Background: an optimization exercise with open tools, aiming at small area. Do not read the settings as production practice.
In this exercise RTL edits were held to simulation tests only and were not proved equivalent to the original.
Not every run is shown, and edits may drop behaviour that the tests do not exercise.
Power is estimated from default activity; no workload was simulated.

==> flow/run.sh <==
#!/bin/bash
# synth_recipe.tcl (not shown) runs the flow's synth.tcl, then flattens the netlist and writes it again
# the make line also repeats each setting of config.mk as NAME=value (left out here)
make -C /OpenROAD-flow-scripts/flow DESIGN_CONFIG=/design/flow/config.mk WORK_HOME=/design/flow/orfs CLKGATE_MAP_FILE= SYNTH_SCRIPT=/design/flow/synth_recipe.tcl finish
==> flow/config.mk <==
export PLATFORM = sky130hd
export DESIGN_NAME = top_stopwatch
export DESIGN_NICKNAME = top_stopwatch
export VERILOG_FILES = /design/flow/design.v
export SDC_FILE = /design/flow/constraint.sdc
export NUM_CORES = 4
export LEC_CHECK = 0
export CAP_MARGIN = 20
export CORE_MARGIN = 2
export CORE_UTILIZATION = 40
export SLEW_MARGIN = 20
==> flow/constraint.sdc <==
create_clock -name core_clock -period 10.0 [get_ports {clk}]
set_input_delay 2.0000 -clock core_clock [delete_from_list [all_inputs] [get_ports {clk}]]
set_output_delay 2.0000 -clock core_clock [all_outputs]
set_load 0.01 [all_outputs]
==> flow/design.v <==
module clk_dll (
    rst,
    clk,
    quick,
    start_stop,
    tick
);
  input rst, clk, start_stop;
  input [3:0] quick;
  output tick;
  reg [31:0] half_cycle;
  parameter half_cycle_orig = 249999;
  reg out_clk;
  reg pressed, enabled;
  reg [31:0] cnt_clk;
  always @(*) begin
    case (quick)
      4'b0000: half_cycle = half_cycle_orig;
      4'b1000: half_cycle = half_cycle_orig / 10;
      4'b0100: half_cycle = half_cycle_orig / 100;
      4'b0010: half_cycle = half_cycle_orig / 1000;
      4'b0001: half_cycle = half_cycle_orig / 10000;
      4'b0111: half_cycle = (half_cycle_orig + 1) * 10 - 1;
      default: half_cycle = half_cycle_orig;
    endcase
  end
  assign tick = enabled && !(cnt_clk >= half_cycle) && (cnt_clk == 0) && !out_clk;
  always @(posedge clk or negedge rst) begin
    if (!rst) begin
      enabled <= 0;
      pressed <= 0;
      out_clk <= 0;
      cnt_clk <= 0;
    end else begin
      if (pressed && !start_stop) enabled <= !enabled;
      pressed <= start_stop;
      if (enabled) begin
        cnt_clk <= cnt_clk + 1;
        if (cnt_clk >= half_cycle) cnt_clk <= 0;
        else if (cnt_clk == 0) out_clk <= !out_clk;
      end
    end
  end
endmodule
module cnt_100 (
    rst,
    clk,
    en,
    value,
    carry
);
  input rst, clk, en;
  output reg [6:0] value;
  output carry;
  assign carry = en && (value == 99);
  always @(posedge clk or negedge rst) begin
    if (!rst) begin
      value <= 0;
    end else if (en) begin
      value <= value + 1;
      if (value == 99) begin
        value <= 0;
      end
    end
  end
endmodule
module cnt_60 (
    rst,
    clk,
    en,
    value,
    carry
);
  input rst, clk, en;
  output reg [6:0] value;
  output carry;
  assign carry = en && (value == 59);
  always @(posedge clk or negedge rst) begin
    if (!rst) begin
      value <= 0;
    end else if (en) begin
      value <= value + 1;
      if (value == 59) begin
        value <= 0;
      end
    end
  end
endmodule
module seg7 (
    digit,
    seg
);
  input [3:0] digit;
  output reg [6:0] seg;
  always @(digit) begin
    case (digit)
      4'b0000: seg = 7'b1000000;
      4'b0001: seg = 7'b1111001;
      4'b0010: seg = 7'b0100100;
      4'b0011: seg = 7'b0110000;
      4'b0100: seg = 7'b0011001;
      4'b0101: seg = 7'b0010010;
      4'b0110: seg = 7'b0000010;
      4'b0111: seg = 7'b1111000;
      4'b1000: seg = 7'b0000000;
      4'b1001: seg = 7'b0010000;
      default: seg = 7'b1111111;
    endcase
  end
endmodule
module top_stopwatch (
    rst,
    clk,
    quick,
    start_stop,
    seg_s001,
    seg_s01,
    seg_s1,
    seg_s10,
    seg_m1,
    seg_m10
);
  input rst, clk, start_stop;
  input [3:0] quick;
  output [6:0] seg_s001, seg_s01, seg_s1, seg_s10, seg_m1, seg_m10;
  wire [6:0] value_s001, value_s, value_m;
  wire tick, carry0, carry1, carry2;
  clk_dll u0 (
      rst,
      clk,
      quick,
      start_stop,
      tick
  );
  cnt_100 u1 (
      rst,
      clk,
      tick,
      value_s001,
      carry0
  );
  cnt_60 u2 (
      rst,
      clk,
      carry0,
      value_s,
      carry1
  );
  cnt_100 u3 (
      rst,
      clk,
      carry1,
      value_m,
      carry2
  );
  seg7 s01 (
      value_s001 / 10,
      seg_s01
  );
  seg7 s001 (
      value_s001 % 10,
      seg_s001
  );
  seg7 s10 (
      value_s / 10,
      seg_s10
  );
  seg7 s1 (
      value_s % 10,
      seg_s1
  );
  seg7 m10 (
      value_m / 10,
      seg_m10
  );
  seg7 m1 (
      value_m % 10,
      seg_m1
  );
endmodule
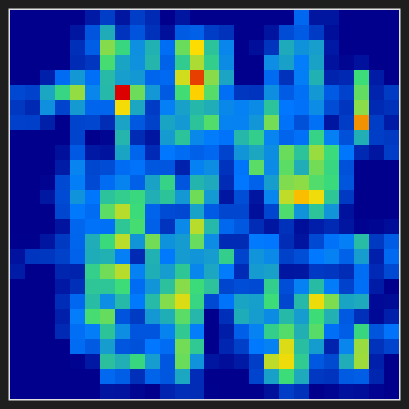
(run_1/route_heat.png)
(3 px per um) The die is cut into 26 by 26 equal tiles; dark blue is low, red is high, scaled to the fullest tile. Values are wire area over tile area, all layers added.
mean over tiles = 0.14
fullest tile = 0.63
nearly empty tiles = 21%
tiles over half the peak = 9.0%
emptiest ninth of the die = south-west

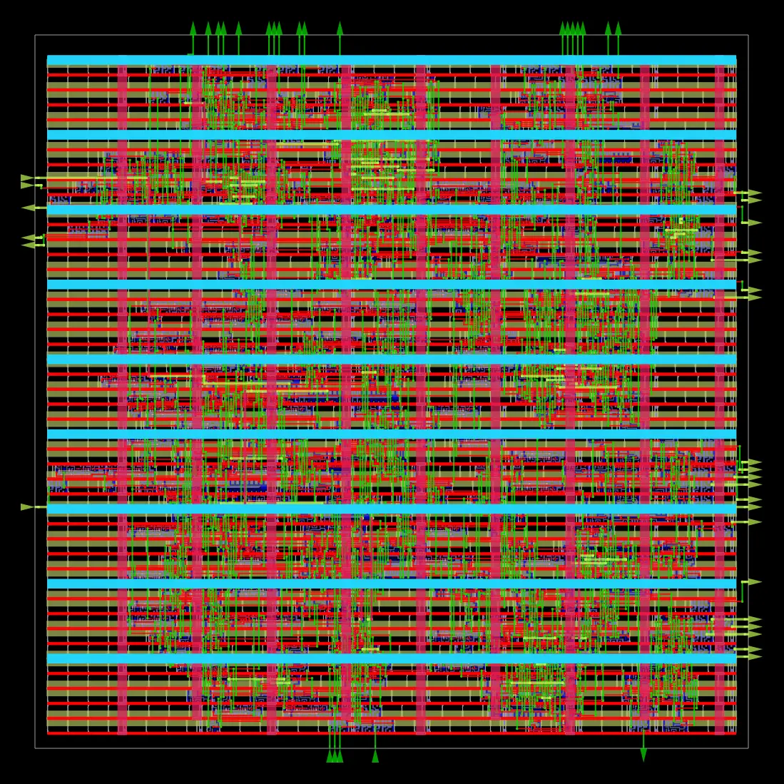
(run_1/top_view.png)
row count: 45
I/O Pins: 49
Post-Layout Cell Count: 1029
final core occ: 45.7%
final WL: 14.7 mm

==> impl_results.md, run 1 <==
- Static Leak: slightly below 0.003 uW
- Unrepaired setup endpoints after global routing: no
- Max Transition Viols Final: 0
- CTS tree: done
- Largest net degree at the start of global routing: 57
- Via density per instance: about 5.7
- CTS Buf Count: 5
- Vias post-DR: a little under 6k
- Initial core utilization: between 40% and 50%
- Yosys Warn Count: 10
- Unique masters post-synth: 90
- Ratio of cells with drive above 1 in the final layout: 5.38%
- Top_reg_cell synth: dfrtp_1
- Die W: 130 um
- Setup TNS: 0 ps
- Ranking of synthesized cells by area: dfrtp_1 (22%), ha_1 (12%), o21ai_0 (5.0%)
- Clock Latency Late Sink: 290 ps
- Antenna diodes: 0
- Most frequent cells in the layout: nand2_1 (64), o21ai_0 (63), ha_1 (63), nor2_1 (59), dfrtp_1 (56)
- Achievable Freq: about 140 MHz
- Sequential Area: around 1400 um2
- Total track usage: about 18%
- Peak VDD IR: ~0.00019 V
- H-tree depth: 2
- Multi-input gate area: 4500 um2
- Ys async rst share: 100%
- Clock skew: 6.88 ps
- Antenna Nets Post-Route: 0
- Setup violators final: 0
- Clock root cell: clkbuf_16
- Clk buf depth: 2
- FF+latch count, synth: between 50 and 60
- Status: no timing/DRC/antenna violations
- Period minus WS final: ~7000 ps
- Most common cell after layout, fill and taps aside: nand2_1
- Critical path data required time: around 8000 ps
- Hold_buf cts: 0
- Port bufs: 48
- CP bufs+invs: 3
- Crit path kind: flip-flop to output pin
- Period Utilization, post-route: between 60% and 70%
- CTS resizes: 0
- Pre-antenna DRT Iters: 6
- Worst path cell trace: nor2_1 > inv_1 > ha_1 > nand3b_1 > o21ai_0 > a211oi_1 > a221oi_1 > a21boi_0 > xnor2_1 > inv_1 > ha_1 > mux2_2 > o21ai_0 > clkdlybuf4s50_1
- DIE AREA: around 17000 um2
- Placer Congestion: ~0.88
- Worst setup SP type: flip-flop
- Remaining Overflow, GRT: 0
- Core box area: 15300 um2
- Hold Path Class: flip-flop to flip-flop
- Crit. End Element: output pin
- Slowest cell on crit path: a221oi_1
- Global-route wire length before repair: 25.6 mm
- Detailed Route Iter0 Violations: about 460
- DRC: 0
- Antenna violations before repair: 0
- Slew @ Worst Pin: between 900 and 1000 ps
- Synth Net Count: around 880
- Clock Sinks: 56
- Count of final hold-check violations: 0
- Die height: 130 um
- Filler cells: 1501
- Top-area cell type share of the netlist area: 22.2%
- NumNets Final: between 800 and 900
- CP max stage delay: approximately 630 ps
- EDFF count, synth: 0
- Maxcap violations: 0
- Sequential-to-total area share from yosys stat: between 20 and 25%
- Area growth syn-to-layout: 10.9%
- Pwr dens: 154 nW/um2
- WP data arrival: around 5000 ps
- Slew HR: ~39%
- Hold WS: around 500 ps
- Worst-path clk slew: around 80 ps
- Wire length per cell: 14.3 um
- Mapped Cells: just over 800
- Post-DP HPWL: about 11 mm
- Top Family by Delay on Critical Path: compound AO/OA/AOI/OAI gates
- Synth Area per Inst: around 8 um2
- Vias in the first global route: about 5.6k
- Crit-path max FO: 18
- Post-CTS setup buffer count: 0
- Synth Cell Area: between 6000 and 7000 um2
- Leading area contributor after synthesis: dfrtp_1
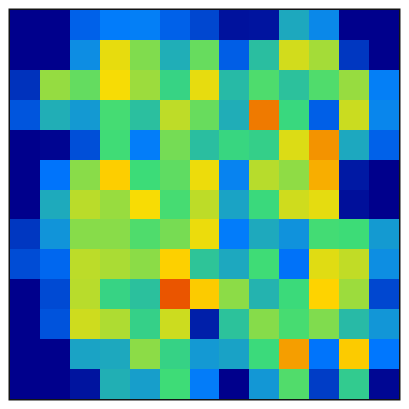
(run_1/util_map.png)
(3 px per um) The die is cut into 13 by 13 equal tiles; dark blue is low, red is high, 0 to 100% covered.
densest ninth of the die = centre
nearly empty tiles = 12%
tiles over 75% full = 5.9%
fullest tile = 90%
mean over tiles = 40%

## run 1: flip-flops by register name (all words and copies together), names as in the netlist
name        count
u1.value        7
u0.pressed      1
u0.out_clk      1
u0.enabled      1
u2.value        7
u3.value        7
u0.cnt_clk     32
## run 1: synthesized netlist by cell type (10+ instances only)
| cell type | n |
|---|---|
| a31oi_1 | 16 |
| nor4_1 | 10 |
| xnor2_1 | 16 |
| o31ai_1 | 10 |
| nand2b_1 | 12 |
| nor2_1 | 59 |
| dfrtp_1 | 56 |
| nor2b_1 | 25 |
| nor3_1 | 30 |
| o21ai_0 | 63 |
| nand3_1 | 35 |
| inv_1 | 48 |
| ha_1 | 63 |
| or3_1 | 13 |
| nand2_1 | 64 |
| mux2i_1 | 15 |
| clkbuf_1 | 19 |
| a21o_1 | 12 |
| buf_2 | 16 |
| and3_1 | 10 |
| nand4_1 | 10 |
| a21oi_1 | 47 |
| o211ai_1 | 10 |
## run 1: final timing paths
| kind | startpoint | endpoint | slack, ps | cells after the start |
|---|---|---|---|---|
| worst max-delay path | u2.value[4]$_DFFE_PN0P_ | seg_s1[5] | 3050 | 14 |
| worst min-delay path | u0.cnt_clk[31]$_DFFE_PN0P_ | u0.cnt_clk[31]$_DFFE_PN0P_ | 500 | 1 |
| worst max register to register | u0.enabled$_DFFE_PN0P_ | u0.cnt_clk[20]$_DFFE_PN0P_ | 6340 | 7 |
| worst min register to register | u0.cnt_clk[31]$_DFFE_PN0P_ | u0.cnt_clk[31]$_DFFE_PN0P_ | 500 | 1 |
| max in group asynchronous | rst | u0.out_clk$_DFFE_PN0P_ | 7700 | 2 |
| min in group asynchronous | rst | u2.value[3]$_DFFE_PN0P_ | 1850 | 2 |
## run 1: power by group
group / total, uW / switching, uW / internal, uW
clock: 184 / 89.3 / 94.9
combinational: 599 / 308 / 290
sequential: 294 / 49.3 / 244
## run 1: cells by family after synthesis
family | after synthesis | share of synthesized area [%]
buffers and inverters | 98 | 6.60
XOR/XNOR | 23 | 3.90
flip-flops | 56 | 22.2
multiplexers | 19 | 3.09
AO/OA/AOI/OAI | 242 | 26.1
AND/OR/NAND/NOR | 303 | 25.5
adder cells (fa/ha/maj) | 64 | 12.7
## run 1: routing by layer
metal	wire, um	vias to the layer above	GRT usage [%]
li1	-	2949	-
met2	7100	130	31.1
met3	399	18	1.65
met5	0	-	0
met4	145	0	3.16
met1	7090	2772	24.2
## run 1: metrics by stage
stage	instances	worst slack, ps	area, um2	total power (uW)
after floorplan	805	4510	6320	686
after global placement	1021	3580	6850	878
after detailed placement	1021	3400	6850	902
after CTS	1029	3030	7000	1090
after global routing	1029	2550	7000	1170
final	1029	3050	7000	1080
## run 1: final cells by class
cell class | count | share of cell area, %
repair buffers | 49 | 6.90
well taps | 211 | 3.77
flip-flops and latches | 56 | 20.0
multi-input cells | 651 | 64.2
clock inverters | 3 | 0.375
clock buffers | 5 | 1.79
inverters | 54 | 2.93
--- run 2 (changed files replaced; the others as in run 1) ---
removed: flow/run.sh
==> flow/design.v <==
module clk_dll (
    rst,
    clk,
    quick,
    start_stop,
    tick
);
  input rst, clk, start_stop;
  input [3:0] quick;
  output tick;
  reg out_clk;
  reg pressed, enabled;
  reg [21:0] cnt_clk;
  function automatic ge_const(input [21:0] v, input [21:0] k);
    integer i;
    begin
      ge_const = 1'b1;
      for (i = 0; i < 22; i = i + 1)
        ge_const = k[i] ? (v[i] & ge_const) : (v[i] | ge_const);
    end
  endfunction
  wire q0 = (quick == 4'b0001);
  wire q1 = (quick == 4'b0010);
  wire q2 = (quick == 4'b0100);
  wire q3 = (quick == 4'b1000);
  wire q5 = (quick == 4'b0111);
  wire q4 = ~(q0 | q1 | q2 | q3 | q5);
  wire ge = (q0 & ge_const(cnt_clk, 22'd24)) | (q1 & ge_const(cnt_clk, 22'd249)) |
            (q2 & ge_const(cnt_clk, 22'd2499)) | (q3 & ge_const(cnt_clk, 22'd24999)) |
            (q4 & ge_const(cnt_clk, 22'd249999)) | (q5 & ge_const(cnt_clk, 22'd2499999));
  wire clr = enabled & ge;
  wire zero = ~|cnt_clk;
  wire [22:0] c;
  assign c[0] = enabled;
  genvar g;
  generate
    for (g = 0; g < 22; g = g + 1) begin : inc
      assign c[g+1] = c[g] & cnt_clk[g];
    end
  endgenerate
  assign tick = enabled & zero & ~out_clk;
  always @(posedge clk or negedge rst) begin
    if (!rst) begin
      enabled <= 1'b0;
      pressed <= 1'b0;
      out_clk <= 1'b0;
      cnt_clk <= 22'd0;
    end else begin
      enabled <= enabled ^ (pressed & ~start_stop);
      pressed <= start_stop;
      out_clk <= out_clk ^ (enabled & zero);
      cnt_clk <= (cnt_clk ^ c[21:0]) & {22{~clr}};
    end
  end
endmodule
module cnt_100 (
    rst,
    clk,
    en,
    value,
    carry
);
  parameter MAX = 9;
  parameter W = 4;
  input rst, clk, en;
  output reg [W-1:0] value;
  output carry;
  assign carry = en & (value == MAX);
  wire [W:0] c;
  assign c[0] = en;
  genvar g;
  generate
    for (g = 0; g < W; g = g + 1) begin : inc
      assign c[g+1] = c[g] & value[g];
    end
  endgenerate
  always @(posedge clk or negedge rst) begin
    if (!rst) value <= 0;
    else value <= (value ^ c[W-1:0]) & {W{~carry}};
  end
endmodule
module cnt_60 (
    rst,
    clk,
    en,
    value,
    carry
);
  input rst, clk, en;
  output [6:0] value;
  output carry;
  assign value = 7'd0;
  assign carry = 1'b0;
endmodule
module seg7 (
    digit,
    seg
);
  input [3:0] digit;
  output reg [6:0] seg;
  always @(*) begin
    case (digit)
      4'd0: seg = 7'b1000000;
      4'd1: seg = 7'b1111001;
      4'd2: seg = 7'b0100100;
      4'd3: seg = 7'b0110000;
      4'd4: seg = 7'b0011001;
      4'd5: seg = 7'b0010010;
      4'd6: seg = 7'b0000010;
      4'd7: seg = 7'b1111000;
      4'd8: seg = 7'b0000000;
      4'd9: seg = 7'b0010000;
      default: seg = 7'b1111111;
    endcase
  end
endmodule
module top_stopwatch (
    rst,
    clk,
    quick,
    start_stop,
    seg_s001,
    seg_s01,
    seg_s1,
    seg_s10,
    seg_m1,
    seg_m10
);
  input rst, clk, start_stop;
  input [3:0] quick;
  output [6:0] seg_s001, seg_s01, seg_s1, seg_s10, seg_m1, seg_m10;
  wire [3:0] d0, d1, d2, d4, d5;
  wire [2:0] d3;
  wire tick, c0, c1, c2, c3, c4, c5;
  clk_dll u0 (rst, clk, quick, start_stop, tick);
  cnt_100 #(9, 4) u1 (rst, clk, tick, d0, c0);
  cnt_100 #(9, 4) u2 (rst, clk, c0, d1, c1);
  cnt_100 #(9, 4) u3 (rst, clk, c1, d2, c2);
  cnt_100 #(5, 3) u4 (rst, clk, c2, d3, c3);
  cnt_100 #(9, 4) u5 (rst, clk, c3, d4, c4);
  cnt_100 #(9, 4) u6 (rst, clk, c4, d5, c5);
  seg7 s001 (d0, seg_s001);
  seg7 s01 (d1, seg_s01);
  seg7 s1 (d2, seg_s1);
  seg7 s10 ({1'b0, d3}, seg_s10);
  seg7 m1 (d4, seg_m1);
  seg7 m10 (d5, seg_m10);
endmodule
==> flow/flow/run.sh <==
#!/bin/bash
# Own flow: the standard synthesis, then the combinational logic between the
# registers is mapped again by ABC for area (registers, their names and cell
# types are kept as the standard synthesis made them), then the standard
# layout steps from floorplan to finish.
set -euo pipefail
W=$PWD
R=$W/orfs/results/${FLOW_PLATFORM:-sky130hd}/top_stopwatch/base
YOSYS=$FLOW_HOME/../tools/install/yosys/bin/yosys
[ -x "$YOSYS" ] || YOSYS=$(command -v yosys)
LIB=$FLOW_HOME/platforms/sky130hd/lib/sky130_fd_sc_hd__tt_025C_1v80.lib

# 1. standard synthesis (up to the Yosys netlist)
bash standard.sh "$R/1_2_yosys.v" > $W/std_synth.log 2>&1
cp "$R/1_2_yosys.v" $W/std_yosys.v

# 2. area remap of the combinational logic
sed -e "s|@LIB@|$LIB|g" -e "s|@IN@|$W/std_yosys.v|g" -e "s|@OUT@|$W/remap.v|g" \
    -e "s|@ABC@|$W/flow/area.abc|g" -e "s|@CONSTR@|$W/flow/abc.constr|g" \
    -e "s|@TOP@|$FLOW_TOP|g" $W/flow/remap.ys > $W/remap_run.ys
"$YOSYS" -s $W/remap_run.ys > $W/remap.log 2>&1

# 3. prove the remapped netlist equal to the standard one, register by register
python3 $W/flow/cutregs.py $W/std_yosys.v $W/cut_std.v "$FLOW_TOP" > $W/cutregs.log 2>&1
python3 $W/flow/cutregs.py $W/remap.v $W/cut_remap.v "$FLOW_TOP" >> $W/cutregs.log 2>&1
sed -e "s|@LIB@|$LIB|g" -e "s|@GOLD@|$W/cut_std.v|g" -e "s|@GATE@|$W/cut_remap.v|g" \
    -e "s|@TOP@|$FLOW_TOP|g" $W/flow/equiv.ys > $W/equiv_run.ys
"$YOSYS" -s $W/equiv_run.ys > $W/equiv.log 2>&1

# 4. the standard layout from the remapped netlist; each port still gets
#    its own buffer, the smallest one (the outputs drive 0.01 pF)
export BUFFER_PORTS_ARGS="-buffer_cell sky130_fd_sc_hd__buf_1"
cp $W/remap.v "$R/1_2_yosys.v"
rm -f "$R/1_synth.odb" "$R/1_synth.sdc"
bash standard.sh > $W/std_layout.log 2>&1
test -s $W/out/final.def
==> flow/flow/abc.constr <==
set_driving_cell sky130_fd_sc_hd__buf_1
set_load 0.01
==> flow/flow/area.abc <==
strash
dc2
dc2
&get -n
&st
&dch -f
&nf -R 1000 -a
&put
topo
==> flow/flow/cutregs.py <==
#!/usr/bin/env python3
"""Turn a flat gate netlist into a purely combinational one for an equivalence
check: every register instance (sky130 df* cell) is removed, its outputs become
top-level inputs and its inputs top-level outputs, named after the instance."""
import re
import sys

src, dst, top = sys.argv[1], sys.argv[2], sys.argv[3]
text = open(src).read()
inst = re.compile(r"^\s*(sky130_fd_sc_hd__df\w+)\s+(\\\S+|\w+)\s*\((.*?)\);\s*$", re.M | re.S)
pin = re.compile(r"\.(\w+)\s*\(\s*(.*?)\s*\)\s*(?:,|$)", re.S)
outs_of = {"Q", "Q_N"}
ports, assigns = [], []
n = 0


def cut(m):
    global n
    cell, name, body = m.group(1), m.group(2), m.group(3)
    tag = re.sub(r"[^A-Za-z0-9_]", "_", name.lstrip("\\"))
    for p, net in pin.findall(body):
        if p in ("CLK", "CLK_N") or not net:
            continue
        port = f"cut_{tag}_{p}"
        if p in outs_of:
            ports.append(f"  input {port};")
            assigns.append(f"  assign {net} = {port};")
        else:
            ports.append(f"  output {port};")
            assigns.append(f"  assign {port} = {net};")
    n += 1
    return ""


text = inst.sub(cut, text)
head = re.compile(r"(module\s+" + re.escape(top) + r"\s*\()(.*?)(\);)", re.S)
names = [p.split()[-1].rstrip(";") for p in ports]
text = head.sub(lambda m: m.group(1) + m.group(2) + "".join(", " + x for x in names) + m.group(3), text, count=1)
end = text.rfind("endmodule")
text = text[:end] + "\n".join(ports + assigns) + "\n" + text[end:]
open(dst, "w").write(text)
print(f"cut {n} registers")
==> flow/flow/equiv.ys <==
# combinational equivalence of the two netlists, registers cut into ports
read_liberty -overwrite -ignore_miss_func @LIB@
read_verilog -overwrite @GOLD@
rename @TOP@ gold
read_verilog -overwrite @GATE@
rename @TOP@ gate
flatten gold gate
opt_clean
miter -equiv -flatten -make_outputs gold gate miter
hierarchy -top miter
sat -verify -prove trigger 0 miter
==> flow/flow/remap.ys <==
read_liberty -overwrite -ignore_miss_func @LIB@
read_verilog -overwrite @IN@
hierarchy -top @TOP@
# registers and tie cells stay as they are; every other cell becomes logic
setattr -mod -set keep_hierarchy 1 sky130_fd_sc_hd__df* sky130_fd_sc_hd__conb_1
flatten
opt_clean -purge
tee -o @OUT@.before.stat stat
abc -script @ABC@ -liberty @LIB@ -dont_use *lpflow* -dont_use *probe* -constr @CONSTR@ -D 10000
opt_clean -purge
splitnets
opt_clean -purge
hilomap -singleton -hicell sky130_fd_sc_hd__conb_1 HI -locell sky130_fd_sc_hd__conb_1 LO
insbuf -buf sky130_fd_sc_hd__buf_4 A X
select @TOP@
tee -o @OUT@.stat stat -liberty @LIB@
write_verilog -noattr -nohex -nodec -selected @OUT@
==> flow/standard.sh <==
#!/bin/bash
# synth_recipe.tcl (not shown) runs the flow's synth.tcl, then flattens the netlist and writes it again
# the make line also repeats each setting of config.mk as NAME=value (left out here)
make -C /OpenROAD-flow-scripts/flow DESIGN_CONFIG=/design/flow/config.mk WORK_HOME=/design/flow/orfs CLKGATE_MAP_FILE= SYNTH_SCRIPT=/design/flow/synth_recipe.tcl "${@:-finish}"
==> run 2 against run 1 <==
Flip-flop and latch count shrank 8. Die area fell by 54%. Worst hold slack worse by 27 ps. Clock power fell by 22%. Clock skew rose by 2.9 ps. Final area fell by 54%. Fmax rose by 78%. Synthesized cell count decreased by 57%. Power fell by 41%. Non-clock buffer count did not move.
==> impl_results.md, run 2 <==
- Status: no timing/DRC/antenna violations
- CTS tree: done
- Post-Layout Cell Count: 485
- Mapped Cells: about 350
- Row count: 30
- Worst setup SP type: flip-flop
- Synth Area per Inst: between 8 and 9 um2
- Clock Sinks: 48
- Vias in the first global route: ~2.2k
- Count of final hold-check violations: 0
- Pwr dens: between 150 and 200 nW/um2
- I/O Pins: between 40 and 50
- Multi-input gate area: between 1500 and 2000 um2
- Area growth syn-to-layout: 14.5%
- DRC: 0
- Worst-path clk slew: 90 ps
- Die W: slightly below 90 um
- Global-route wire length before repair: a little under 10 mm
- Largest net degree at the start of global routing: 49
- Crit path kind: flip-flop to flip-flop
- Post-CTS setup buffer count: 0
- Slew HR: 44.1%
- Final worst slack: approximately 6000 ps
- Die height: 87.6 um
- Clock root cell: clkbuf_8
- Placed insts: approximately 480
- Hold Path Class: flip-flop to flip-flop
- Hold_buf cts: 0
- NumNets Final: approximately 410
- Port bufs: 48
- Place WS: approximately 6000 ps
- Slowest cell on crit path: or4_1
- CTS resizes: 0
- Clock skew: between 9 and 10 ps
- Synth Cell Area: between 2000 and 3000 um2
- Filler cells: approximately 690
- Crit-path max FO: 6
- Sequential Area: roughly 1200 um2
- Pre-antenna DRT Iters: 4
- Top Family by Delay on Critical Path: simple AND/OR/NAND/NOR gates
- Detailed Route Iter0 Violations: 159
- Placer Congestion: between 0.8 and 0.9
- Antenna diodes: 0
- Synth Net Count: 355
- Yosys Warn Count: 4
- H-tree depth: 2
- Most frequent cells in the layout: nor2_1 (70), dfrtp_1 (48), buf_1 (47), nand2_1 (36)
- Setup violators final: 0
- CP dominant cell by count: nor2_1
- Antenna violations before repair: 0
- Worst path cell trace: or4_1 > nor2_1 > nand4_1 > nor4_1 > and2_0 > nand3_1 > nor2_1 > and3_1 > and4_1 > and4_1 > nand3_1 > nor2_1 > a21oi_1 > nor2_1
- Via density per instance: between 5 and 6
- Crit. End Element: flip-flop
- Slew @ Worst Pin: around 840 ps
- Critical path data required time: approximately 10000 ps
- Wire length per cell: 11.5 um
- Remaining Overflow, GRT: 0
- Period minus WS final: between 3000 and 4000 ps
- Unrepaired setup endpoints after global routing: no
- Most flops, register: u0.cnt_clk
- Most common cell after layout, fill and taps aside: nor2_1
- Clk buf depth: 2
- Antenna Nets Post-Route: 0
- WP data arrival: roughly 4100 ps
- Period Utilization, post-route: 39.0%
- Static Leak: ~0.0015 uW
- Final WL: around 5.6 mm
- CP bufs+invs: 0
- Vias post-DR: between 2k and 3k
- Achievable Freq: roughly 260 MHz
- Clock Latency Late Sink: 300 ps
- DIE AREA: about 7700 um2
- Total track usage: 15.6%
- Core box area: 6760 um2
- Final core occ: a little under half
- CP max stage delay: about 550 ps
- Post-DP HPWL: roughly 4 mm
- Max Transition Viols Final: 0
- Peak VDD IR: between 0.00015 and 0.0002 V
- Ratio of cells with drive above 1 in the final layout: around 2.5%
- Initial core utilization: 41.3%
- Maxcap violations: 0
- Setup TNS: 0 ps
- CTS Buf Count: 5
- Number of flip-flops in the largest register: 22
[run 2: path summary, 6_finish.rpt]
path,slack (ps),end,cells after the start,start
max,6100,u6.value[3]$_DFF_PN0_,14,u0.cnt_clk[19]$_DFF_PN0_
min,480,u0.out_clk$_DFF_PN0_,1,u0.out_clk$_DFF_PN0_
max reg2reg,6100,u6.value[3]$_DFF_PN0_,14,u0.cnt_clk[19]$_DFF_PN0_
min reg2reg,480,u0.out_clk$_DFF_PN0_,1,u0.out_clk$_DFF_PN0_
max in group asynchronous,7810,u6.value[3]$_DFF_PN0_,2,rst
min in group asynchronous,1770,u0.cnt_clk[20]$_DFF_PN0_,2,rst
[run 2: per-layer routing]
layer  vias to the layer above  global-route usage, %  part of all wire [%]
met5                         -                      0                     0
met4                         0                   4.62                   1.2
met3                         6                   2.83                   3.5
met2                        41                   24.4                    44
met1                      1205                   22.4                    52
li1                       1351                      -                     -
[run 2: report_power, final]
group	switching (uW)	total [uW]	internal, uW
Combinational	122	206	84.6
Sequential	52.6	281	228
Clock	68.4	144	75.4
Total	243	631	388
[run 2: worst reg2reg max path: cells and delay by family, from the launching register on]
kind               cells  cell delay [ps]
AOI/OAI and AO/OA      1              100
and+or+nand+nor       13             3290
DFF                    1              440
[run 2: stage by stage]
stage          area (um2)  hold WS (ps)  power [uW]
6_report             3200           476         631
5_1_grt              3200           505         685
4_1_cts              3200           482         635
3_5_place_dp         3080           463         490
3_3_place_gp         3080           476         488
2_1_floorplan        2790           442         429
[run 2: cell type report]
| cell class | instances | area share, % |
|---|---|---|
| clock inverter | 3 | 1.45 |
| multi-input combinational | 292 | 48.8 |
| clock buffer | 5 | 2.15 |
| tap | 80 | 3.13 |
| timing repair buffer | 49 | 5.91 |
| sequential | 48 | 37.6 |
| inverter | 8 | 0.939 |
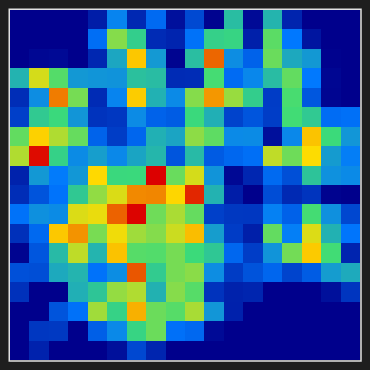
(run_2/route_heat.png)
(4 px per um) The die is cut into 18 by 18 equal tiles; dark blue is low, red is high, scaled to the fullest tile. Values are wire area over tile area, all layers added.
emptiest ninth of the die = south-east
fullest tile = 0.38
tiles over half the peak = 24%
mean over tiles = 0.11
nearly empty tiles = 20%

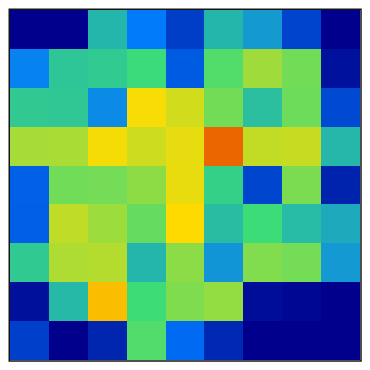
(run_2/util_map.png)
(4 px per um) The die is cut into 9 by 9 equal tiles; dark blue is low, red is high, 0 to 100% covered.
tiles over 75% full = 3.7%
mean over tiles = 40%
densest ninth of the die = centre
emptiest ninth of the die = south-east

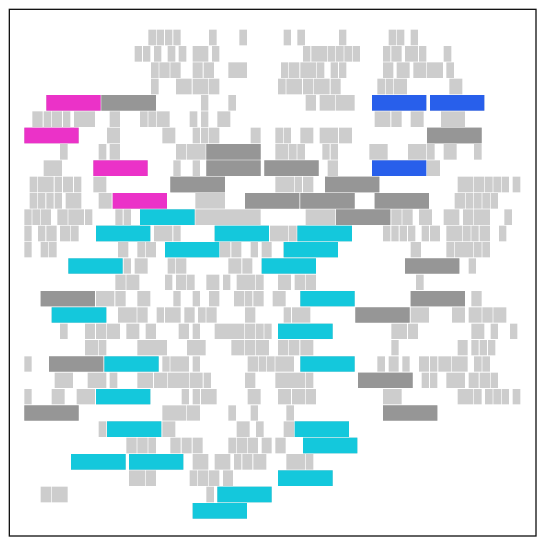
(run_2/ff_map.png)
(6 px per um) Other sequential cells in the stronger grey, the rest of the logic in the fainter grey.
u1.value -> magenta  # sequential cells 4, where north-west
u0.cnt_clk -> cyan  # sequential cells 22
u4.value -> blue  # sequential cells 3
not coloured = 19

==> inputs of run 3 (changes only) <==
--- a/flow/flow/run.sh
+++ b/flow/flow/run.sh
@@ -27,9 +27,7 @@
     -e "s|@TOP@|$FLOW_TOP|g" $W/flow/equiv.ys > $W/equiv_run.ys
 "$YOSYS" -s $W/equiv_run.ys > $W/equiv.log 2>&1
 
-# 4. the standard layout from the remapped netlist; each port still gets
-#    its own buffer, the smallest one (the outputs drive 0.01 pF)
-export BUFFER_PORTS_ARGS="-buffer_cell sky130_fd_sc_hd__buf_1"
+# 4. the standard layout from the remapped netlist
 cp $W/remap.v "$R/1_2_yosys.v"
 rm -f "$R/1_synth.odb" "$R/1_synth.sdc"
 bash standard.sh > $W/std_layout.log 2>&1
==> run 3 against run 2 <==
Still clean. Sequential share of layout area fell by 2.9 points. Fmax is 5.5% lower. First-iteration DRC count down 23%. Via count is 0.46% lower. Clock skew fell by 4.4 ps. Worst hold slack better by 14 ps. Flip-flop and latch count unchanged. Final area grew 8.3%. Register-to-register slack got worse by 40 ps. Die area unchanged. Highest routed layer unchanged.
==> impl_results.md, run 3 <==
- NumNets Final: 410
- Core box area: between 6000 and 7000 um2
- Antenna diodes: 0
- Vias in the first global route: around 2.3k
- Pwr dens: 183 nW/um2
- Setup TNS: 0 ps
- Logic pwr share: around 37%
- CTS tree: done
- Period minus WS final: 4130 ps
- Total track usage: between 10% and 20%
- Filler cells: around 670
- Clock Latency Late Sink: roughly 300 ps
- Static Leak: roughly 0.0016 uW
- DIE AREA: approximately 7700 um2
- Place WS: approximately 5600 ps
- CTS Buf Count: 5
- Period Utilization, post-route: approximately two fifths
- Hold Path Class: flip-flop to flip-flop
- Area growth syn-to-layout: 23.9%
- Yosys Warn Count: 4
- Vias post-DR: ~2.6k
- Antenna violations before repair: 0
- Mapped Cells: roughly 350
- Final worst slack: 5870 ps
- Initial core utilization: between 40% and 50%
- Post-CTS setup buffer count: 0
- Worst setup SP type: primary input
- Flop pwr share: about 44%
- Worst-path clk slew: roughly 80 ps
- Port bufs: 48
- Synth Area per Inst: roughly 8 um2
- Most flops, register: u0.cnt_clk
- Detailed Route Iter0 Violations: roughly 120
- Ratio of cells with drive above 1 in the final layout: ~1.7%
- Slew @ Worst Pin: about 840 ps
- Remaining Overflow, GRT: 0
- Most frequent cells in the layout: nor2_1 (70), dfrtp_1 (48), clkdlybuf4s50_1 (47), nand2_1 (36)
- Pre-antenna DRT Iters: 4
- Setup violators final: 0
- Critical path data required time: ~10000 ps
- Largest net degree at the start of global routing: slightly below 50
- Hold_buf cts: 0
- Global-route wire length before repair: 9.96 mm
- Sw power: approximately 240 uW
- DRC: 0
- Synth Net Count: between 300 and 400
- Clock Sinks: 48
- Maxcap violations: 0
- Status: no timing/DRC/antenna violations
- Clk buf depth: 2
- Unrepaired setup endpoints after global routing: no
- Post-DP HPWL: ~4.2 mm
- Number of flip-flops in the largest register: 22
- Antenna Nets Post-Route: 0
- Clock skew: ~5.4 ps
- Slew HR: a little over two fifths
- Achievable Freq: ~240 MHz
- Via density per instance: roughly 5.4
- WP data arrival: 4360 ps
- Wire length per cell: between 10 and 15 um
- Sw Share: 37.6%
- Crit-path max FO: 22
- Multi-input gate area: approximately 1600 um2
- Most common cell after layout, fill and taps aside: nor2_1
- Max Transition Viols Final: 0
- I/O Pins: 49
- Crit path kind: primary input to flip-flop
- Peak VDD IR: roughly 0.00018 V
- Sequential Area: about 1200 um2
- Synth Cell Area: approximately 2800 um2
- Crit. End Element: flip-flop
- Placed insts: between 400 and 500
- Die W: about 90 um
- CTS resizes: 0
- Clock root cell: clkbuf_8
- Internal reg-to-reg setup slack: 6060 ps
- Placer Congestion: 0.775
- Final WL: 5.84 mm
- Count of final hold-check violations: 0
- Post-Layout Cell Count: between 400 and 500
- Internal: 395 uW
- H-tree depth: 2
- Part of the total power dissipated in the clock network: between 10% and 20%
## run 3: changes by cell type in the layout (fill, tap and decap cells not counted), sizes merged
cell and change:
clkinvlp -1, buf -47, inv -1, clkbuf +2, bufinv -1, clkdlybuf4s50 +47
## run 3: per-stage QoR
step	hold slack [ps]	utilization, %	power (uW)	cell area (um2)
4_1_cts	487	51.2	639	3460
6_report	491	51.2	633	3460
5_1_grt	515	51.2	685	3460
3_3_place_gp	473	49.9	515	3370
2_1_floorplan	442	-	429	2790
3_5_place_dp	473	49.9	517	3370
## run 3: final timing paths
| check | start | to | cells past startpoint |
|---|---|---|---|
| max in group asynchronous | rst | u3.value[2]$_DFF_PN0_ | 1 |
| worst max-delay path | quick[0] | u0.cnt_clk[17]$_DFF_PN0_ | 7 |
| min in group asynchronous | rst | u0.cnt_clk[19]$_DFF_PN0_ | 1 |
| worst max register to register | u0.cnt_clk[19]$_DFF_PN0_ | u6.value[3]$_DFF_PN0_ | 14 |
| worst min-delay path | u0.out_clk$_DFF_PN0_ | u0.out_clk$_DFF_PN0_ | 1 |
| worst min register to register | u0.out_clk$_DFF_PN0_ | u0.out_clk$_DFF_PN0_ | 1 |
## run 3: final cells by class
| cell class | count | share of cell area [%] |
|---|---|---|
| Inverter | 8 | 0.868 |
| Timing Repair Buffer | 48 | 13.8 |
| Multi-Input combinational cell | 292 | 45.1 |
| Clock buffer | 8 | 2.60 |
| Tap cell | 80 | 2.89 |
| Sequential cell | 48 | 34.7 |
## run 3: power by group through the flow
stage          clock network (uW)  registers (uW)  logic, uW
6_report                      118             281        234
5_1_grt                       130             288        267
4_1_cts                       123             280        236
3_5_place_dp                    0             283        234
3_3_place_gp                    0             284        231
2_1_floorplan                   0             270        159
## run 3: metal layers
layer	global-route usage (%)	share of wire [%]	up-vias	wire, um
li1	-	-	1348	-
met2	25.1	46	33	2670
met3	3.30	3.1	6	181
met1	22.0	50	1204	2950
met5	0	0	-	0
met4	4.06	0.82	0	48
## run 3: critical path, stage by stage
cell	delay, ps
clkdlybuf4s50_1	500
or4b_1	560
o211ai_1	110
nor2_1	60
o41a_1	720
o21bai_1	290
a21oi_1	110
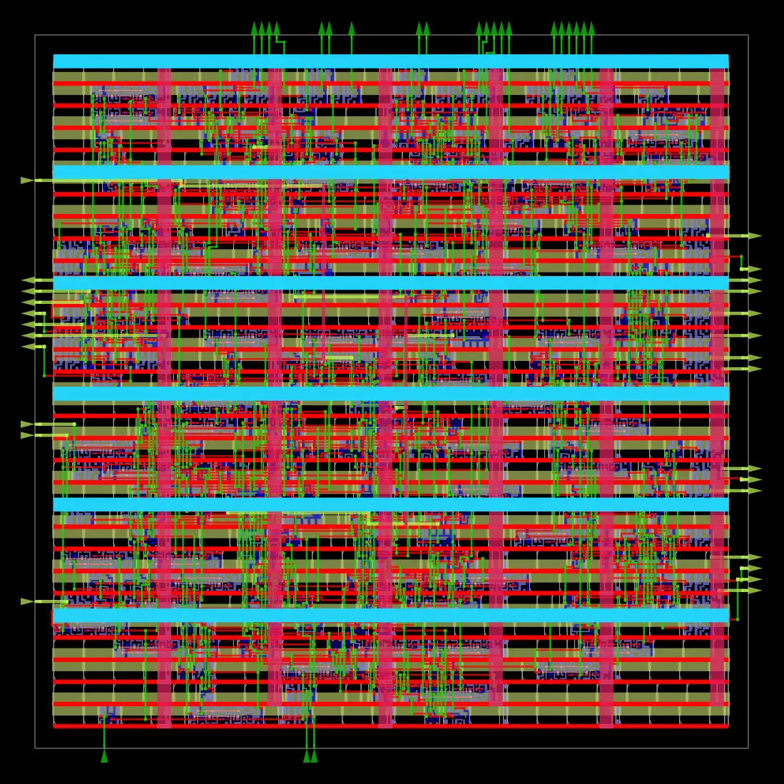
(run_3/top_view.png)
final core occ: 51.2%
post-route cell area: 3460 um2
row count: 30
die height: 87.6 um

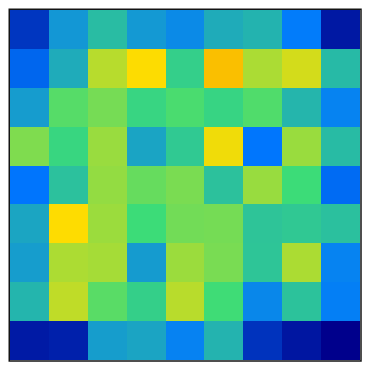
(run_3/util_map.png)
(4 px per um) The die is cut into 9 by 9 equal tiles; dark blue is low, red is high, 0 to 100% covered.
fullest tile = 78%
mean over tiles = 44%
nearly empty tiles = 1.2%
emptiest ninth of the die = south-east
tiles over 75% full = 1.2%

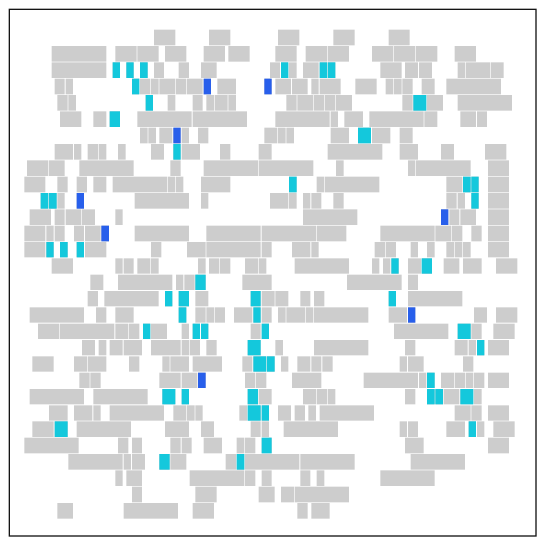
(run_3/gates.png)
(6 px per um)
nand cells -> cyan  # cells 53, where spread over the die
inv cells -> blue  # cells 8

--- run 4 (changed files replaced; the others as in run 3) ---
removed: flow/flow/area.abc
==> flow/design.v <==
module clk_dll (
    rst,
    clk,
    quick,
    start_stop,
    tick
);
  input rst, clk, start_stop;
  input [3:0] quick;
  output tick;
  reg out_clk;
  reg pressed, enabled;
  reg [21:0] cnt_clk;
  function automatic ge_const(input [21:0] v, input [21:0] k);
    integer i;
    begin
      ge_const = 1'b1;
      for (i = 0; i < 22; i = i + 1)
        ge_const = k[i] ? (v[i] & ge_const) : (v[i] | ge_const);
    end
  endfunction
  wire q0 = (quick == 4'b0001);
  wire q1 = (quick == 4'b0010);
  wire q2 = (quick == 4'b0100);
  wire q3 = (quick == 4'b1000);
  wire q5 = (quick == 4'b0111);
  wire q4 = ~(q0 | q1 | q2 | q3 | q5);
  wire ge = (q0 & ge_const(cnt_clk, 22'd24)) | (q1 & ge_const(cnt_clk, 22'd249)) |
            (q2 & ge_const(cnt_clk, 22'd2499)) | (q3 & ge_const(cnt_clk, 22'd24999)) |
            (q4 & ge_const(cnt_clk, 22'd249999)) | (q5 & ge_const(cnt_clk, 22'd2499999));
  wire clr = enabled & ge;
  wire zero = ~|cnt_clk;
  wire [22:0] c;
  assign c[0] = enabled;
  genvar g;
  generate
    for (g = 0; g < 22; g = g + 1) begin : inc
      assign c[g+1] = c[g] & cnt_clk[g];
    end
  endgenerate
  assign tick = enabled & zero & ~out_clk;
  always @(posedge clk or negedge rst) begin
    if (!rst) begin
      enabled <= 1'b0;
      pressed <= 1'b0;
      out_clk <= 1'b0;
      cnt_clk <= 22'd0;
    end else begin
      enabled <= enabled ^ (pressed & ~start_stop);
      pressed <= start_stop;
      out_clk <= out_clk ^ (enabled & zero);
      cnt_clk <= (cnt_clk ^ c[21:0]) & {22{~clr}};
    end
  end
endmodule
module cnt_100 (
    rst,
    clk,
    en,
    last,
    s
);
  input rst, clk, en;
  output last;
  output reg [3:0] s;
  wire [3:0] t;   
  assign t[0] = s[3];
  assign t[1] = (~s[3] & ~s[2] & ~s[0]) | (s[2] & s[1] & ~s[0]);
  assign t[2] = (~s[3] & s[1]) | (~s[3] & s[2]);
  assign t[3] = ~s[2] | ~s[1];
  assign last = s[3] & ~s[2] & s[0];
  always @(posedge clk or negedge rst) begin
    if (!rst) s <= 4'b0;
    else s <= s ^ (t & {4{en}});
  end
endmodule
module cnt_60 (
    rst,
    clk,
    en,
    last,
    seg
);
  input rst, clk, en;
  output last;
  output [6:0] seg;
  reg [2:0] s;
  wire [2:0] t;   
  assign t[0] = ~s[2];
  assign t[1] = s[0];
  assign t[2] = s[0] | s[2];
  assign last = s[2] & ~s[1];
  assign seg[0] = s[0];
  assign seg[1] = s[2] & ~s[1];
  assign seg[2] = s[2] & s[1];
  assign seg[3] = s[0];
  assign seg[4] = s[0] | (~s[2] & s[1]) | (s[2] & ~s[1]);
  assign seg[5] = (~s[1] & s[0]) | (s[1] & ~s[0]);
  assign seg[6] = ~s[2] & ~s[1];
  always @(posedge clk or negedge rst) begin
    if (!rst) s <= 3'b0;
    else s <= s ^ (t & {3{en}});
  end
endmodule
module seg7 (
    digit,
    seg
);
  input [3:0] digit;
  output [6:0] seg;
  assign seg[0] = digit[1] & ~digit[0];
  assign seg[1] = digit[2] & ~digit[1];
  assign seg[2] = ~digit[3] & digit[1];
  assign seg[3] = digit[3] & ~digit[0];
  assign seg[4] = digit[3];
  assign seg[5] = (digit[1] & digit[0]) | (digit[3] & ~digit[2] & ~digit[0]);
  assign seg[6] = ~digit[2] & ~digit[0];
endmodule
module top_stopwatch (
    rst,
    clk,
    quick,
    start_stop,
    seg_s001,
    seg_s01,
    seg_s1,
    seg_s10,
    seg_m1,
    seg_m10
);
  input rst, clk, start_stop;
  input [3:0] quick;
  output [6:0] seg_s001, seg_s01, seg_s1, seg_s10, seg_m1, seg_m10;
  wire [3:0] d0, d1, d2, d4, d5;
  wire tick, l0, l1, l2, l3, l4, l5;
  clk_dll u0 (rst, clk, quick, start_stop, tick);
  wire e1 = tick & l0;
  wire e2 = e1 & l1;
  wire e3 = e2 & l2;
  wire e4 = e3 & l3;
  wire e5 = e4 & l4;
  cnt_100 u1 (rst, clk, tick, l0, d0);
  cnt_100 u2 (rst, clk, e1, l1, d1);
  cnt_100 u3 (rst, clk, e2, l2, d2);
  cnt_60 u4 (rst, clk, e3, l3, seg_s10);
  cnt_100 u5 (rst, clk, e4, l4, d4);
  cnt_100 u6 (rst, clk, e5, l5, d5);
  seg7 s001 (d0, seg_s001);
  seg7 s01 (d1, seg_s01);
  seg7 s1 (d2, seg_s1);
  seg7 m1 (d4, seg_m1);
  seg7 m10 (d5, seg_m10);
endmodule
==> flow/flow/run.sh <==
#!/bin/bash
# Own flow: the standard synthesis, then the combinational logic between the
# registers is mapped again by ABC for area (registers, their names and cell
# types are kept as the standard synthesis made them), then the standard
# layout steps from floorplan to finish.
set -euo pipefail
W=$PWD
R=$W/orfs/results/${FLOW_PLATFORM:-sky130hd}/top_stopwatch/base
YOSYS=$FLOW_HOME/../tools/install/yosys/bin/yosys
[ -x "$YOSYS" ] || YOSYS=$(command -v yosys)
LIB=$FLOW_HOME/platforms/sky130hd/lib/sky130_fd_sc_hd__tt_025C_1v80.lib

# 1. standard synthesis (up to the Yosys netlist)
bash standard.sh "$R/1_2_yosys.v" > $W/std_synth.log 2>&1
cp "$R/1_2_yosys.v" $W/std_yosys.v

# 2. area remap of the combinational logic: a few ABC scripts, keep the smallest
best=""; best_area=""
for abc in $W/flow/area*.abc; do
  k=$(basename $abc .abc)
  sed -e "s|@LIB@|$LIB|g" -e "s|@IN@|$W/std_yosys.v|g" -e "s|@OUT@|$W/remap_$k.v|g" \
      -e "s|@ABC@|$abc|g" -e "s|@CONSTR@|$W/flow/abc.constr|g" \
      -e "s|@TOP@|$FLOW_TOP|g" $W/flow/remap.ys > $W/remap_$k.ys
  "$YOSYS" -s $W/remap_$k.ys > $W/remap_$k.log 2>&1 || continue
  a=$(sed -n "s/.*Chip area for module.*: *\([0-9.]*\).*/\1/p" $W/remap_$k.v.stat | head -1)
  echo "$k $a" >> $W/remap_areas.txt
  if [ -n "$a" ] && { [ -z "$best_area" ] || python3 -c "import sys; sys.exit(0 if $a < $best_area else 1)"; }; then
    best=$k; best_area=$a
  fi
done
echo "chosen $best $best_area" >> $W/remap_areas.txt
cp $W/remap_$best.v $W/remap.v

# 3. prove the remapped netlist equal to the standard one, register by register
python3 $W/flow/cutregs.py $W/std_yosys.v $W/cut_std.v "$FLOW_TOP" > $W/cutregs.log 2>&1
python3 $W/flow/cutregs.py $W/remap.v $W/cut_remap.v "$FLOW_TOP" >> $W/cutregs.log 2>&1
sed -e "s|@LIB@|$LIB|g" -e "s|@GOLD@|$W/cut_std.v|g" -e "s|@GATE@|$W/cut_remap.v|g" \
    -e "s|@TOP@|$FLOW_TOP|g" $W/flow/equiv.ys > $W/equiv_run.ys
"$YOSYS" -s $W/equiv_run.ys > $W/equiv.log 2>&1

# 4. the standard layout from the remapped netlist; each port still gets
#    its own buffer, the smallest one (the outputs drive 0.01 pF)
export BUFFER_PORTS_ARGS="-buffer_cell sky130_fd_sc_hd__buf_1"
cp $W/remap.v "$R/1_2_yosys.v"
rm -f "$R/1_synth.odb" "$R/1_synth.sdc"
bash standard.sh > $W/std_layout.log 2>&1
test -s $W/out/final.def
==> flow/flow/area1.abc <==
strash
dc2
dc2
&get -n
&st
&dch -f
&nf -R 1000 -a
&put
topo
==> flow/flow/area4.abc <==
strash
balance
rewrite
refactor
balance
rewrite
rewrite -z
balance
refactor -z
rewrite -z
balance
dc2
&get -n
&st
&dch -f
&nf -R 1000 -a
&put
topo
==> flow/flow/area5.abc <==
strash
dc2
dc2
&get -n
&st
&dch -f
&nf -R 1000 -a -E 1000
&put
topo
==> flow/flow/area7.abc <==
strash
ifraig
dc2
dc2
dc2
&get -n
&st
&dch -f
&nf -R 1000 -a
&put
topo
==> run 4 against run 3 <==
Still clean on timing, DRC and antenna. Utilization decreased by 4.8 points. Synthesized cell count decreased by 19%. Fmax increased by 0.53%. Non-clock buffer count increased by 1. Global-route usage decreased by 0.63 points. Final cell count decreased by 15%. Clock power increased by 26%. Critical path type is now flip-flop to flip-flop. Largest cell class unchanged. Largest power group unchanged.
==> impl_results.md, run 4 <==
- Ratio of cells with drive above 1 in the final layout: 3.00%
- Final Total Pwr: roughly 630 uW
- Placed Area: approximately 2800 um2
- RR Startpoint: u0.cnt_clk[18]$_DFF_PN0_
- Global-route wire length before repair: ~8.8 mm
- Clk buf depth: 2
- I/O Pins: about 50
- Wire length per cell: about 12 um
- Pwr dens: 216 nW/um2
- Worst-path clk slew: roughly 90 ps
- Total track usage: roughly 15%
- Mapped Cells: 283
- Place WS: just under 6000 ps
- Post-CTS setup buffer count: 0
- Antenna Nets Post-Route: 0
- Pre-antenna DRT Iters: 4
- Final worst slack: between 5000 and 6000 ps
- Max Transition Viols Final: 0
- Setup TNS: 0 ps
- Peak VDD IR: between 0.0001 and 0.00015 V
- Placer Congestion: 0.824
- R2R cell count: 13
- Via density per instance: roughly 5.2
- Unrepaired setup endpoints after global routing: no
- Critical path data required time: slightly above 10000 ps
- Hold endpoint: u0.out_clk$_DFF_PN0_
- Clock root cell: clkbuf_8
- Detailed Route Iter0 Violations: 97
- Period Utilization, post-route: between 40% and 50%
- Hold Path Class: flip-flop to flip-flop
- Synth Area per Inst: 8.98 um2
- DRC: 0
- Remaining Overflow, GRT: 0
- Die W: roughly 84 um
- Most common cell after layout, fill and taps aside: dfrtp_1
- Most flops, register: u0.cnt_clk
- Antenna violations before repair: 0
- Slew HR: between 40% and 50%
- Area growth syn-to-layout: 13.9%
- Count of final hold-check violations: 0
- Slew @ Worst Pin: 813 ps
- Maxcap violations: 0
- Post-DP HPWL: 3.55 mm
- Core box area: about 6200 um2
- R2r endpoint: u6.s[1]$_DFF_PN0_
- Filler cells: approximately 630
- Static Leak: 0.00128 uW
- CTS resizes: 0
- Achievable Freq: ~240 MHz
- Worst setup SP type: flip-flop
- Clock Latency Late Sink: around 300 ps
- Hold Path Stages: 2
- Crit. End Element: flip-flop
- Clock Sinks: between 40 and 50
- NumNets Final: 339
- CTS Buf Count: 5
- Setup violators final: 0
- Crit path kind: flip-flop to flip-flop
- WP data arrival: ~4300 ps
- Port bufs: 48
- Antenna diodes: 0
- Most frequent cells in the layout: dfrtp_1 (48), buf_1 (47), nor2_1 (45), nand2_1 (23), nor3_1 (23)
- Row count: 29
- Status: no timing/DRC/antenna violations
## run 4: how the worst max path moves through the flow
stage / to / from / cells past startpoint
floorplan: u0.cnt_clk[10]$_DFF_PN0_ / quick[1] / 6
global placement: u6.s[1]$_DFF_PN0_ / u0.cnt_clk[18]$_DFF_PN0_ / 13
detailed placement: u6.s[1]$_DFF_PN0_ / u0.cnt_clk[18]$_DFF_PN0_ / 13
CTS: u6.s[1]$_DFF_PN0_ / u0.cnt_clk[18]$_DFF_PN0_ / 13
global route: u6.s[1]$_DFF_PN0_ / u0.cnt_clk[18]$_DFF_PN0_ / 13
finish: u6.s[1]$_DFF_PN0_ / u0.cnt_clk[18]$_DFF_PN0_ / 13
## run 4: worst max-delay path, cell delays in order, from the launching register on
cell and delay, ps:
dfrtp_1 420, or4_1 540, nor2_1 190, nand4_1 230
nor3_1 630, nand3_1 170, nor2_1 280, nand3_1 130
nor2_1 250, nand3_1 110, nor2_1 190, and2_0 240
nand4b_1 240, o32a_1 390
## run 4: power by group
group / total, uW / internal [uW] / switching, uW
clock network: 149 / 81.8 / 66.9
logic: 185 / 78.1 / 107
registers: 292 / 231 / 60.1
total: 626 / 391 / 234
## run 4: per-layer routing
metal  vias to the layer above  global-route usage, %  routed length [um]
met5                         -                      0                   0
met1                      1004                   20.3                2510
met3                         4                   3.56                 197
li1                       1094                      -                   -
met4                         0                   4.40                  37
met2                        41                   24.4                2360
## run 4: cell type report
class | instances | area (um2) | area share [%]
clock buffer | 6 | 82.6 | 2.85
clock inverter | 2 | 38.8 | 1.34
inverter | 7 | 26.3 | 0.907
multi-input combinational | 221 | 1260 | 43.6
sequential | 48 | 1200 | 41.5
tap | 77 | 96.3 | 3.33
timing repair buffer | 49 | 189 | 6.52
## run 4: through the flow
step	instances	hold slack, ps
2_1_floorplan	283	478
3_3_place_gp	402	497
3_5_place_dp	402	502
4_1_cts	410	531
5_1_grt	410	580
6_report	410	524
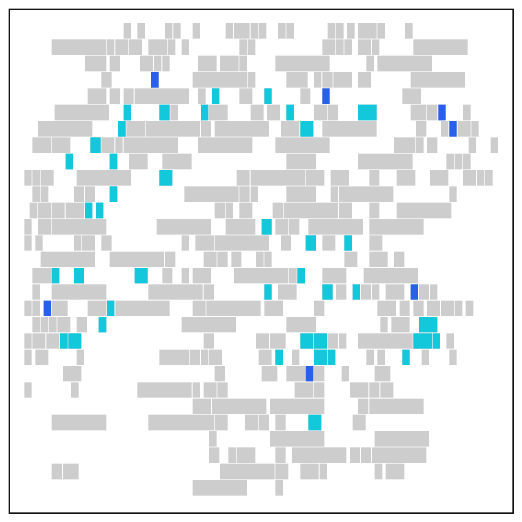
(run_4/gates.png)
(6 px per um)
nand cells -> cyan  # cells 40
inv cells -> blue  # cells 7

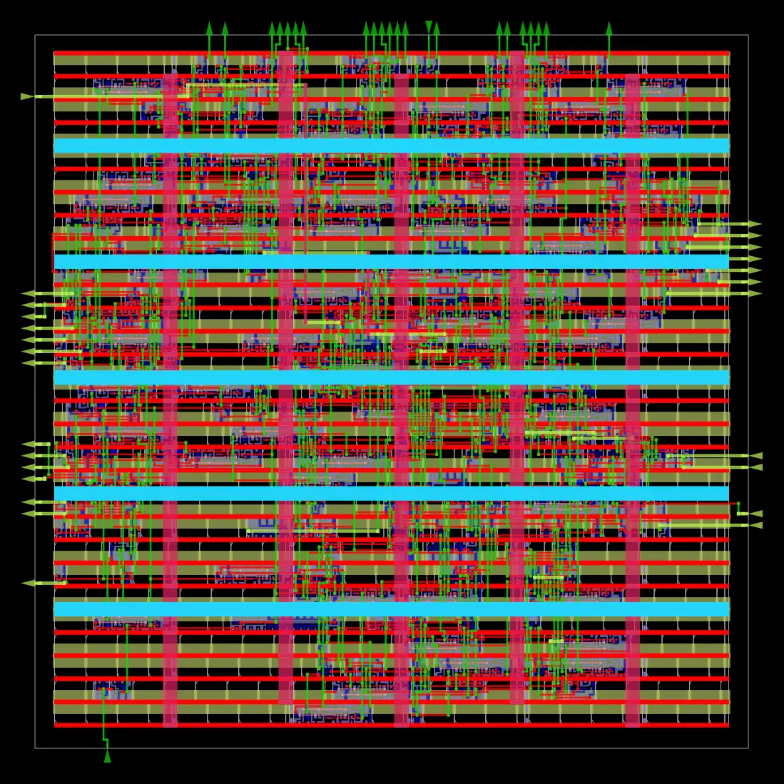
(run_4/top_view.png)
post-route cell area: 2900 um2
die height: 83.7 um
final core occ: 46.4%
final WL: 5.11 mm
Post-Layout Cell Count: 410

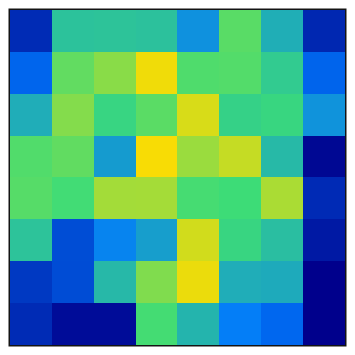
(run_4/util_map.png)
(4 px per um) The die is cut into 8 by 8 equal tiles; dark blue is low, red is high, 0 to 100% covered.
densest ninth of the die = centre
fullest tile = 74%
mean over tiles = 40%
emptiest ninth of the die = south-west

==> inputs of run 5 (changes only) <==
--- a/flow/design.v
+++ b/flow/design.v
@@ -27,7 +27,7 @@
   wire q4 = ~(q0 | q1 | q2 | q3 | q5);
   wire ge = (q0 & ge_const(cnt_clk, 22'd24)) | (q1 & ge_const(cnt_clk, 22'd249)) |
             (q2 & ge_const(cnt_clk, 22'd2499)) | (q3 & ge_const(cnt_clk, 22'd24999)) |
-            (q4 & ge_const(cnt_clk, 22'd249999)) | (q5 & ge_const(cnt_clk, 22'd2499999));
+            (q4 & ge_const(cnt_clk, 22'd249999)) | (q5 & (&(cnt_clk | ~22'd2499999)));
   wire clr = enabled & ge;
   wire zero = ~|cnt_clk;
   wire [22:0] c;
==> flow/flow/area11.abc (new file) <==
strash
dc2
dc2
dc2
dc2
&get -n
&st
&dch -f
&nf -R 1000 -a
&put
topo
==> flow/flow/area8.abc (new file) <==
strash
ifraig
dc2
balance
rewrite
refactor
balance
rewrite -z
balance
refactor -z
rewrite -z
balance
dc2
&get -n
&st
&dch -f
&nf -R 1000 -a
&put
topo
==> run 5 against run 4 <==
Clock skew fell by 1.8 ps. Final cell count fell by 0.49%. Worst hold slack got worse by 22 ps. Via count rose by 0.79%. Setup slack got worse by 390 ps. Flip-flop and latch count did not move. Non-clock buffer count rose by 1. Register-to-register slack got worse by 390 ps. Clock-buffer cell count rose by 1. Fmax fell by 8.7%. Global-route usage fell by 0.19 points. Wire length barely moved. Largest cell class unchanged.
==> impl_results.md, run 5 <==
- Wire length per cell: about 13 um
- Achievable Freq: about 220 MHz
- Number of flip-flops in the largest register: 22
- Crit. End Element: flip-flop
- Global-route wire length before repair: around 8.5 mm
- WP data arrival: about 4700 ps
- Die height: 83.3 um
- Vias post-DR: 2160
- Most flops, register: u0.cnt_clk
- Synth Area per Inst: slightly below 9 um2
- Slowest cell on crit path: or4_1
- NumNets Final: 339
- Clock Latency Late Sink: about 300 ps
- Setup TNS: 0 ps
- Remaining Overflow, GRT: 0
- CP max stage delay: between 500 and 600 ps
- Area growth syn-to-layout: 13.3%
- Worst path cell trace: or4_1 > or4_1 > or3_1 > nor4_1 > nand4_1 > nor2_1 > nand4b_1 > clkinv_1 > nand3_1 > nor2_1 > nand4_1 > nor2b_1 > nand4b_1 > o32a_1
- Clk buf depth: 2
- Core box area: ~6000 um2
- Clock Sinks: 48
- Post-DP HPWL: around 3.6 mm
- Pre-antenna DRT Iters: 4
- Status: no timing/DRC/antenna violations
- Final WL: ~5.1 mm
- Mapped Cells: roughly 280
- Post-CTS setup buffer count: 0
- Post-route cell area: about 2900 um2
- Static Leak: around 0.0013 uW
- Max Transition Viols Final: 0
- Vias in the first global route: ~1.9k
- Unrepaired setup endpoints after global routing: no
- Most common cell after layout, fill and taps aside: nor2_1
- Largest net degree at the start of global routing: 49
- Crit path kind: flip-flop to flip-flop
- Setup violators final: 0
- Peak VDD IR: 0.0000828 V
- CTS resizes: 0
- Detailed Route Iter0 Violations: 83
- Clock skew: between 4 and 5 ps
- Pwr dens: about 220 nW/um2
- Worst setup SP type: flip-flop
- DRC: 0
- Crit-path max FO: 6
- Hold Path Class: flip-flop to flip-flop
- Most frequent cells in the layout: nor2_1 (51), dfrtp_1 (48), buf_1 (47), nand2_1 (23), a21oi_1 (23)
- Antenna Nets Post-Route: 0
- Port bufs: 48
- Placer Congestion: 0.786
- Count of final hold-check violations: 0
- Slew HR: between 50% and 60%
- Maxcap violations: 0
- DIE AREA: around 6900 um2
- Initial core utilization: 42.0%
- Clock root cell: clkbuf_8
- Antenna violations before repair: 0
- Filler cells: between 500 and 600
- Via density per instance: ~5.3
- Synth Net Count: 289
- Period minus WS final: roughly 4500 ps
- Ratio of cells with drive above 1 in the final layout: under 10%
- Die W: 83.3 um
- Synth Cell Area: around 2500 um2
- H-tree depth: 2
- Hold WS: 502 ps
- Critical path data required time: approximately 10000 ps
- Yosys Warn Count: 3
- CTS Buf Count: 5
- Period Utilization, post-route: between 40% and 50%
- Slew @ Worst Pin: about 600 ps
- Worst-path clk slew: approximately 90 ps
- Hold_buf cts: 0
- Antenna diodes: 0
- I/O Pins: slightly below 50
- CTS tree: done
- Placed Area: about 2800 um2
- Total track usage: roughly 15%
run 5: layout make-up:
type                       instances  area [um2]  area share [%]
clock buffer                       7        86.3            3.03
clock inverter                     1        7.51           0.263
inverter                           9        33.8            1.18
multi-input combinational        218        1230            43.1
sequential                        48        1200            42.1
tap                               75        93.8            3.29
timing repair buffer              50         200            7.02
run 5: layer usage:
metal | global-route usage, % | share of wire, % | up-vias | routed length [um]
met4 | 4.92 | 1.4 | 0 | 72
met3 | 3.98 | 4.7 | 5 | 238
li1 | - | - | 1095 | -
met1 | 19.9 | 49 | 1018 | 2500
met5 | 0 | 0 | - | 0
met2 | 23.6 | 45 | 42 | 2300
run 5: report_power, final:
| part | switching [uW] | internal [uW] | leakage [uW] |
|---|---|---|---|
| combinational | 119 | 90.7 | 0.000621 |
| clock | 63.2 | 56.2 | 0.0000445 |
| sequential | 60.3 | 234 | 0.000650 |
run 5: per-stage QoR:
stage          std cells  utilization, %  power, uW  setup slack (ps)
2_1_floorplan        282               -        441              6060
3_3_place_gp         399            45.9        498              5640
3_5_place_dp         400            46.1        507              5510
4_1_cts              408            47.6        630              5490
5_1_grt              408            47.6        678              4950
6_report             408            47.6        623              5500
run 5: critical path, delay by kind of cell, from the launching register on:
kind	cells	cell delay [ps]
and+or+nand+nor	12	3460
DFF	1	400
AOI/OAI and AO/OA	1	400
buffers and inverters	1	130
run 5: worst paths after layout:
kind / startpoint / end / slack (ps) / cells past startpoint
max in group asynchronous: rst / u3.s[2]$_DFF_PN0_ / 7810 / 2
min in group asynchronous: rst / u0.cnt_clk[20]$_DFF_PN0_ / 1790 / 2
max reg2reg: u0.cnt_clk[18]$_DFF_PN0_ / u6.s[1]$_DFF_PN0_ / 5500 / 14
min reg2reg: u3.s[1]$_DFF_PN0_ / u3.s[1]$_DFF_PN0_ / 500 / 2
min: u3.s[1]$_DFF_PN0_ / u3.s[1]$_DFF_PN0_ / 500 / 2
max: u0.cnt_clk[18]$_DFF_PN0_ / u6.s[1]$_DFF_PN0_ / 5500 / 14
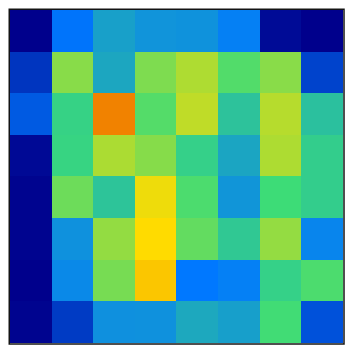
(run_5/util_map.png)
(4 px per um) The die is cut into 8 by 8 equal tiles; dark blue is low, red is high, 0 to 100% covered.
mean over tiles = 40%
nearly empty tiles = 11%
densest ninth of the die = centre

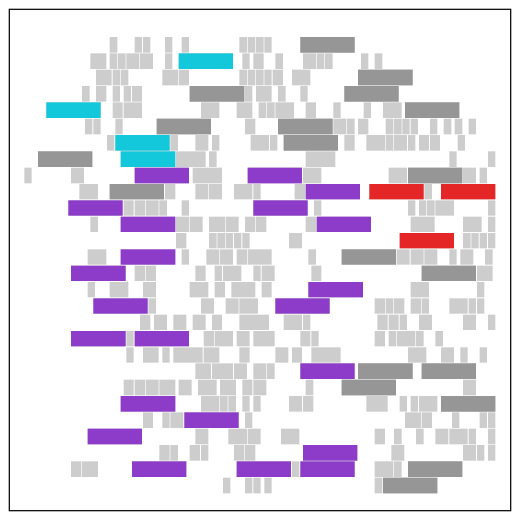
(run_5/ff_map.png)
(6 px per um) Other sequential cells in the stronger grey, the rest of the logic in the fainter grey.
final core occ: 47.6%
Sequential Area: 1200 um2
Seq group: 294 uW
sequential share of cell area: 42.1%

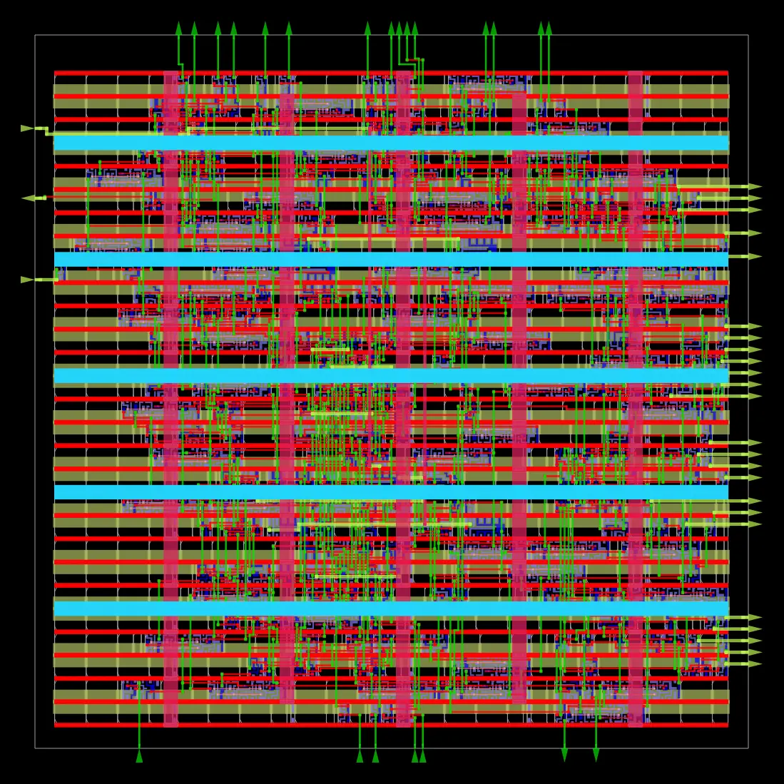
(run_5/top_view.png)
Post-Layout Cell Count: 408
row count: 28

==> inputs of run 6 (changes only) <==
--- a/flow/flow/run.sh
+++ b/flow/flow/run.sh
@@ -41,6 +41,8 @@
 # 4. the standard layout from the remapped netlist; each port still gets
 #    its own buffer, the smallest one (the outputs drive 0.01 pF)
 export BUFFER_PORTS_ARGS="-buffer_cell sky130_fd_sc_hd__buf_1"
+# clock tree arguments, when flow/cts_args gives them
+if [ -s $W/flow/cts_args ]; then export CTS_ARGS="$(cat $W/flow/cts_args)"; fi
 cp $W/remap.v "$R/1_2_yosys.v"
 rm -f "$R/1_synth.odb" "$R/1_synth.sdc"
 bash standard.sh > $W/std_layout.log 2>&1
==> flow/flow/cts_args (new file) <==
-buf_list sky130_fd_sc_hd__clkbuf_16 -root_buf sky130_fd_sc_hd__clkbuf_16 -dont_use_dummy_load -repair_clock_nets
==> run 6 against run 5 <==
Die area did not move. Critical path depth did not move. Combinational power barely moved. Clock-buffer cell count fell by 2. Clock power rose by 27%. Largest cell class unchanged.
==> impl_results.md, run 6 <==
- Peak VDD IR: ~0.000085 V
- Pre-antenna DRT Iters: 4
- Number of flip-flops in the largest register: 22
- I/O Pins: about 50
- Max Transition Viols Final: 0
- Post-CTS setup buffer count: 0
- Slowest cell on crit path: or4_1
- CTS tree: done
- Synth Cell Area: approximately 2500 um2
- Slew @ Worst Pin: ~600 ps
- Most frequent cells in the layout: nor2_1 (51), dfrtp_1 (48), buf_1 (47), nand2_1 (23), a21oi_1 (23)
- Crit. End Element: flip-flop
- WP data arrival: around 4700 ps
- Ratio of cells with drive above 1 in the final layout: 2.42%
- Crit path from: u0.cnt_clk[18]$_DFF_PN0_
- Antenna violations before repair: 0
- Global-route wire length before repair: 8.61 mm
- Wire length per cell: ~13 um
- Largest net degree at the start of global routing: between 40 and 50
- Hold_buf cts: 0
- Placed Area: 2760 um2
- Crit-path max FO: 6
- Antenna Nets Post-Route: 0
- Worst setup SP type: flip-flop
- Count of final hold-check violations: 0
- Via density per instance: 5.27
- Die W: ~83 um
- Setup violators final: 0
- Top Family by Delay on Critical Path: simple AND/OR/NAND/NOR gates
- Crit path kind: flip-flop to flip-flop
- Hold Path Class: flip-flop to flip-flop
- Static Leak: 0.00133 uW
- CP bufs+invs: 1
- Most common cell after layout, fill and taps aside: nor2_1
- Initial core utilization: approximately 42%
- CP max stage delay: roughly 540 ps
- DRC: 0
- Period Utilization, post-route: between 40 and 50%
- Achievable Freq: around 220 MHz
- NumNets Final: 339
- RR Startpoint: u0.cnt_clk[18]$_DFF_PN0_
- Synth Net Count: 289
- Remaining Overflow, GRT: 0
- Clock Latency Late Sink: roughly 280 ps
- Slew HR: around 60%
- Pwr dens: ~230 nW/um2
- Hold Crit Start: u3.s[1]$_DFF_PN0_
- Placer Congestion: ~0.79
- H-tree depth: 2
- Total track usage: 14.9%
- Period minus WS final: between 4000 and 5000 ps
- Worst-path clk slew: about 60 ps
- Yosys Warn Count: 3
- Area growth syn-to-layout: 14.6%
- Row count: 28
- Port bufs: between 40 and 50
- Final WL: just over 5 mm
- Most flops, register: u0.cnt_clk
- Mapped Cells: roughly 280
- Clock root cell: clkbuf_16
- Core box area: between 5000 and 6000 um2
- Status: no timing/DRC/antenna violations
- CTS resizes: 0
- Critical path data required time: 10170 ps
- Detailed Route Iter0 Violations: 73
- Vias in the first global route: 1889
- Clock Sinks: 48
- Synth Area per Inst: between 8 and 9 um2
- Maxcap violations: 0
- Antenna diodes: 0
- Clk buf depth: 2
- CTS Buf Count: 5
- Post-DP HPWL: 3.63 mm
- Setup TNS: 0 ps
- Unrepaired setup endpoints after global routing: no
- Clock skew: between 10 and 15 ps
- Vias post-DR: around 2.1k
run 6: where the power goes:
part           total (uW)  switching [uW]  internal, uW
Clock                 151            62.9          88.3
Combinational         209             119          90.7
Sequential            295            60.4           234
run 6: final timing paths:
check | to | slack [ps] | cells after the start
max in group asynchronous | u0.cnt_clk[11]$_DFF_PN0_ | 7780 | 2
max | u6.s[1]$_DFF_PN0_ | 5510 | 14
min in group asynchronous | u0.cnt_clk[15]$_DFF_PN0_ | 1810 | 2
min reg2reg | u3.s[1]$_DFF_PN0_ | 500 | 2
max reg2reg | u6.s[1]$_DFF_PN0_ | 5510 | 14
min | u3.s[1]$_DFF_PN0_ | 500 | 2
run 6: area by class of cell:
class	instances	area [um2]
clock buffers	5	125
fillers	599	3110
multi-input cells	218	1230
flip-flops and latches	48	1200
well taps	75	93.8
repair buffers	50	200
inverters	9	33.8
run 6: worst min-delay path, stage by stage, from the launching register on:
cell     delay (ps)
dfrtp_1         370
nand2_1          60
nand2_1          40
run 6: through the flow:
step                      hold WS, ps  power (uW)  cells  utilization [%]  setup WS (ps)
final                             497         655    405             48.1           5510
after global routing              530         709    405             48.1           4960
after CTS                         501         661    405             48.1           5500
after detailed placement          487         507    400             46.1           5510
after global placement            484         498    399             45.9           5640
after floorplan                   461         441    282                -           6060
run 6: per-layer routing:
| metal | track usage, % | up-vias | routed length [um] |
|---|---|---|---|
| met2 | 24.1 | 38 | 2360 |
| met3 | 3.68 | 6 | 205 |
| met1 | 19.8 | 999 | 2510 |
| met5 | 0 | - | 0 |
| li1 | - | 1092 | - |
| met4 | 4.02 | 0 | 57 |
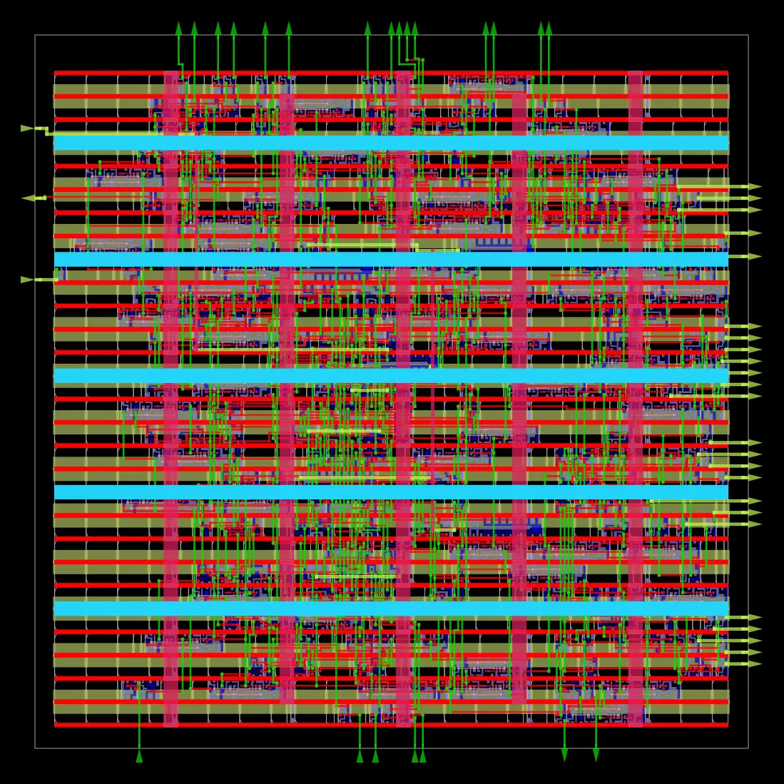
(run_6/top_view.png)
post-route cell area: 2880 um2
DIE AREA: 6940 um2
die height: 83.3 um

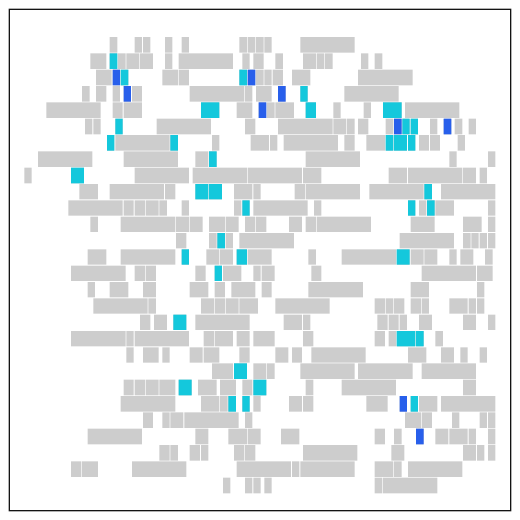
(run_6/gates.png)
(6 px per um)
inv cells -> blue  # cells 9, where spread over the die
nand cells -> cyan  # cells 37

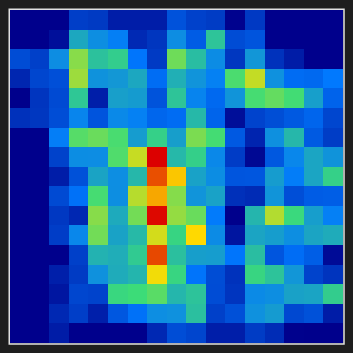
(run_6/route_heat.png)
(4 px per um) The die is cut into 17 by 17 equal tiles; dark blue is low, red is high, scaled to the fullest tile. Values are wire area over tile area, all layers added.
mean over tiles = 0.12
fullest tile = 0.46
densest ninth of the die = centre
tiles over half the peak = 12%

==> inputs of run 7 (changes only) <==
==> flow/flow/cts_args (replaced) <==
-sink_clustering_enable -sink_clustering_size 30 -buf_list sky130_fd_sc_hd__clkbuf_8 -dont_use_dummy_load -repair_clock_nets
==> run 7 against run 6 <==
Non-clock buffer count unchanged. Largest cell class unchanged. Wire length grew 0.29%. Largest power group unchanged. Critical path depth is the same.
==> impl_results.md, run 7 <==
- Hold Path Class: flip-flop to flip-flop
- Static Leak: 0.00131 uW
- R2r endpoint: u6.s[1]$_DFF_PN0_
- Crit path depth: 14
- Largest net degree at the start of global routing: 49
- Vias in the first global route: approximately 1.9k
- Port bufs: between 40 and 50
- H-tree depth: 2
- DRC: 0
- Status: no timing/DRC/antenna violations
- Die W: between 80 and 90 um
- RR Startpoint: u0.cnt_clk[18]$_DFF_PN0_
- Setup violators final: 0
- Worst setup SP type: flip-flop
- Mapped Cells: ~280
- Yosys Warn Count: 3
- Most common cell after layout, fill and taps aside: nor2_1
- Pre-antenna DRT Iters: 4
- Peak VDD IR: 0.0000934 V
- Clock root cell: clkbuf_8
- Antenna violations before repair: 0
- CTS tree: done
- Hold_buf cts: 0
- WP data arrival: 4680 ps
- Most frequent cells in the layout: nor2_1 (51), dfrtp_1 (48), buf_1 (47), nand2_1 (23), a21oi_1 (23)
- Hold Path Stages: 2
- CP max stage delay: about 540 ps
- Wire length per cell: approximately 13 um
- CTS resizes: 0
- Vias post-DR: 2167
- Antenna diodes: 0
- Period minus WS final: roughly 4500 ps
- Top Family by Delay on Critical Path: simple AND/OR/NAND/NOR gates
- Post-DP HPWL: between 3 and 4 mm
- Clk buf depth: 2
- Critical path data required time: about 10000 ps
- Remaining Overflow, GRT: 0
- Synth Net Count: approximately 290
- Clock Latency Late Sink: about 300 ps
- Placed insts: 400
- Total track usage: about 15%
- I/O Pins: between 40 and 50
- Placer Congestion: ~0.8
- Ratio of cells with drive above 1 in the final layout: under 10%
- Hold Crit Start: u3.s[1]$_DFF_PN0_
- Internal reg-to-reg setup slack: roughly 5500 ps
- Number of flip-flops in the largest register: 22
- Final WL: a little over 5 mm
- Slew HR: between 50 and 60%
- Core box area: 5990 um2
- Synth Cell Area: between 2000 and 3000 um2
- Slowest cell on crit path: or4_1
- Maxcap violations: 0
- Slew @ Worst Pin: 602 ps
- Hold endpoint: u3.s[1]$_DFF_PN0_
- Filler cells: roughly 600
- Row count: 28
- Unrepaired setup endpoints after global routing: no
- Crit-path max FO: 6
- Crit path kind: flip-flop to flip-flop
- Global-route wire length before repair: between 8 and 9 mm
- Setup TNS: 0 ps
- Count of final hold-check violations: 0
- Antenna Nets Post-Route: 0
- Via density per instance: 5.35
- NumNets Final: ~340
- Max Transition Viols Final: 0
- Worst path cell trace: or4_1 > or4_1 > or3_1 > nor4_1 > nand4_1 > nor2_1 > nand4b_1 > clkinv_1 > nand3_1 > nor2_1 > nand4_1 > nor2b_1 > nand4b_1 > o32a_1
- Post-Layout Cell Count: between 400 and 500
- Die height: between 80 and 90 um
- R2R cell count: 14
- Achievable Freq: around 220 MHz
- Initial core utilization: approximately 42%
- CP bufs+invs: 1
- DIE AREA: between 6000 and 7000 um2
- Post-CTS setup buffer count: 0
- Clock Sinks: 48
- Area growth syn-to-layout: 12.3%
[run 7: changes by cell type in the layout (fill, tap and decap cells not counted)]
| cell | before | now |
|---|---|---|
| clkbuf_16 | 5 | 0 |
| clkbuf_8 | 0 | 5 |
[run 7: report_power, final]
group / switching [uW] / internal, uW
clock: 58.3 / 45.2
combinational: 119 / 90.7
sequential: 60.3 / 234
total: 238 / 370
[run 7: how the worst max path moves through the flow]
| stage | startpoint | to |
|---|---|---|
| after CTS | u0.cnt_clk[18]$_DFF_PN0_ | u6.s[1]$_DFF_PN0_ |
| after global routing | u0.cnt_clk[18]$_DFF_PN0_ | u6.s[1]$_DFF_PN0_ |
| after global placement | u0.cnt_clk[18]$_DFF_PN0_ | u6.s[1]$_DFF_PN0_ |
| after floorplan | u0.cnt_clk[18]$_DFF_PN0_ | u6.s[1]$_DFF_PN0_ |
| final | u0.cnt_clk[18]$_DFF_PN0_ | u6.s[1]$_DFF_PN0_ |
| after detailed placement | u0.cnt_clk[18]$_DFF_PN0_ | u6.s[1]$_DFF_PN0_ |
[run 7: area by class of cell]
class	count	area, um2	share of cell area [%]
Clock buffer	5	68.8	2.43
Sequential cell	48	1200	42.5
Multi-Input combinational cell	218	1230	43.5
Tap cell	75	93.8	3.32
Timing Repair Buffer	50	200	7.08
Inverter	9	33.8	1.19
[run 7: per-stage QoR]
step	hold slack, ps	worst slack [ps]	util, %	instance area, um2	power [uW]
global route	537	4950	47.2	2830	661
CTS	508	5500	47.2	2830	614
finish	503	5510	47.2	2830	608
global placement	484	5640	45.9	2750	498
detailed placement	487	5510	46.1	2760	507
floorplan	461	6060	-	2520	441
[run 7: worst min-delay path: cells and delay by family (launching register included)]
kind	cells	cell delay [ps]
DFF	1	380
and+or+nand+nor	2	100
[run 7: per-layer routing]
layer	global-route usage (%)	share of wire [%]	vias up
met5	0	0	-
met4	4.92	1.4	0
met3	3.68	4.6	5
met2	23.8	45	53
met1	20.0	48	1018
li1	-	-	1091
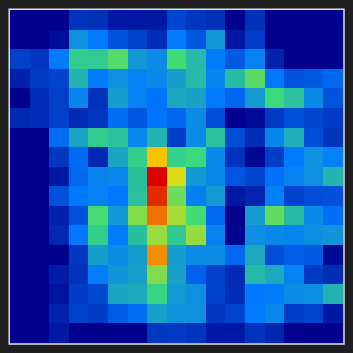
(run_7/route_heat.png)
(4 px per um) The die is cut into 17 by 17 equal tiles; dark blue is low, red is high, scaled to the fullest tile. Values are wire area over tile area, all layers added.
densest ninth of the die = centre
tiles over half the peak = 6.2%
mean over tiles = 0.12
emptiest ninth of the die = south-west
nearly empty tiles = 18%
fullest tile = 0.54

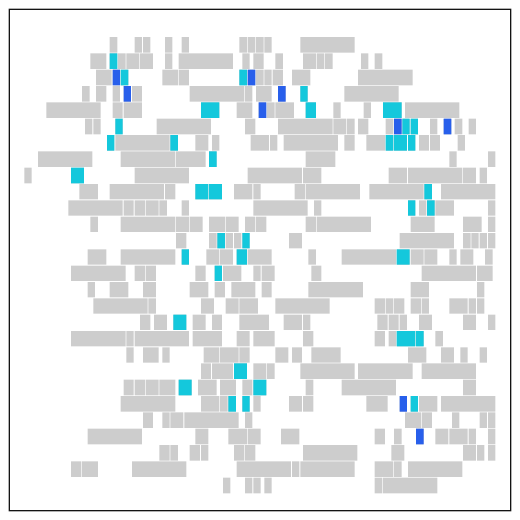
(run_7/gates.png)
(6 px per um)
inv cells -> blue  # cells 9, where spread over the die
nand cells -> cyan  # cells 37

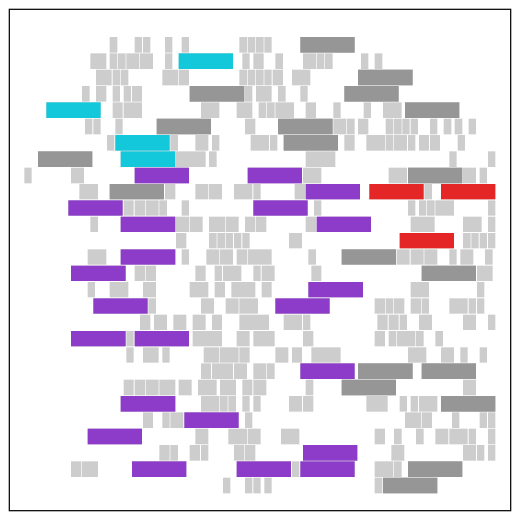
(run_7/ff_map.png)
(6 px per um) Other sequential cells in the stronger grey, the rest of the logic in the fainter grey.
u4.s -> red  # sequential cells 3
u1.s -> cyan  # sequential cells 4, where north-west
u0.cnt_clk -> purple  # sequential cells 22
not coloured = 19

==> inputs of run 8 (changes only) <==
==> flow/flow/run.sh (replaced) <==
#!/bin/bash
# Own flow: the standard synthesis; then smaller netlists with the same
# registers (names and cell types as the standard synthesis made them), from
# ABC area mapping of the logic between the registers; the smallest one proven
# equal to the standard netlist goes through the standard layout steps,
# from floorplan to finish. Each tool's output goes to a log file here.
set -euo pipefail
W=$PWD
R=$W/orfs/results/${FLOW_PLATFORM:-sky130hd}/top_stopwatch/base
YOSYS=$FLOW_HOME/../tools/install/yosys/bin/yosys
[ -x "$YOSYS" ] || YOSYS=$(command -v yosys)
LIB=$FLOW_HOME/platforms/sky130hd/lib/sky130_fd_sc_hd__tt_025C_1v80.lib

# 1. standard synthesis (up to the Yosys netlist)
bash standard.sh "$R/1_2_yosys.v" > $W/std_synth.log 2>&1
cp "$R/1_2_yosys.v" $W/std_yosys.v

# 2. candidate netlists, each with the standard synthesis's registers:
#    (a) the standard netlist's combinational logic mapped again by ABC;
#    (b) the design synthesized again without half-adder extraction.
#    Each with a few ABC area scripts.
fill() {
  sed -e "s|@LIB@|$LIB|g" -e "s|@IN@|$W/std_yosys.v|g" -e "s|@DESIGN@|$W/design.v|g" \
      -e "s|@OUT@|$2|g" -e "s|@ABC@|$3|g" -e "s|@CONSTR@|$W/flow/abc.constr|g" \
      -e "s|@FLOW@|$FLOW_HOME|g" -e "s|@TOP@|$FLOW_TOP|g" "$1"
}
: > $W/cand_areas.txt
for abc in $W/flow/area*.abc; do
  k=$(basename $abc .abc)
  for kind in remap alt; do
    ys=$W/flow/remap.ys; [ $kind = alt ] && ys=$W/flow/synth_alt.ys
    out=$W/cand_${kind}_$k.v
    fill $ys $out $abc > $W/cand_${kind}_$k.ys
    "$YOSYS" -s $W/cand_${kind}_$k.ys > $W/cand_${kind}_$k.log 2>&1 || continue
    a=$(sed -n "s/.*Chip area for module.*: *\([0-9.]*\).*/\1/p" $out.stat | head -1)
    [ -n "$a" ] && echo "$a $out" >> $W/cand_areas.txt
  done
done
sort -n $W/cand_areas.txt > $W/cand_sorted.txt

# 3. take the smallest candidate that is proven equal to the standard netlist,
#    register by register (registers cut into ports, SAT on the miter)
python3 $W/flow/cutregs.py $W/std_yosys.v $W/cut_std.v "$FLOW_TOP" > $W/cutregs.log 2>&1
chosen=""
while read -r a cand; do
  python3 $W/flow/cutregs.py $cand $W/cut_cand.v "$FLOW_TOP" >> $W/cutregs.log 2>&1 || continue
  sed -e "s|@LIB@|$LIB|g" -e "s|@GOLD@|$W/cut_std.v|g" -e "s|@GATE@|$W/cut_cand.v|g" \
      -e "s|@TOP@|$FLOW_TOP|g" $W/flow/equiv.ys > $W/equiv_run.ys
  if "$YOSYS" -s $W/equiv_run.ys > $W/equiv_$(basename $cand .v).log 2>&1; then
    chosen=$cand; echo "chosen $a $cand" >> $W/cand_areas.txt; break
  fi
  echo "not equal: $cand" >> $W/cand_areas.txt
done < $W/cand_sorted.txt
if [ -z "$chosen" ]; then chosen=$W/std_yosys.v; echo "chosen the standard netlist" >> $W/cand_areas.txt; fi
cp $chosen $W/remap.v

# 4. the standard layout from the remapped netlist; each port still gets
#    its own buffer, the smallest one (the outputs drive 0.01 pF)
export BUFFER_PORTS_ARGS="-buffer_cell sky130_fd_sc_hd__buf_1"
# clock tree arguments, when flow/cts_args gives them
if [ -s $W/flow/cts_args ]; then export CTS_ARGS="$(cat $W/flow/cts_args)"; fi
cp $W/remap.v "$R/1_2_yosys.v"
rm -f "$R/1_synth.odb" "$R/1_synth.sdc"
bash standard.sh > $W/std_layout.log 2>&1
test -s $W/out/final.def
==> flow/flow/cts_args (replaced) <==
-sink_clustering_enable -sink_clustering_size 50 -sink_clustering_max_diameter 300 -buf_list sky130_fd_sc_hd__clkbuf_8 -dont_use_dummy_load -repair_clock_nets
==> flow/flow/synth_alt.ys (new file) <==
read_verilog -defer -sv @DESIGN@
hierarchy -check -top @TOP@
synth -flatten -nofsm -noshare -top @TOP@ -extra-map @FLOW@/platforms/common/lcu_kogge_stone.v
rename -wire
opt -purge
techmap
opt -fast -purge
dfflibmap -liberty @LIB@ -dont_use *lpflow* -dont_use *probe*
opt
setundef -zero
abc -script @ABC@ -liberty @LIB@ -dont_use *lpflow* -dont_use *probe* -constr @CONSTR@ -D 10000
opt_clean -purge
splitnets
opt_clean -purge
hilomap -singleton -hicell sky130_fd_sc_hd__conb_1 HI -locell sky130_fd_sc_hd__conb_1 LO
insbuf -buf sky130_fd_sc_hd__buf_4 A X
rename -hide w:*$func$*
tee -o @OUT@.stat stat -liberty @LIB@
write_verilog -noattr -nohex -nodec @OUT@
==> run 8 against run 7 <==
Setup slack better by 150 ps. Clock power is essentially flat. Utilization barely moved. Die area shrank 1.9%. Via count is 1.8% lower. Final area is 0.62% lower. Critical path type unchanged. Critical endpoint is now u6.s[0]$_DFF_PN0_.
==> impl_results.md, run 8 <==
- Most flops, register: u0.cnt_clk
- Wire length per cell: around 12 um
- Pwr dens: approximately 210 nW/um2
- Post-CTS setup buffer count: 0
- Static Leak: 0.00130 uW
- Worst setup SP type: flip-flop
- Period minus WS final: 4340 ps
- Global-route wire length before repair: 8.24 mm
- I/O Pins: 49
- Final Total Pwr: 583 uW
- Unrepaired setup endpoints after global routing: no
- Critical path data required time: just over 10000 ps
- DRC: 0
- Slew HR: between 40% and 50%
- Crit path kind: flip-flop to flip-flop
- Die height: 82.5 um
- Achievable Freq: around 230 MHz
- Mapped Cells: approximately 280
- Final WL: ~4.8 mm
- WP data arrival: about 4500 ps
- Peak VDD IR: ~0.00012 V
- Port bufs: 48
- Clock skew: around 16 ps
- Synth Net Count: 290
- Post-DP HPWL: approximately 3.6 mm
- CTS resizes: 0
- Count of final hold-check violations: 0
- Hold_buf cts: 0
- Placer Congestion: around 0.79
- Detailed Route Iter0 Violations: between 100 and 150
- Largest net degree at the start of global routing: 49
- Via density per instance: roughly 5.2
- Clock Sinks: between 40 and 50
- Hold WS: between 500 and 600 ps
- Placed insts: 406
- Row count: 28
- Setup violators final: 0
- Status: no timing/DRC/antenna violations
- Die W: between 80 and 90 um
- Most frequent cells in the layout: nor2_1 (55), dfrtp_1 (48), buf_1 (47), nand2_1 (30), a21oi_1 (20)
- Filler cells: ~600
- Core box area: around 6000 um2
- CTS Buf Count: 5
- Initial core utilization: around 41%
- Crit. End Element: flip-flop
- DIE AREA: 6810 um2
- H-tree depth: 2
- Hold Path Class: flip-flop to flip-flop
- Clock Latency Late Sink: ~300 ps
- Post-Layout Cell Count: between 400 and 500
- Maxcap violations: 0
- Area growth syn-to-layout: 14.0%
- Ratio of cells with drive above 1 in the final layout: about 2.1%
- NumNets Final: roughly 350
- CTS tree: done
- Most common cell after layout, fill and taps aside: nor2_1
- Slew @ Worst Pin: between 800 and 900 ps
- Worst-path clk slew: 80 ps
- Period Utilization, post-route: approximately 43%
- Crit-path max FO: 7
- Total track usage: 15.4%
- Vias in the first global route: 1890
- Remaining Overflow, GRT: 0
- Antenna Nets Post-Route: 0
- Clock root cell: clkbuf_8
- Vias post-DR: 2129
- Antenna diodes: 0
- Clk buf depth: 2
- Synth Area per Inst: between 8 and 9 um2
- Number of flip-flops in the largest register: 22
- Setup TNS: 0 ps
- Synth Cell Area: ~2500 um2
- Max Transition Viols Final: 0
- Pre-antenna DRT Iters: 4
- Antenna violations before repair: 0
- Yosys Warn Count: 3
[run 8: metrics by stage]
step | setup slack, ps | instance area [um2]
2_1_floorplan | 6140 | 2470
3_3_place_gp | 5750 | 2740
3_5_place_dp | 5640 | 2740
4_1_cts | 5620 | 2810
5_1_grt | 5250 | 2810
6_report | 5660 | 2810
[run 8: worst max-delay path, stage by stage, from the launching register on]
cell and delay (ps):
dfrtp_1 440, or4_1 540, or4_1 430, nor4_1 400
nand4_1 140, or3_1 360, nor2_1 230, and3_1 300
and3_1 250, nand3_1 170, nor2b_1 380, and3_1 290
nand2_1 70, a22o_1 230
[run 8: worst paths after layout]
path	slack [ps]	startpoint	to	depth (start not counted)
worst max-delay path	5660	u0.cnt_clk[18]$_DFF_PN0_	u6.s[0]$_DFF_PN0_	13
worst min-delay path	500	u0.out_clk$_DFF_PN0_	u0.out_clk$_DFF_PN0_	2
worst max register to register	5660	u0.cnt_clk[18]$_DFF_PN0_	u6.s[0]$_DFF_PN0_	13
worst min register to register	500	u0.out_clk$_DFF_PN0_	u0.out_clk$_DFF_PN0_	2
max in group asynchronous	7790	rst	u0.cnt_clk[19]$_DFF_PN0_	2
min in group asynchronous	1790	rst	u4.s[0]$_DFF_PN0_	2
[run 8: power by group]
group          total (uW)  internal [uW]  switching (uW)  leakage [uW]
Sequential            290            234            56.4      0.000650
Clock                 102           45.2            56.7     0.0000359
Combinational         191           81.9             109      0.000613
Total                 583            361             222       0.00130
[run 8: area by class of cell]
class / instances / area (um2) / share of cell area, %
clock buffers: 5 / 68.8 / 2.45
flip-flops and latches: 48 / 1200 / 42.7
well taps: 75 / 93.8 / 3.34
repair buffers: 49 / 189 / 6.72
multi-input cells: 227 / 1230 / 43.8
inverters: 7 / 26.3 / 0.935
[run 8: per-layer routing]
metal	GRT usage, %	vias up	share of wire (%)
met1	20.7	986	50
met2	25.2	43	46
li1	-	1095	-
met4	3.93	0	0.81
met5	0	-	0
met3	3.26	5	4.0
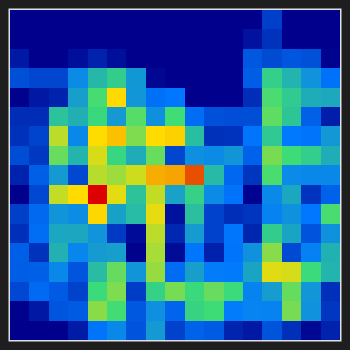
(run_8/route_heat.png)
(4 px per um) The die is cut into 17 by 17 equal tiles; dark blue is low, red is high, scaled to the fullest tile. Values are wire area over tile area, all layers added.
densest ninth of the die = centre
emptiest ninth of the die = north
tiles over half the peak = 16%
fullest tile = 0.42
mean over tiles = 0.11
nearly empty tiles = 20%

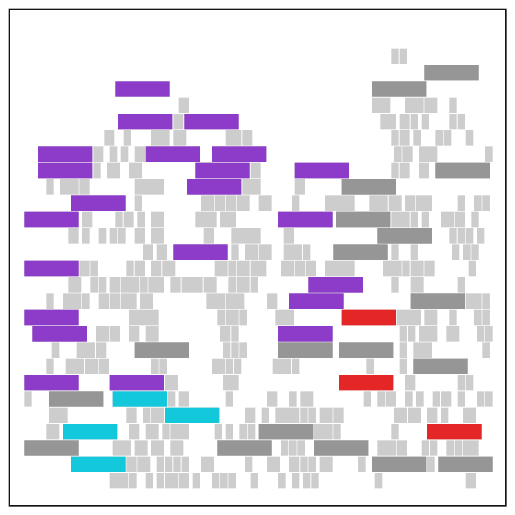
(run_8/ff_map.png)
(6 px per um) Other sequential cells in the stronger grey, the rest of the logic in the fainter grey.
final core occ: 47.2%
Seq group: 290 uW

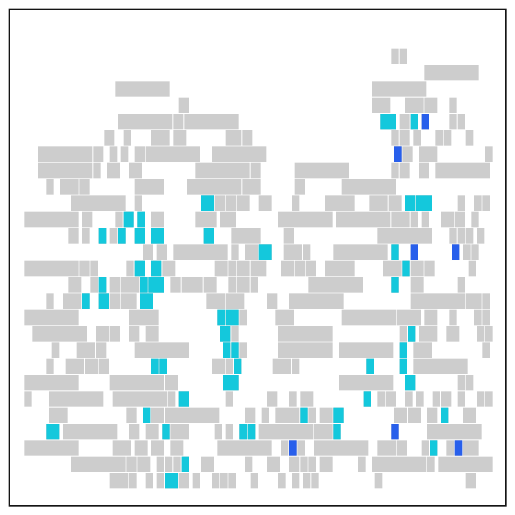
(run_8/gates.png)
(6 px per um)
nand cells -> cyan  # cells 52
inv cells -> blue  # cells 7

==> inputs of run 9 (changes only) <==
==> flow/flow/cts_args (replaced) <==
-sink_clustering_enable -sink_clustering_size 30 -buf_list sky130_fd_sc_hd__clkbuf_8 -dont_use_dummy_load -repair_clock_nets
==> run 9 against run 8 <==
Combinational power hardly changed. Wire length stayed put. Clock-buffer cell count stayed put. Clock skew stayed put. Synthesized cell count did not move. Power stayed put. Highest routed layer unchanged. Critical endpoint unchanged. Still clean on timing, DRC and antenna. Global-route usage unchanged. Final area unchanged. First-iteration DRC count unchanged.
==> impl_results.md, run 9 <==
- Status: no timing/DRC/antenna violations
- Internal: approximately 360 uW
- Pwr dens: about 210 nW/um2
- Most frequent cells in the layout: nor2_1 (55), dfrtp_1 (48), buf_1 (47), nand2_1 (30), a21oi_1 (20)
- Core box area: 5960 um2
- Sequential Area: 1200 um2
- Static Leak: roughly 0.0013 uW
- Hold_buf cts: 0
- Antenna Nets Post-Route: 0
- Antenna violations before repair: 0
- Synth Cell Area: 2470 um2
- Crit-path max FO: 7
- Post-DP HPWL: around 3.6 mm
- Flop pwr share: ~50%
- Hold WS: 501 ps
- Crit path kind: flip-flop to flip-flop
- Antenna diodes: 0
- RR Startpoint: u0.cnt_clk[18]$_DFF_PN0_
- Clock root cell: clkbuf_8
- Period minus WS final: roughly 4300 ps
- Area growth syn-to-layout: 14.0%
- Clock skew: approximately 16 ps
- Post-Layout Cell Count: between 400 and 500
- Internal reg-to-reg setup slack: roughly 5700 ps
- Filler cells: roughly 610
- CTS tree: done
- WP data arrival: roughly 4500 ps
- R2R cell count: 13
- Crit path from: u0.cnt_clk[18]$_DFF_PN0_
- Crit. End Element: flip-flop
- Wire length per cell: between 10 and 15 um
- Post-CTS setup buffer count: 0
- Mapped Cells: between 200 and 300
- Final WL: around 4.8 mm
- CTS Buf Count: 5
- Setup violators final: 0
- Row count: 28
- NumNets Final: approximately 350
- Clock Sinks: 48
- Placed insts: approximately 410
- Hold Crit Start: u0.out_clk$_DFF_PN0_
- Clk buf depth: 2
- Total track usage: between 10% and 20%
- Largest net degree at the start of global routing: 49
- Period Utilization, post-route: 43.4%
- Hold Path Class: flip-flop to flip-flop
- Most common cell after layout, fill and taps aside: nor2_1
- Ratio of cells with drive above 1 in the final layout: 2.08%
- Maxcap violations: 0
- Global-route wire length before repair: between 8 and 9 mm
- Slew HR: between 40% and 50%
- Hold endpoint: u0.out_clk$_DFF_PN0_
- Critical path data required time: 10170 ps
- Multi-input gate area: roughly 1200 um2
- Achievable Freq: roughly 230 MHz
- Vias in the first global route: ~1.9k
- Yosys Warn Count: 3
- Worst setup SP type: flip-flop
- Unrepaired setup endpoints after global routing: no
- Vias post-DR: between 2k and 2.5k
- R2r endpoint: u6.s[0]$_DFF_PN0_
- Worst-path clk slew: approximately 80 ps
- I/O Pins: between 40 and 50
- Logic pwr share: between 30 and 40%
- Synth Net Count: 290
- Max Transition Viols Final: 0
- Detailed Route Iter0 Violations: 137
- Initial core utilization: approximately two fifths
- Hold Path Stages: 2
- Port bufs: 48
- Sw power: ~220 uW
- Remaining Overflow, GRT: 0
- Via density per instance: roughly 5.2
- Most flops, register: u0.cnt_clk
- CTS resizes: 0
- Peak VDD IR: 0.000119 V
- DRC: 0
- Setup TNS: 0 ps
- Final core occ: between 40% and 50%
- Part of the total power dissipated in the clock network: between 15 and 20%
- Pre-antenna DRT Iters: 4
- Number of flip-flops in the largest register: 22
- Placer Congestion: roughly 0.79
- Count of final hold-check violations: 0
- Slew @ Worst Pin: between 800 and 900 ps
- Final Total Pwr: about 600 uW
- Clock Latency Late Sink: 300 ps
- Synth Area per Inst: 8.71 um2
- Sw Share: 38.1%
- H-tree depth: 2
==> run 9: area by class of cell <==
class	count	area share, %
Timing Repair Buffer	49	6.72
Clock buffer	5	2.45
Multi-Input combinational cell	227	43.8
Sequential cell	48	42.7
Inverter	7	0.935
Tap cell	75	3.34
==> run 9: power groups by stage <==
stage | Combinational, uW | Clock, uW | Sequential (uW)
5_1_grt | 218 | 116 | 301
2_1_floorplan | 146 | 0 | 281
3_3_place_gp | 193 | 0 | 293
4_1_cts | 194 | 107 | 290
6_report | 191 | 102 | 290
3_5_place_dp | 192 | 0 | 293
==> run 9: critical path, cell delays in order, from the launching register on <==
cell and delay, ps:
dfrtp_1 440, or4_1 540, or4_1 430, nor4_1 400, nand4_1 140, or3_1 360, nor2_1 230, and3_1 300
and3_1 250, nand3_1 170, nor2b_1 380, and3_1 290, nand2_1 70, a22o_1 230
==> run 9: per-stage QoR <==
step	setup slack, ps	cell area [um2]
2_1_floorplan	6140	2470
3_3_place_gp	5750	2740
3_5_place_dp	5640	2740
4_1_cts	5620	2810
5_1_grt	5250	2810
6_report	5660	2810
==> run 9: how the worst max path moves through the flow <==
stage	end	cells after the start
4_1_cts	u6.s[0]$_DFF_PN0_	13
6_report	u6.s[0]$_DFF_PN0_	13
3_3_place_gp	u6.s[0]$_DFF_PN0_	13
3_5_place_dp	u6.s[0]$_DFF_PN0_	13
5_1_grt	u6.s[0]$_DFF_PN0_	13
2_1_floorplan	u6.s[0]$_DFF_PN0_	13
==> run 9: metal layers <==
metal  vias up  share of wire, %  track usage, %
met4         0              0.81            3.93
li1       1095                 -               -
met1       986                50            20.7
met5         -                 0               0
met3         5               4.0            3.26
met2        43                46            25.2
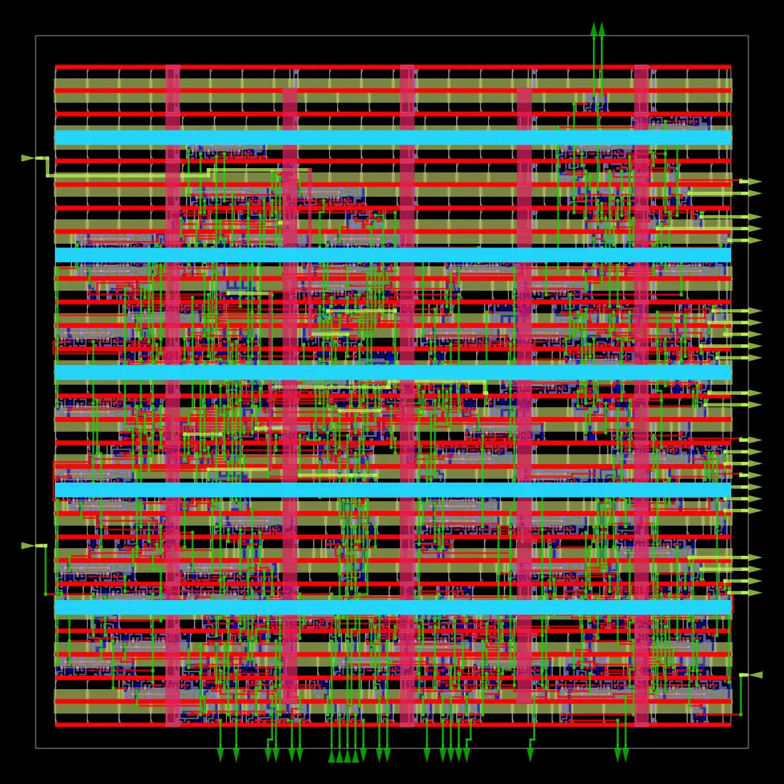
(run_9/top_view.png)
die height: 82.5 um
DIE AREA: 6810 um2
Die W: 82.5 um
post-route cell area: 2810 um2

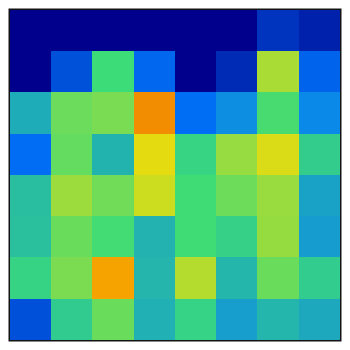
(run_9/util_map.png)
(4 px per um) The die is cut into 8 by 8 equal tiles; dark blue is low, red is high, 0 to 100% covered.
tiles over 75% full = 3.1%
nearly empty tiles = 13%
mean over tiles = 40%
fullest tile = 84%

==> inputs of run 10 (changes only) <==
==> flow/flow/area12.abc (new file) <==
strash
dc2
dc2
dc2
dc2
dc2
dc2
&get -n
&st
&dch -f
&nf -R 1000 -a
&put
topo
==> run 10 against run 9 <==
Setup slack got worse by 91 ps. Register-to-register slack got worse by 90 ps. Worst hold slack got worse by 4.4 ps. Clock skew decreased by 2.2 ps. Sequential power about the same. Global-route usage increased by 0.51 points. Non-clock buffer count unchanged. Sequential share of layout area increased by 0.48 points. Final cell count decreased by 4.1%.
==> impl_results.md, run 10 <==
- Status: no timing/DRC/antenna violations
- Hold Path Stages: 1
- Via density per instance: 5.30
- Hold_buf cts: 0
- CTS Buf Count: 5
- Core box area: slightly below 6000 um2
- Setup violators final: 0
- Filler cells: 610
- Worst setup SP type: flip-flop
- H-tree depth: 2
- Clk buf depth: 2
- Clock root cell: clkbuf_8
- Antenna diodes: 0
- Most common cell after layout, fill and taps aside: dfrtp_1
- Row count: 28
- Vias in the first global route: roughly 1.9k
- Vias post-DR: roughly 2.1k
- Hold Path Class: flip-flop to flip-flop
- Crit. End Element: flip-flop
- Achievable Freq: approximately 230 MHz
- Remaining Overflow, GRT: 0
- Crit-path max FO: 9
- CTS resizes: 0
- Hold WS: just under 500 ps
- Crit path kind: flip-flop to flip-flop
- Clock skew: between 10 and 15 ps
- Max Transition Viols Final: 0
- DRC: 0
- Unrepaired setup endpoints after global routing: no
- Final Total Pwr: 574 uW
- Post-DP HPWL: approximately 3.6 mm
- Placer Congestion: between 0.7 and 0.8
- Count of final hold-check violations: 0
- Final WL: between 4 and 5 mm
- R2r endpoint: u6.s[1]$_DFF_PN0_
- RR Startpoint: u0.cnt_clk[19]$_DFF_PN0_
- Detailed Route Iter0 Violations: 62
- Hold Crit Start: u0.out_clk$_DFF_PN0_
- Hold endpoint: u0.out_clk$_DFF_PN0_
- Period minus WS final: approximately 4400 ps
- Port bufs: 48
- Static Leak: 0.00124 uW
- Period Utilization, post-route: between 40% and 50%
- I/O Pins: 49
- Clock Latency Late Sink: roughly 290 ps
- Setup TNS: 0 ps
- Yosys Warn Count: 3
- Ratio of cells with drive above 1 in the final layout: between 2 and 2.5%
- Slew @ Worst Pin: about 850 ps
- Most frequent cells in the layout: dfrtp_1 (48), buf_1 (47), nor2_1 (44), a21oi_1 (26), nor3_1 (17)
- Post-route cell area: between 2000 and 3000 um2
- CTS tree: done
- Global-route wire length before repair: 8.34 mm
- NumNets Final: approximately 330
- Post-CTS setup buffer count: 0
- Largest net degree at the start of global routing: approximately 50
- WP data arrival: around 4700 ps
- Critical path data required time: about 10000 ps
- Synth Cell Area: about 2400 um2
- Total track usage: 15.9%
- Pre-antenna DRT Iters: 4
- DIE AREA: approximately 6700 um2
[run 10: changes by cell type in the layout (fill, tap and decap cells not counted), moves of 5 or more]
| cell | change |
|---|---|
| nor2_1 | -11 |
| nand2_1 | -15 |
| xnor2_1 | +5 |
| a21oi_1 | +6 |
| nor2b_1 | -5 |
| nand3_1 | -7 |
[run 10: per-layer routing]
metal  GRT usage, %  vias to the layer above  share of wire [%]
met2           25.9                       33                 46
met1           21.3                      989                 49
met3           2.86                        5                3.3
met5              0                        -                  0
li1               -                     1062                  -
met4           5.50                        0                1.2
[run 10: layout make-up]
type	instances	area share (%)
flip-flops and latches	48	43.2
multi-input cells	206	42.6
inverters	11	1.49
well taps	75	3.38
clock buffers	5	2.48
repair buffers	49	6.80
[run 10: report_power, final]
part | internal (uW) | leakage (uW) | switching, uW
clock network | 45.2 | 0.0000359 | 56.7
registers | 233 | 0.000650 | 57.8
logic | 73.9 | 0.000558 | 107
total | 353 | 0.00124 | 221
[run 10: worst max-delay path by stage]
stage                                         from  cells after the start                 to
after floorplan           u0.cnt_clk[19]$_DFF_PN0_                     11  u6.s[1]$_DFF_PN0_
after global placement    u0.cnt_clk[19]$_DFF_PN0_                     11  u6.s[1]$_DFF_PN0_
after detailed placement  u0.cnt_clk[19]$_DFF_PN0_                     11  u6.s[1]$_DFF_PN0_
after CTS                 u0.cnt_clk[18]$_DFF_PN0_                     11  u6.s[1]$_DFF_PN0_
after global routing      u0.cnt_clk[19]$_DFF_PN0_                     11  u6.s[1]$_DFF_PN0_
final                     u0.cnt_clk[19]$_DFF_PN0_                     11  u6.s[1]$_DFF_PN0_
[run 10: metrics by stage]
stage | setup WS (ps) | cells
after floorplan | 6080 | 266
after global placement | 5700 | 389
after detailed placement | 5570 | 389
after CTS | 5560 | 394
after global routing | 5150 | 394
final | 5570 | 394
[run 10: worst max-delay path: stages, from the launching register on]
cell and delay [ps]:
dfrtp_1 410, or4_1 540, or4_1 430, or4_1 470, nor4_1 590, and3_1 410, and3_1 300, nand3_1 180
nor2b_1 410, nand3_1 210, nor3b_1 270, xnor2_1 140
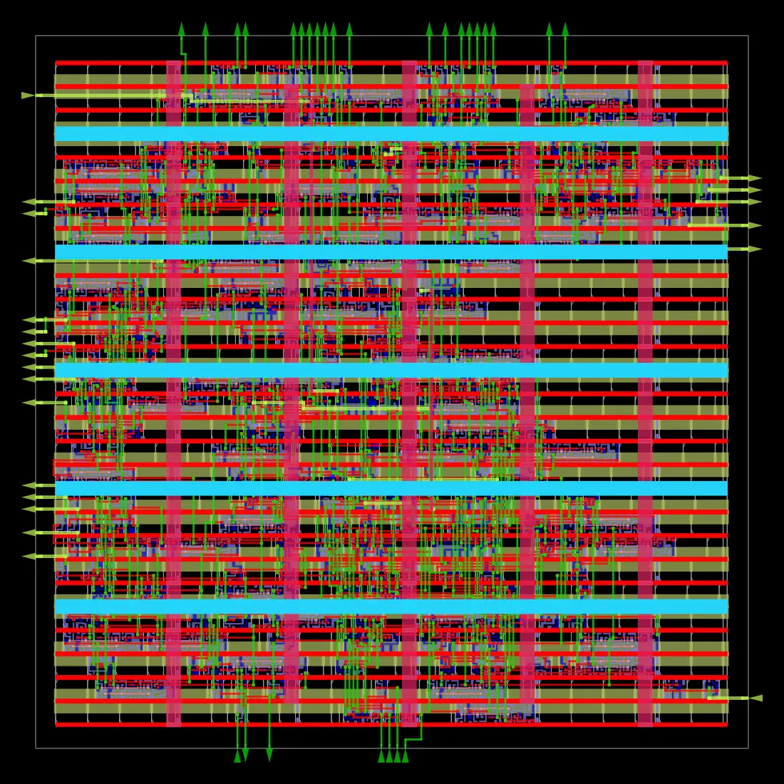
(run_10/top_view.png)
Post-Layout Cell Count: 394
Die W: 82.0 um

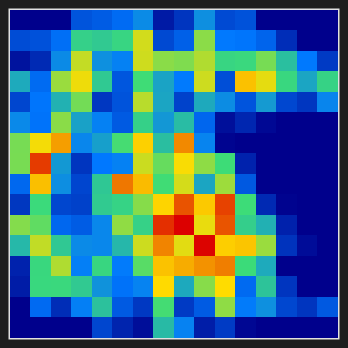
(run_10/route_heat.png)
(4 px per um) The die is cut into 16 by 16 equal tiles; dark blue is low, red is high, scaled to the fullest tile. Values are wire area over tile area, all layers added.
densest ninth of the die = centre
fullest tile = 0.35
tiles over half the peak = 27%
nearly empty tiles = 19%

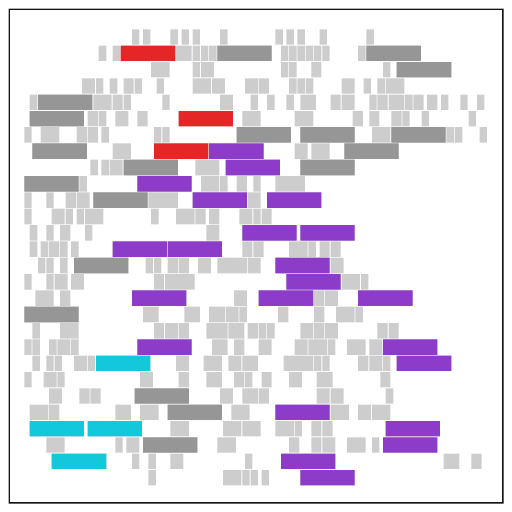
(run_10/ff_map.png)
(6 px per um) Other sequential cells in the stronger grey, the rest of the logic in the fainter grey.
u0.cnt_clk -> purple  # sequential cells 22
u1.s -> cyan  # sequential cells 4, where south-west
u4.s -> red  # sequential cells 3
not coloured = 19

==> inputs of run 11 (changes only) <==
==> flow/flow/cts_args (replaced) <==
-sink_clustering_enable -buf_list sky130_fd_sc_hd__clkbuf_4 -root_buf sky130_fd_sc_hd__clkbuf_8 -dont_use_dummy_load -repair_clock_nets
==> run 11 against run 10 <==
Non-clock buffer count unchanged. Highest routed layer unchanged. Combinational power about the same. Wire length unchanged. Still clean on timing, DRC and antenna.
==> impl_results.md, run 11 <==
- DRC: 0
- Number of flip-flops in the largest register: 22
- Area growth syn-to-layout: 14.1%
- Detailed Route Iter0 Violations: 62
- Filler cells: 610
- Post-DP HPWL: 3.56 mm
- Period minus WS final: 4430 ps
- Unrepaired setup endpoints after global routing: no
- Synth Cell Area: 2430 um2
- Maxcap violations: 0
- Part of the total power dissipated in the clock network: 17.8%
- Worst setup SP type: flip-flop
- Via density per instance: 5.30
- Critical path data required time: just over 10000 ps
- Row count: 28
- Flop pwr share: ~51%
- Internal reg-to-reg setup slack: 5570 ps
- Most flops, register: u0.cnt_clk
- Sw power: between 200 and 250 uW
- CTS resizes: 0
- Peak VDD IR: between 0.0001 and 0.00015 V
- Worst-path clk slew: ~80 ps
- Static Leak: roughly 0.0012 uW
- CTS tree: done
- Pwr dens: between 200 and 250 nW/um2
- Largest net degree at the start of global routing: 49
- Clock root cell: clkbuf_8
- Vias post-DR: 2089
- Antenna Nets Post-Route: 0
- Remaining Overflow, GRT: 0
- H-tree depth: 2
- Logic pwr share: approximately a third
- Status: no timing/DRC/antenna violations
- CTS Buf Count: 5
- Internal: around 350 uW
- Clock Sinks: 48
- Sequential Area: approximately 1200 um2
- Pre-antenna DRT Iters: 4
- Final core occ: a little under half
- Antenna diodes: 0
- Period Utilization, post-route: 44.3%
- Setup TNS: 0 ps
- Vias in the first global route: about 1.9k
- Hold_buf cts: 0
- Sw Share: 38.6%
- Port bufs: 48
- Synth Net Count: approximately 270
- Clock skew: around 14 ps
- Global-route wire length before repair: ~8.3 mm
- Crit path kind: flip-flop to flip-flop
- Crit. End Element: flip-flop
- Initial core utilization: between 40 and 50%
- Placer Congestion: between 0.7 and 0.8
- Clock Latency Late Sink: 290 ps
- Most frequent cells in the layout: dfrtp_1 (48), buf_1 (47), nor2_1 (44), a21oi_1 (26), nor3_1 (17)
- NumNets Final: about 330
- Multi-input gate area: approximately 1200 um2
- Setup violators final: 0
- Total track usage: ~16%
- Die height: 82.0 um
- I/O Pins: between 40 and 50
- Synth Area per Inst: 9.15 um2
- DIE AREA: between 6000 and 7000 um2
- Hold WS: about 500 ps
- Mapped Cells: ~270
- Crit-path max FO: 9
- Post-Layout Cell Count: between 300 and 400
- Core box area: approximately 5900 um2
- Clk buf depth: 2
- Achievable Freq: 226 MHz
- Final WL: 4.92 mm
- Slew @ Worst Pin: 852 ps
- Wire length per cell: ~12 um
- Max Transition Viols Final: 0
- Antenna violations before repair: 0
- Yosys Warn Count: 3
- Ratio of cells with drive above 1 in the final layout: approximately 2.2%
- Count of final hold-check violations: 0
- Die W: 82.0 um
- Slew HR: 43.2%
- WP data arrival: approximately 4700 ps
- Post-CTS setup buffer count: 0
- Placed insts: slightly below 400
- Hold Path Class: flip-flop to flip-flop
run 11: power by group through the flow:
stage	Sequential [uW]	Clock (uW)	Combinational, uW
floorplan	279	0	134
global placement	293	0	180
detailed placement	294	0	181
CTS	290	107	182
global route	299	114	207
finish	291	102	181
run 11: layout make-up:
| type | count | area share (%) |
|---|---|---|
| well taps | 75 | 3.38 |
| flip-flops and latches | 48 | 43.2 |
| repair buffers | 49 | 6.80 |
| inverters | 11 | 1.49 |
| clock buffers | 5 | 2.48 |
| multi-input cells | 206 | 42.6 |
run 11: layer usage:
metal / up-vias / global-route usage (%) / part of all wire, %
met4: 0 / 5.50 / 1.2
met5: - / 0 / 0
met2: 33 / 25.9 / 46
met3: 5 / 2.86 / 3.3
met1: 989 / 21.3 / 49
li1: 1062 / - / -
run 11: worst max-delay path, cell delays in order, from the launching register on:
cell	delay [ps]
dfrtp_1	410
or4_1	540
or4_1	430
or4_1	470
nor4_1	590
and3_1	410
and3_1	300
nand3_1	180
nor2b_1	410
nand3_1	210
nor3b_1	270
xnor2_1	140
run 11: through the flow:
stage	setup slack (ps)	total power (uW)	cell area (um2)
2_1_floorplan	6080	413	2430
3_3_place_gp	5700	473	2710
3_5_place_dp	5570	475	2710
4_1_cts	5560	580	2780
5_1_grt	5150	620	2780
6_report	5570	574	2780
run 11: path summary, 6_finish.rpt:
check | to | startpoint | cells after the start
worst max-delay path | u6.s[1]$_DFF_PN0_ | u0.cnt_clk[19]$_DFF_PN0_ | 11
worst min-delay path | u0.out_clk$_DFF_PN0_ | u0.out_clk$_DFF_PN0_ | 1
worst max register to register | u6.s[1]$_DFF_PN0_ | u0.cnt_clk[19]$_DFF_PN0_ | 11
worst min register to register | u0.out_clk$_DFF_PN0_ | u0.out_clk$_DFF_PN0_ | 1
max in group asynchronous | u0.cnt_clk[9]$_DFF_PN0_ | rst | 2
min in group asynchronous | u0.cnt_clk[3]$_DFF_PN0_ | rst | 2
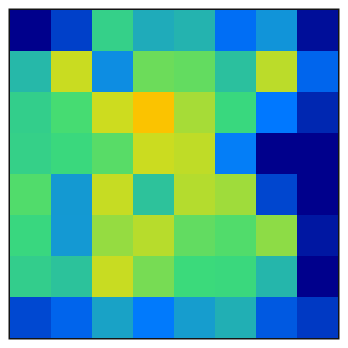
(run_11/util_map.png)
(4 px per um) The die is cut into 8 by 8 equal tiles; dark blue is low, red is high, 0 to 100% covered.
fullest tile = 78%
tiles over 75% full = 1.6%
densest ninth of the die = centre
mean over tiles = 40%
nearly empty tiles = 7.8%

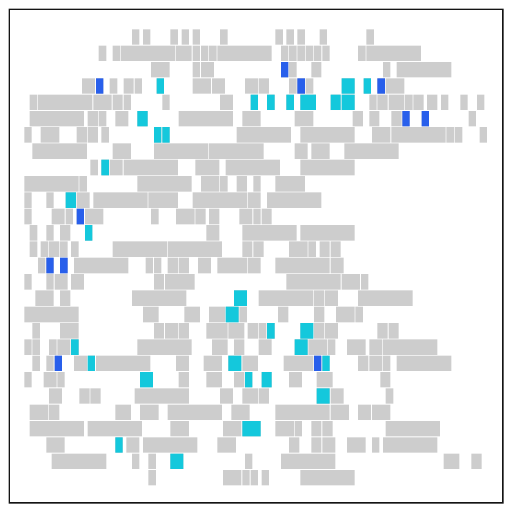
(run_11/gates.png)
(6 px per um)
most common cell after layout, fill and taps aside: dfrtp_1
fraction of area in multi-input gates: 42.6%


==> gallery <==
Gate families picked out.
(a)
(4 px per um)
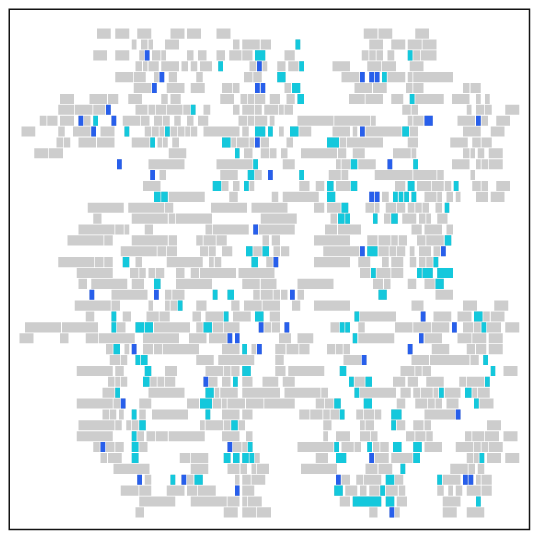
(b)
(6 px per um)
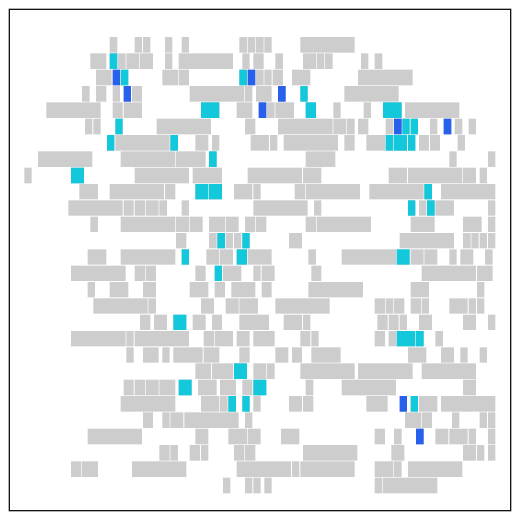
(c)
(6 px per um)
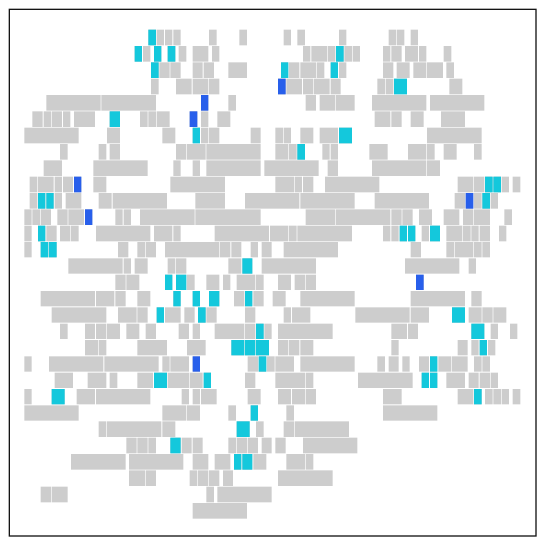
run 1: (a)
run 5: (b)
run 2: (c)
Of these, most cells: (a)
Of these, fewest cells: (b)

Key to (c):
nand cells -> cyan  # cells 53, where spread over the die
inv cells -> blue  # cells 8


==> gallery <==
Sequential cells coloured by netlist name.
image #1
(6 px per um) Other sequential cells in the stronger grey, the rest of the logic in the fainter grey.
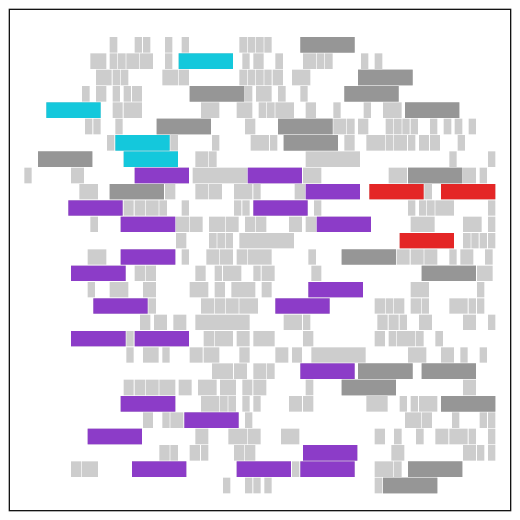
image #2
(4 px per um) Other sequential cells in the stronger grey, the rest of the logic in the fainter grey.
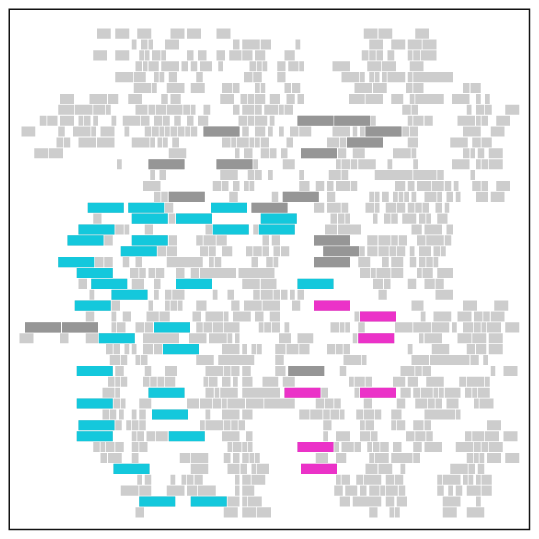
image #3
(6 px per um) Other sequential cells in the stronger grey, the rest of the logic in the fainter grey.
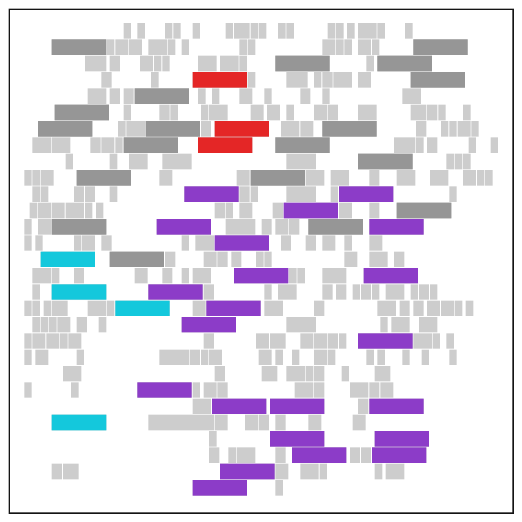
image #4
(6 px per um) Other sequential cells in the stronger grey, the rest of the logic in the fainter grey.
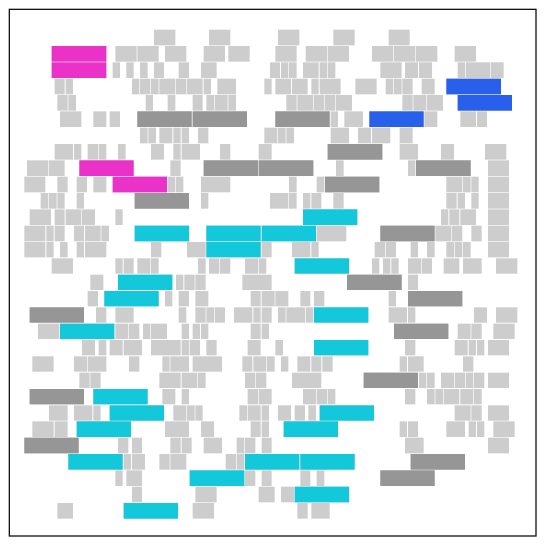
- run 6 = image #1
- run 4 = image #3
- run 1 = image #2
- run 3 = image #4

Key to image #4:
u0.cnt_clk -> cyan  # sequential cells 22
u4.value -> blue  # sequential cells 3
u1.value -> magenta  # sequential cells 4, where north-west
not coloured = 19

==> port drivers added, routing unchanged <==
In the flow no input, the clock included, has a driving cell. The finished layouts below were timed again as built, in two steps.
Step 1: set_driving_cell puts a clkbuf_16 on clk and a buf_2 on each other input, an assumption about the parent block.
Step 2 moves the port delays by t, midway between the first and last clock arrival at a register: inputs arrive t later, outputs are due t later. That takes back most of the time a late clock gives input paths.
a / b / c = ideal / step 1 / step 2; a / b = the first two.
run	t (ns)	setup WS [ns]	worst register clock-pin slew, ns
run 1	0.328	3.048 / 3.012 / 3.339	0.08 / 0.08
run 2	0.328	6.098 / 6.098 / 5.942	0.10 / 0.10
run 3	0.324	5.871 / 5.875 / 5.551	0.08 / 0.08
run 4	0.327	5.892 / 5.892 / 5.892	0.09 / 0.09
run 5	0.328	5.499 / 5.499 / 5.499	0.09 / 0.09
run 6	0.310	5.510 / 5.510 / 5.510	0.06 / 0.06
run 7	0.325	5.506 / 5.506 / 5.506	0.09 / 0.09
run 8	0.315	5.660 / 5.660 / 5.660	0.09 / 0.09
run 9	0.315	5.660 / 5.660 / 5.660	0.09 / 0.09
run 10	0.314	5.568 / 5.568 / 5.568	0.08 / 0.08
run 11	0.314	5.568 / 5.568 / 5.568	0.08 / 0.08
After both steps setup and hold are still met in every run listed. The setup slack of run 3, which loses most, moves by +0.004 ns with the drivers and by -0.320 ns with both steps.
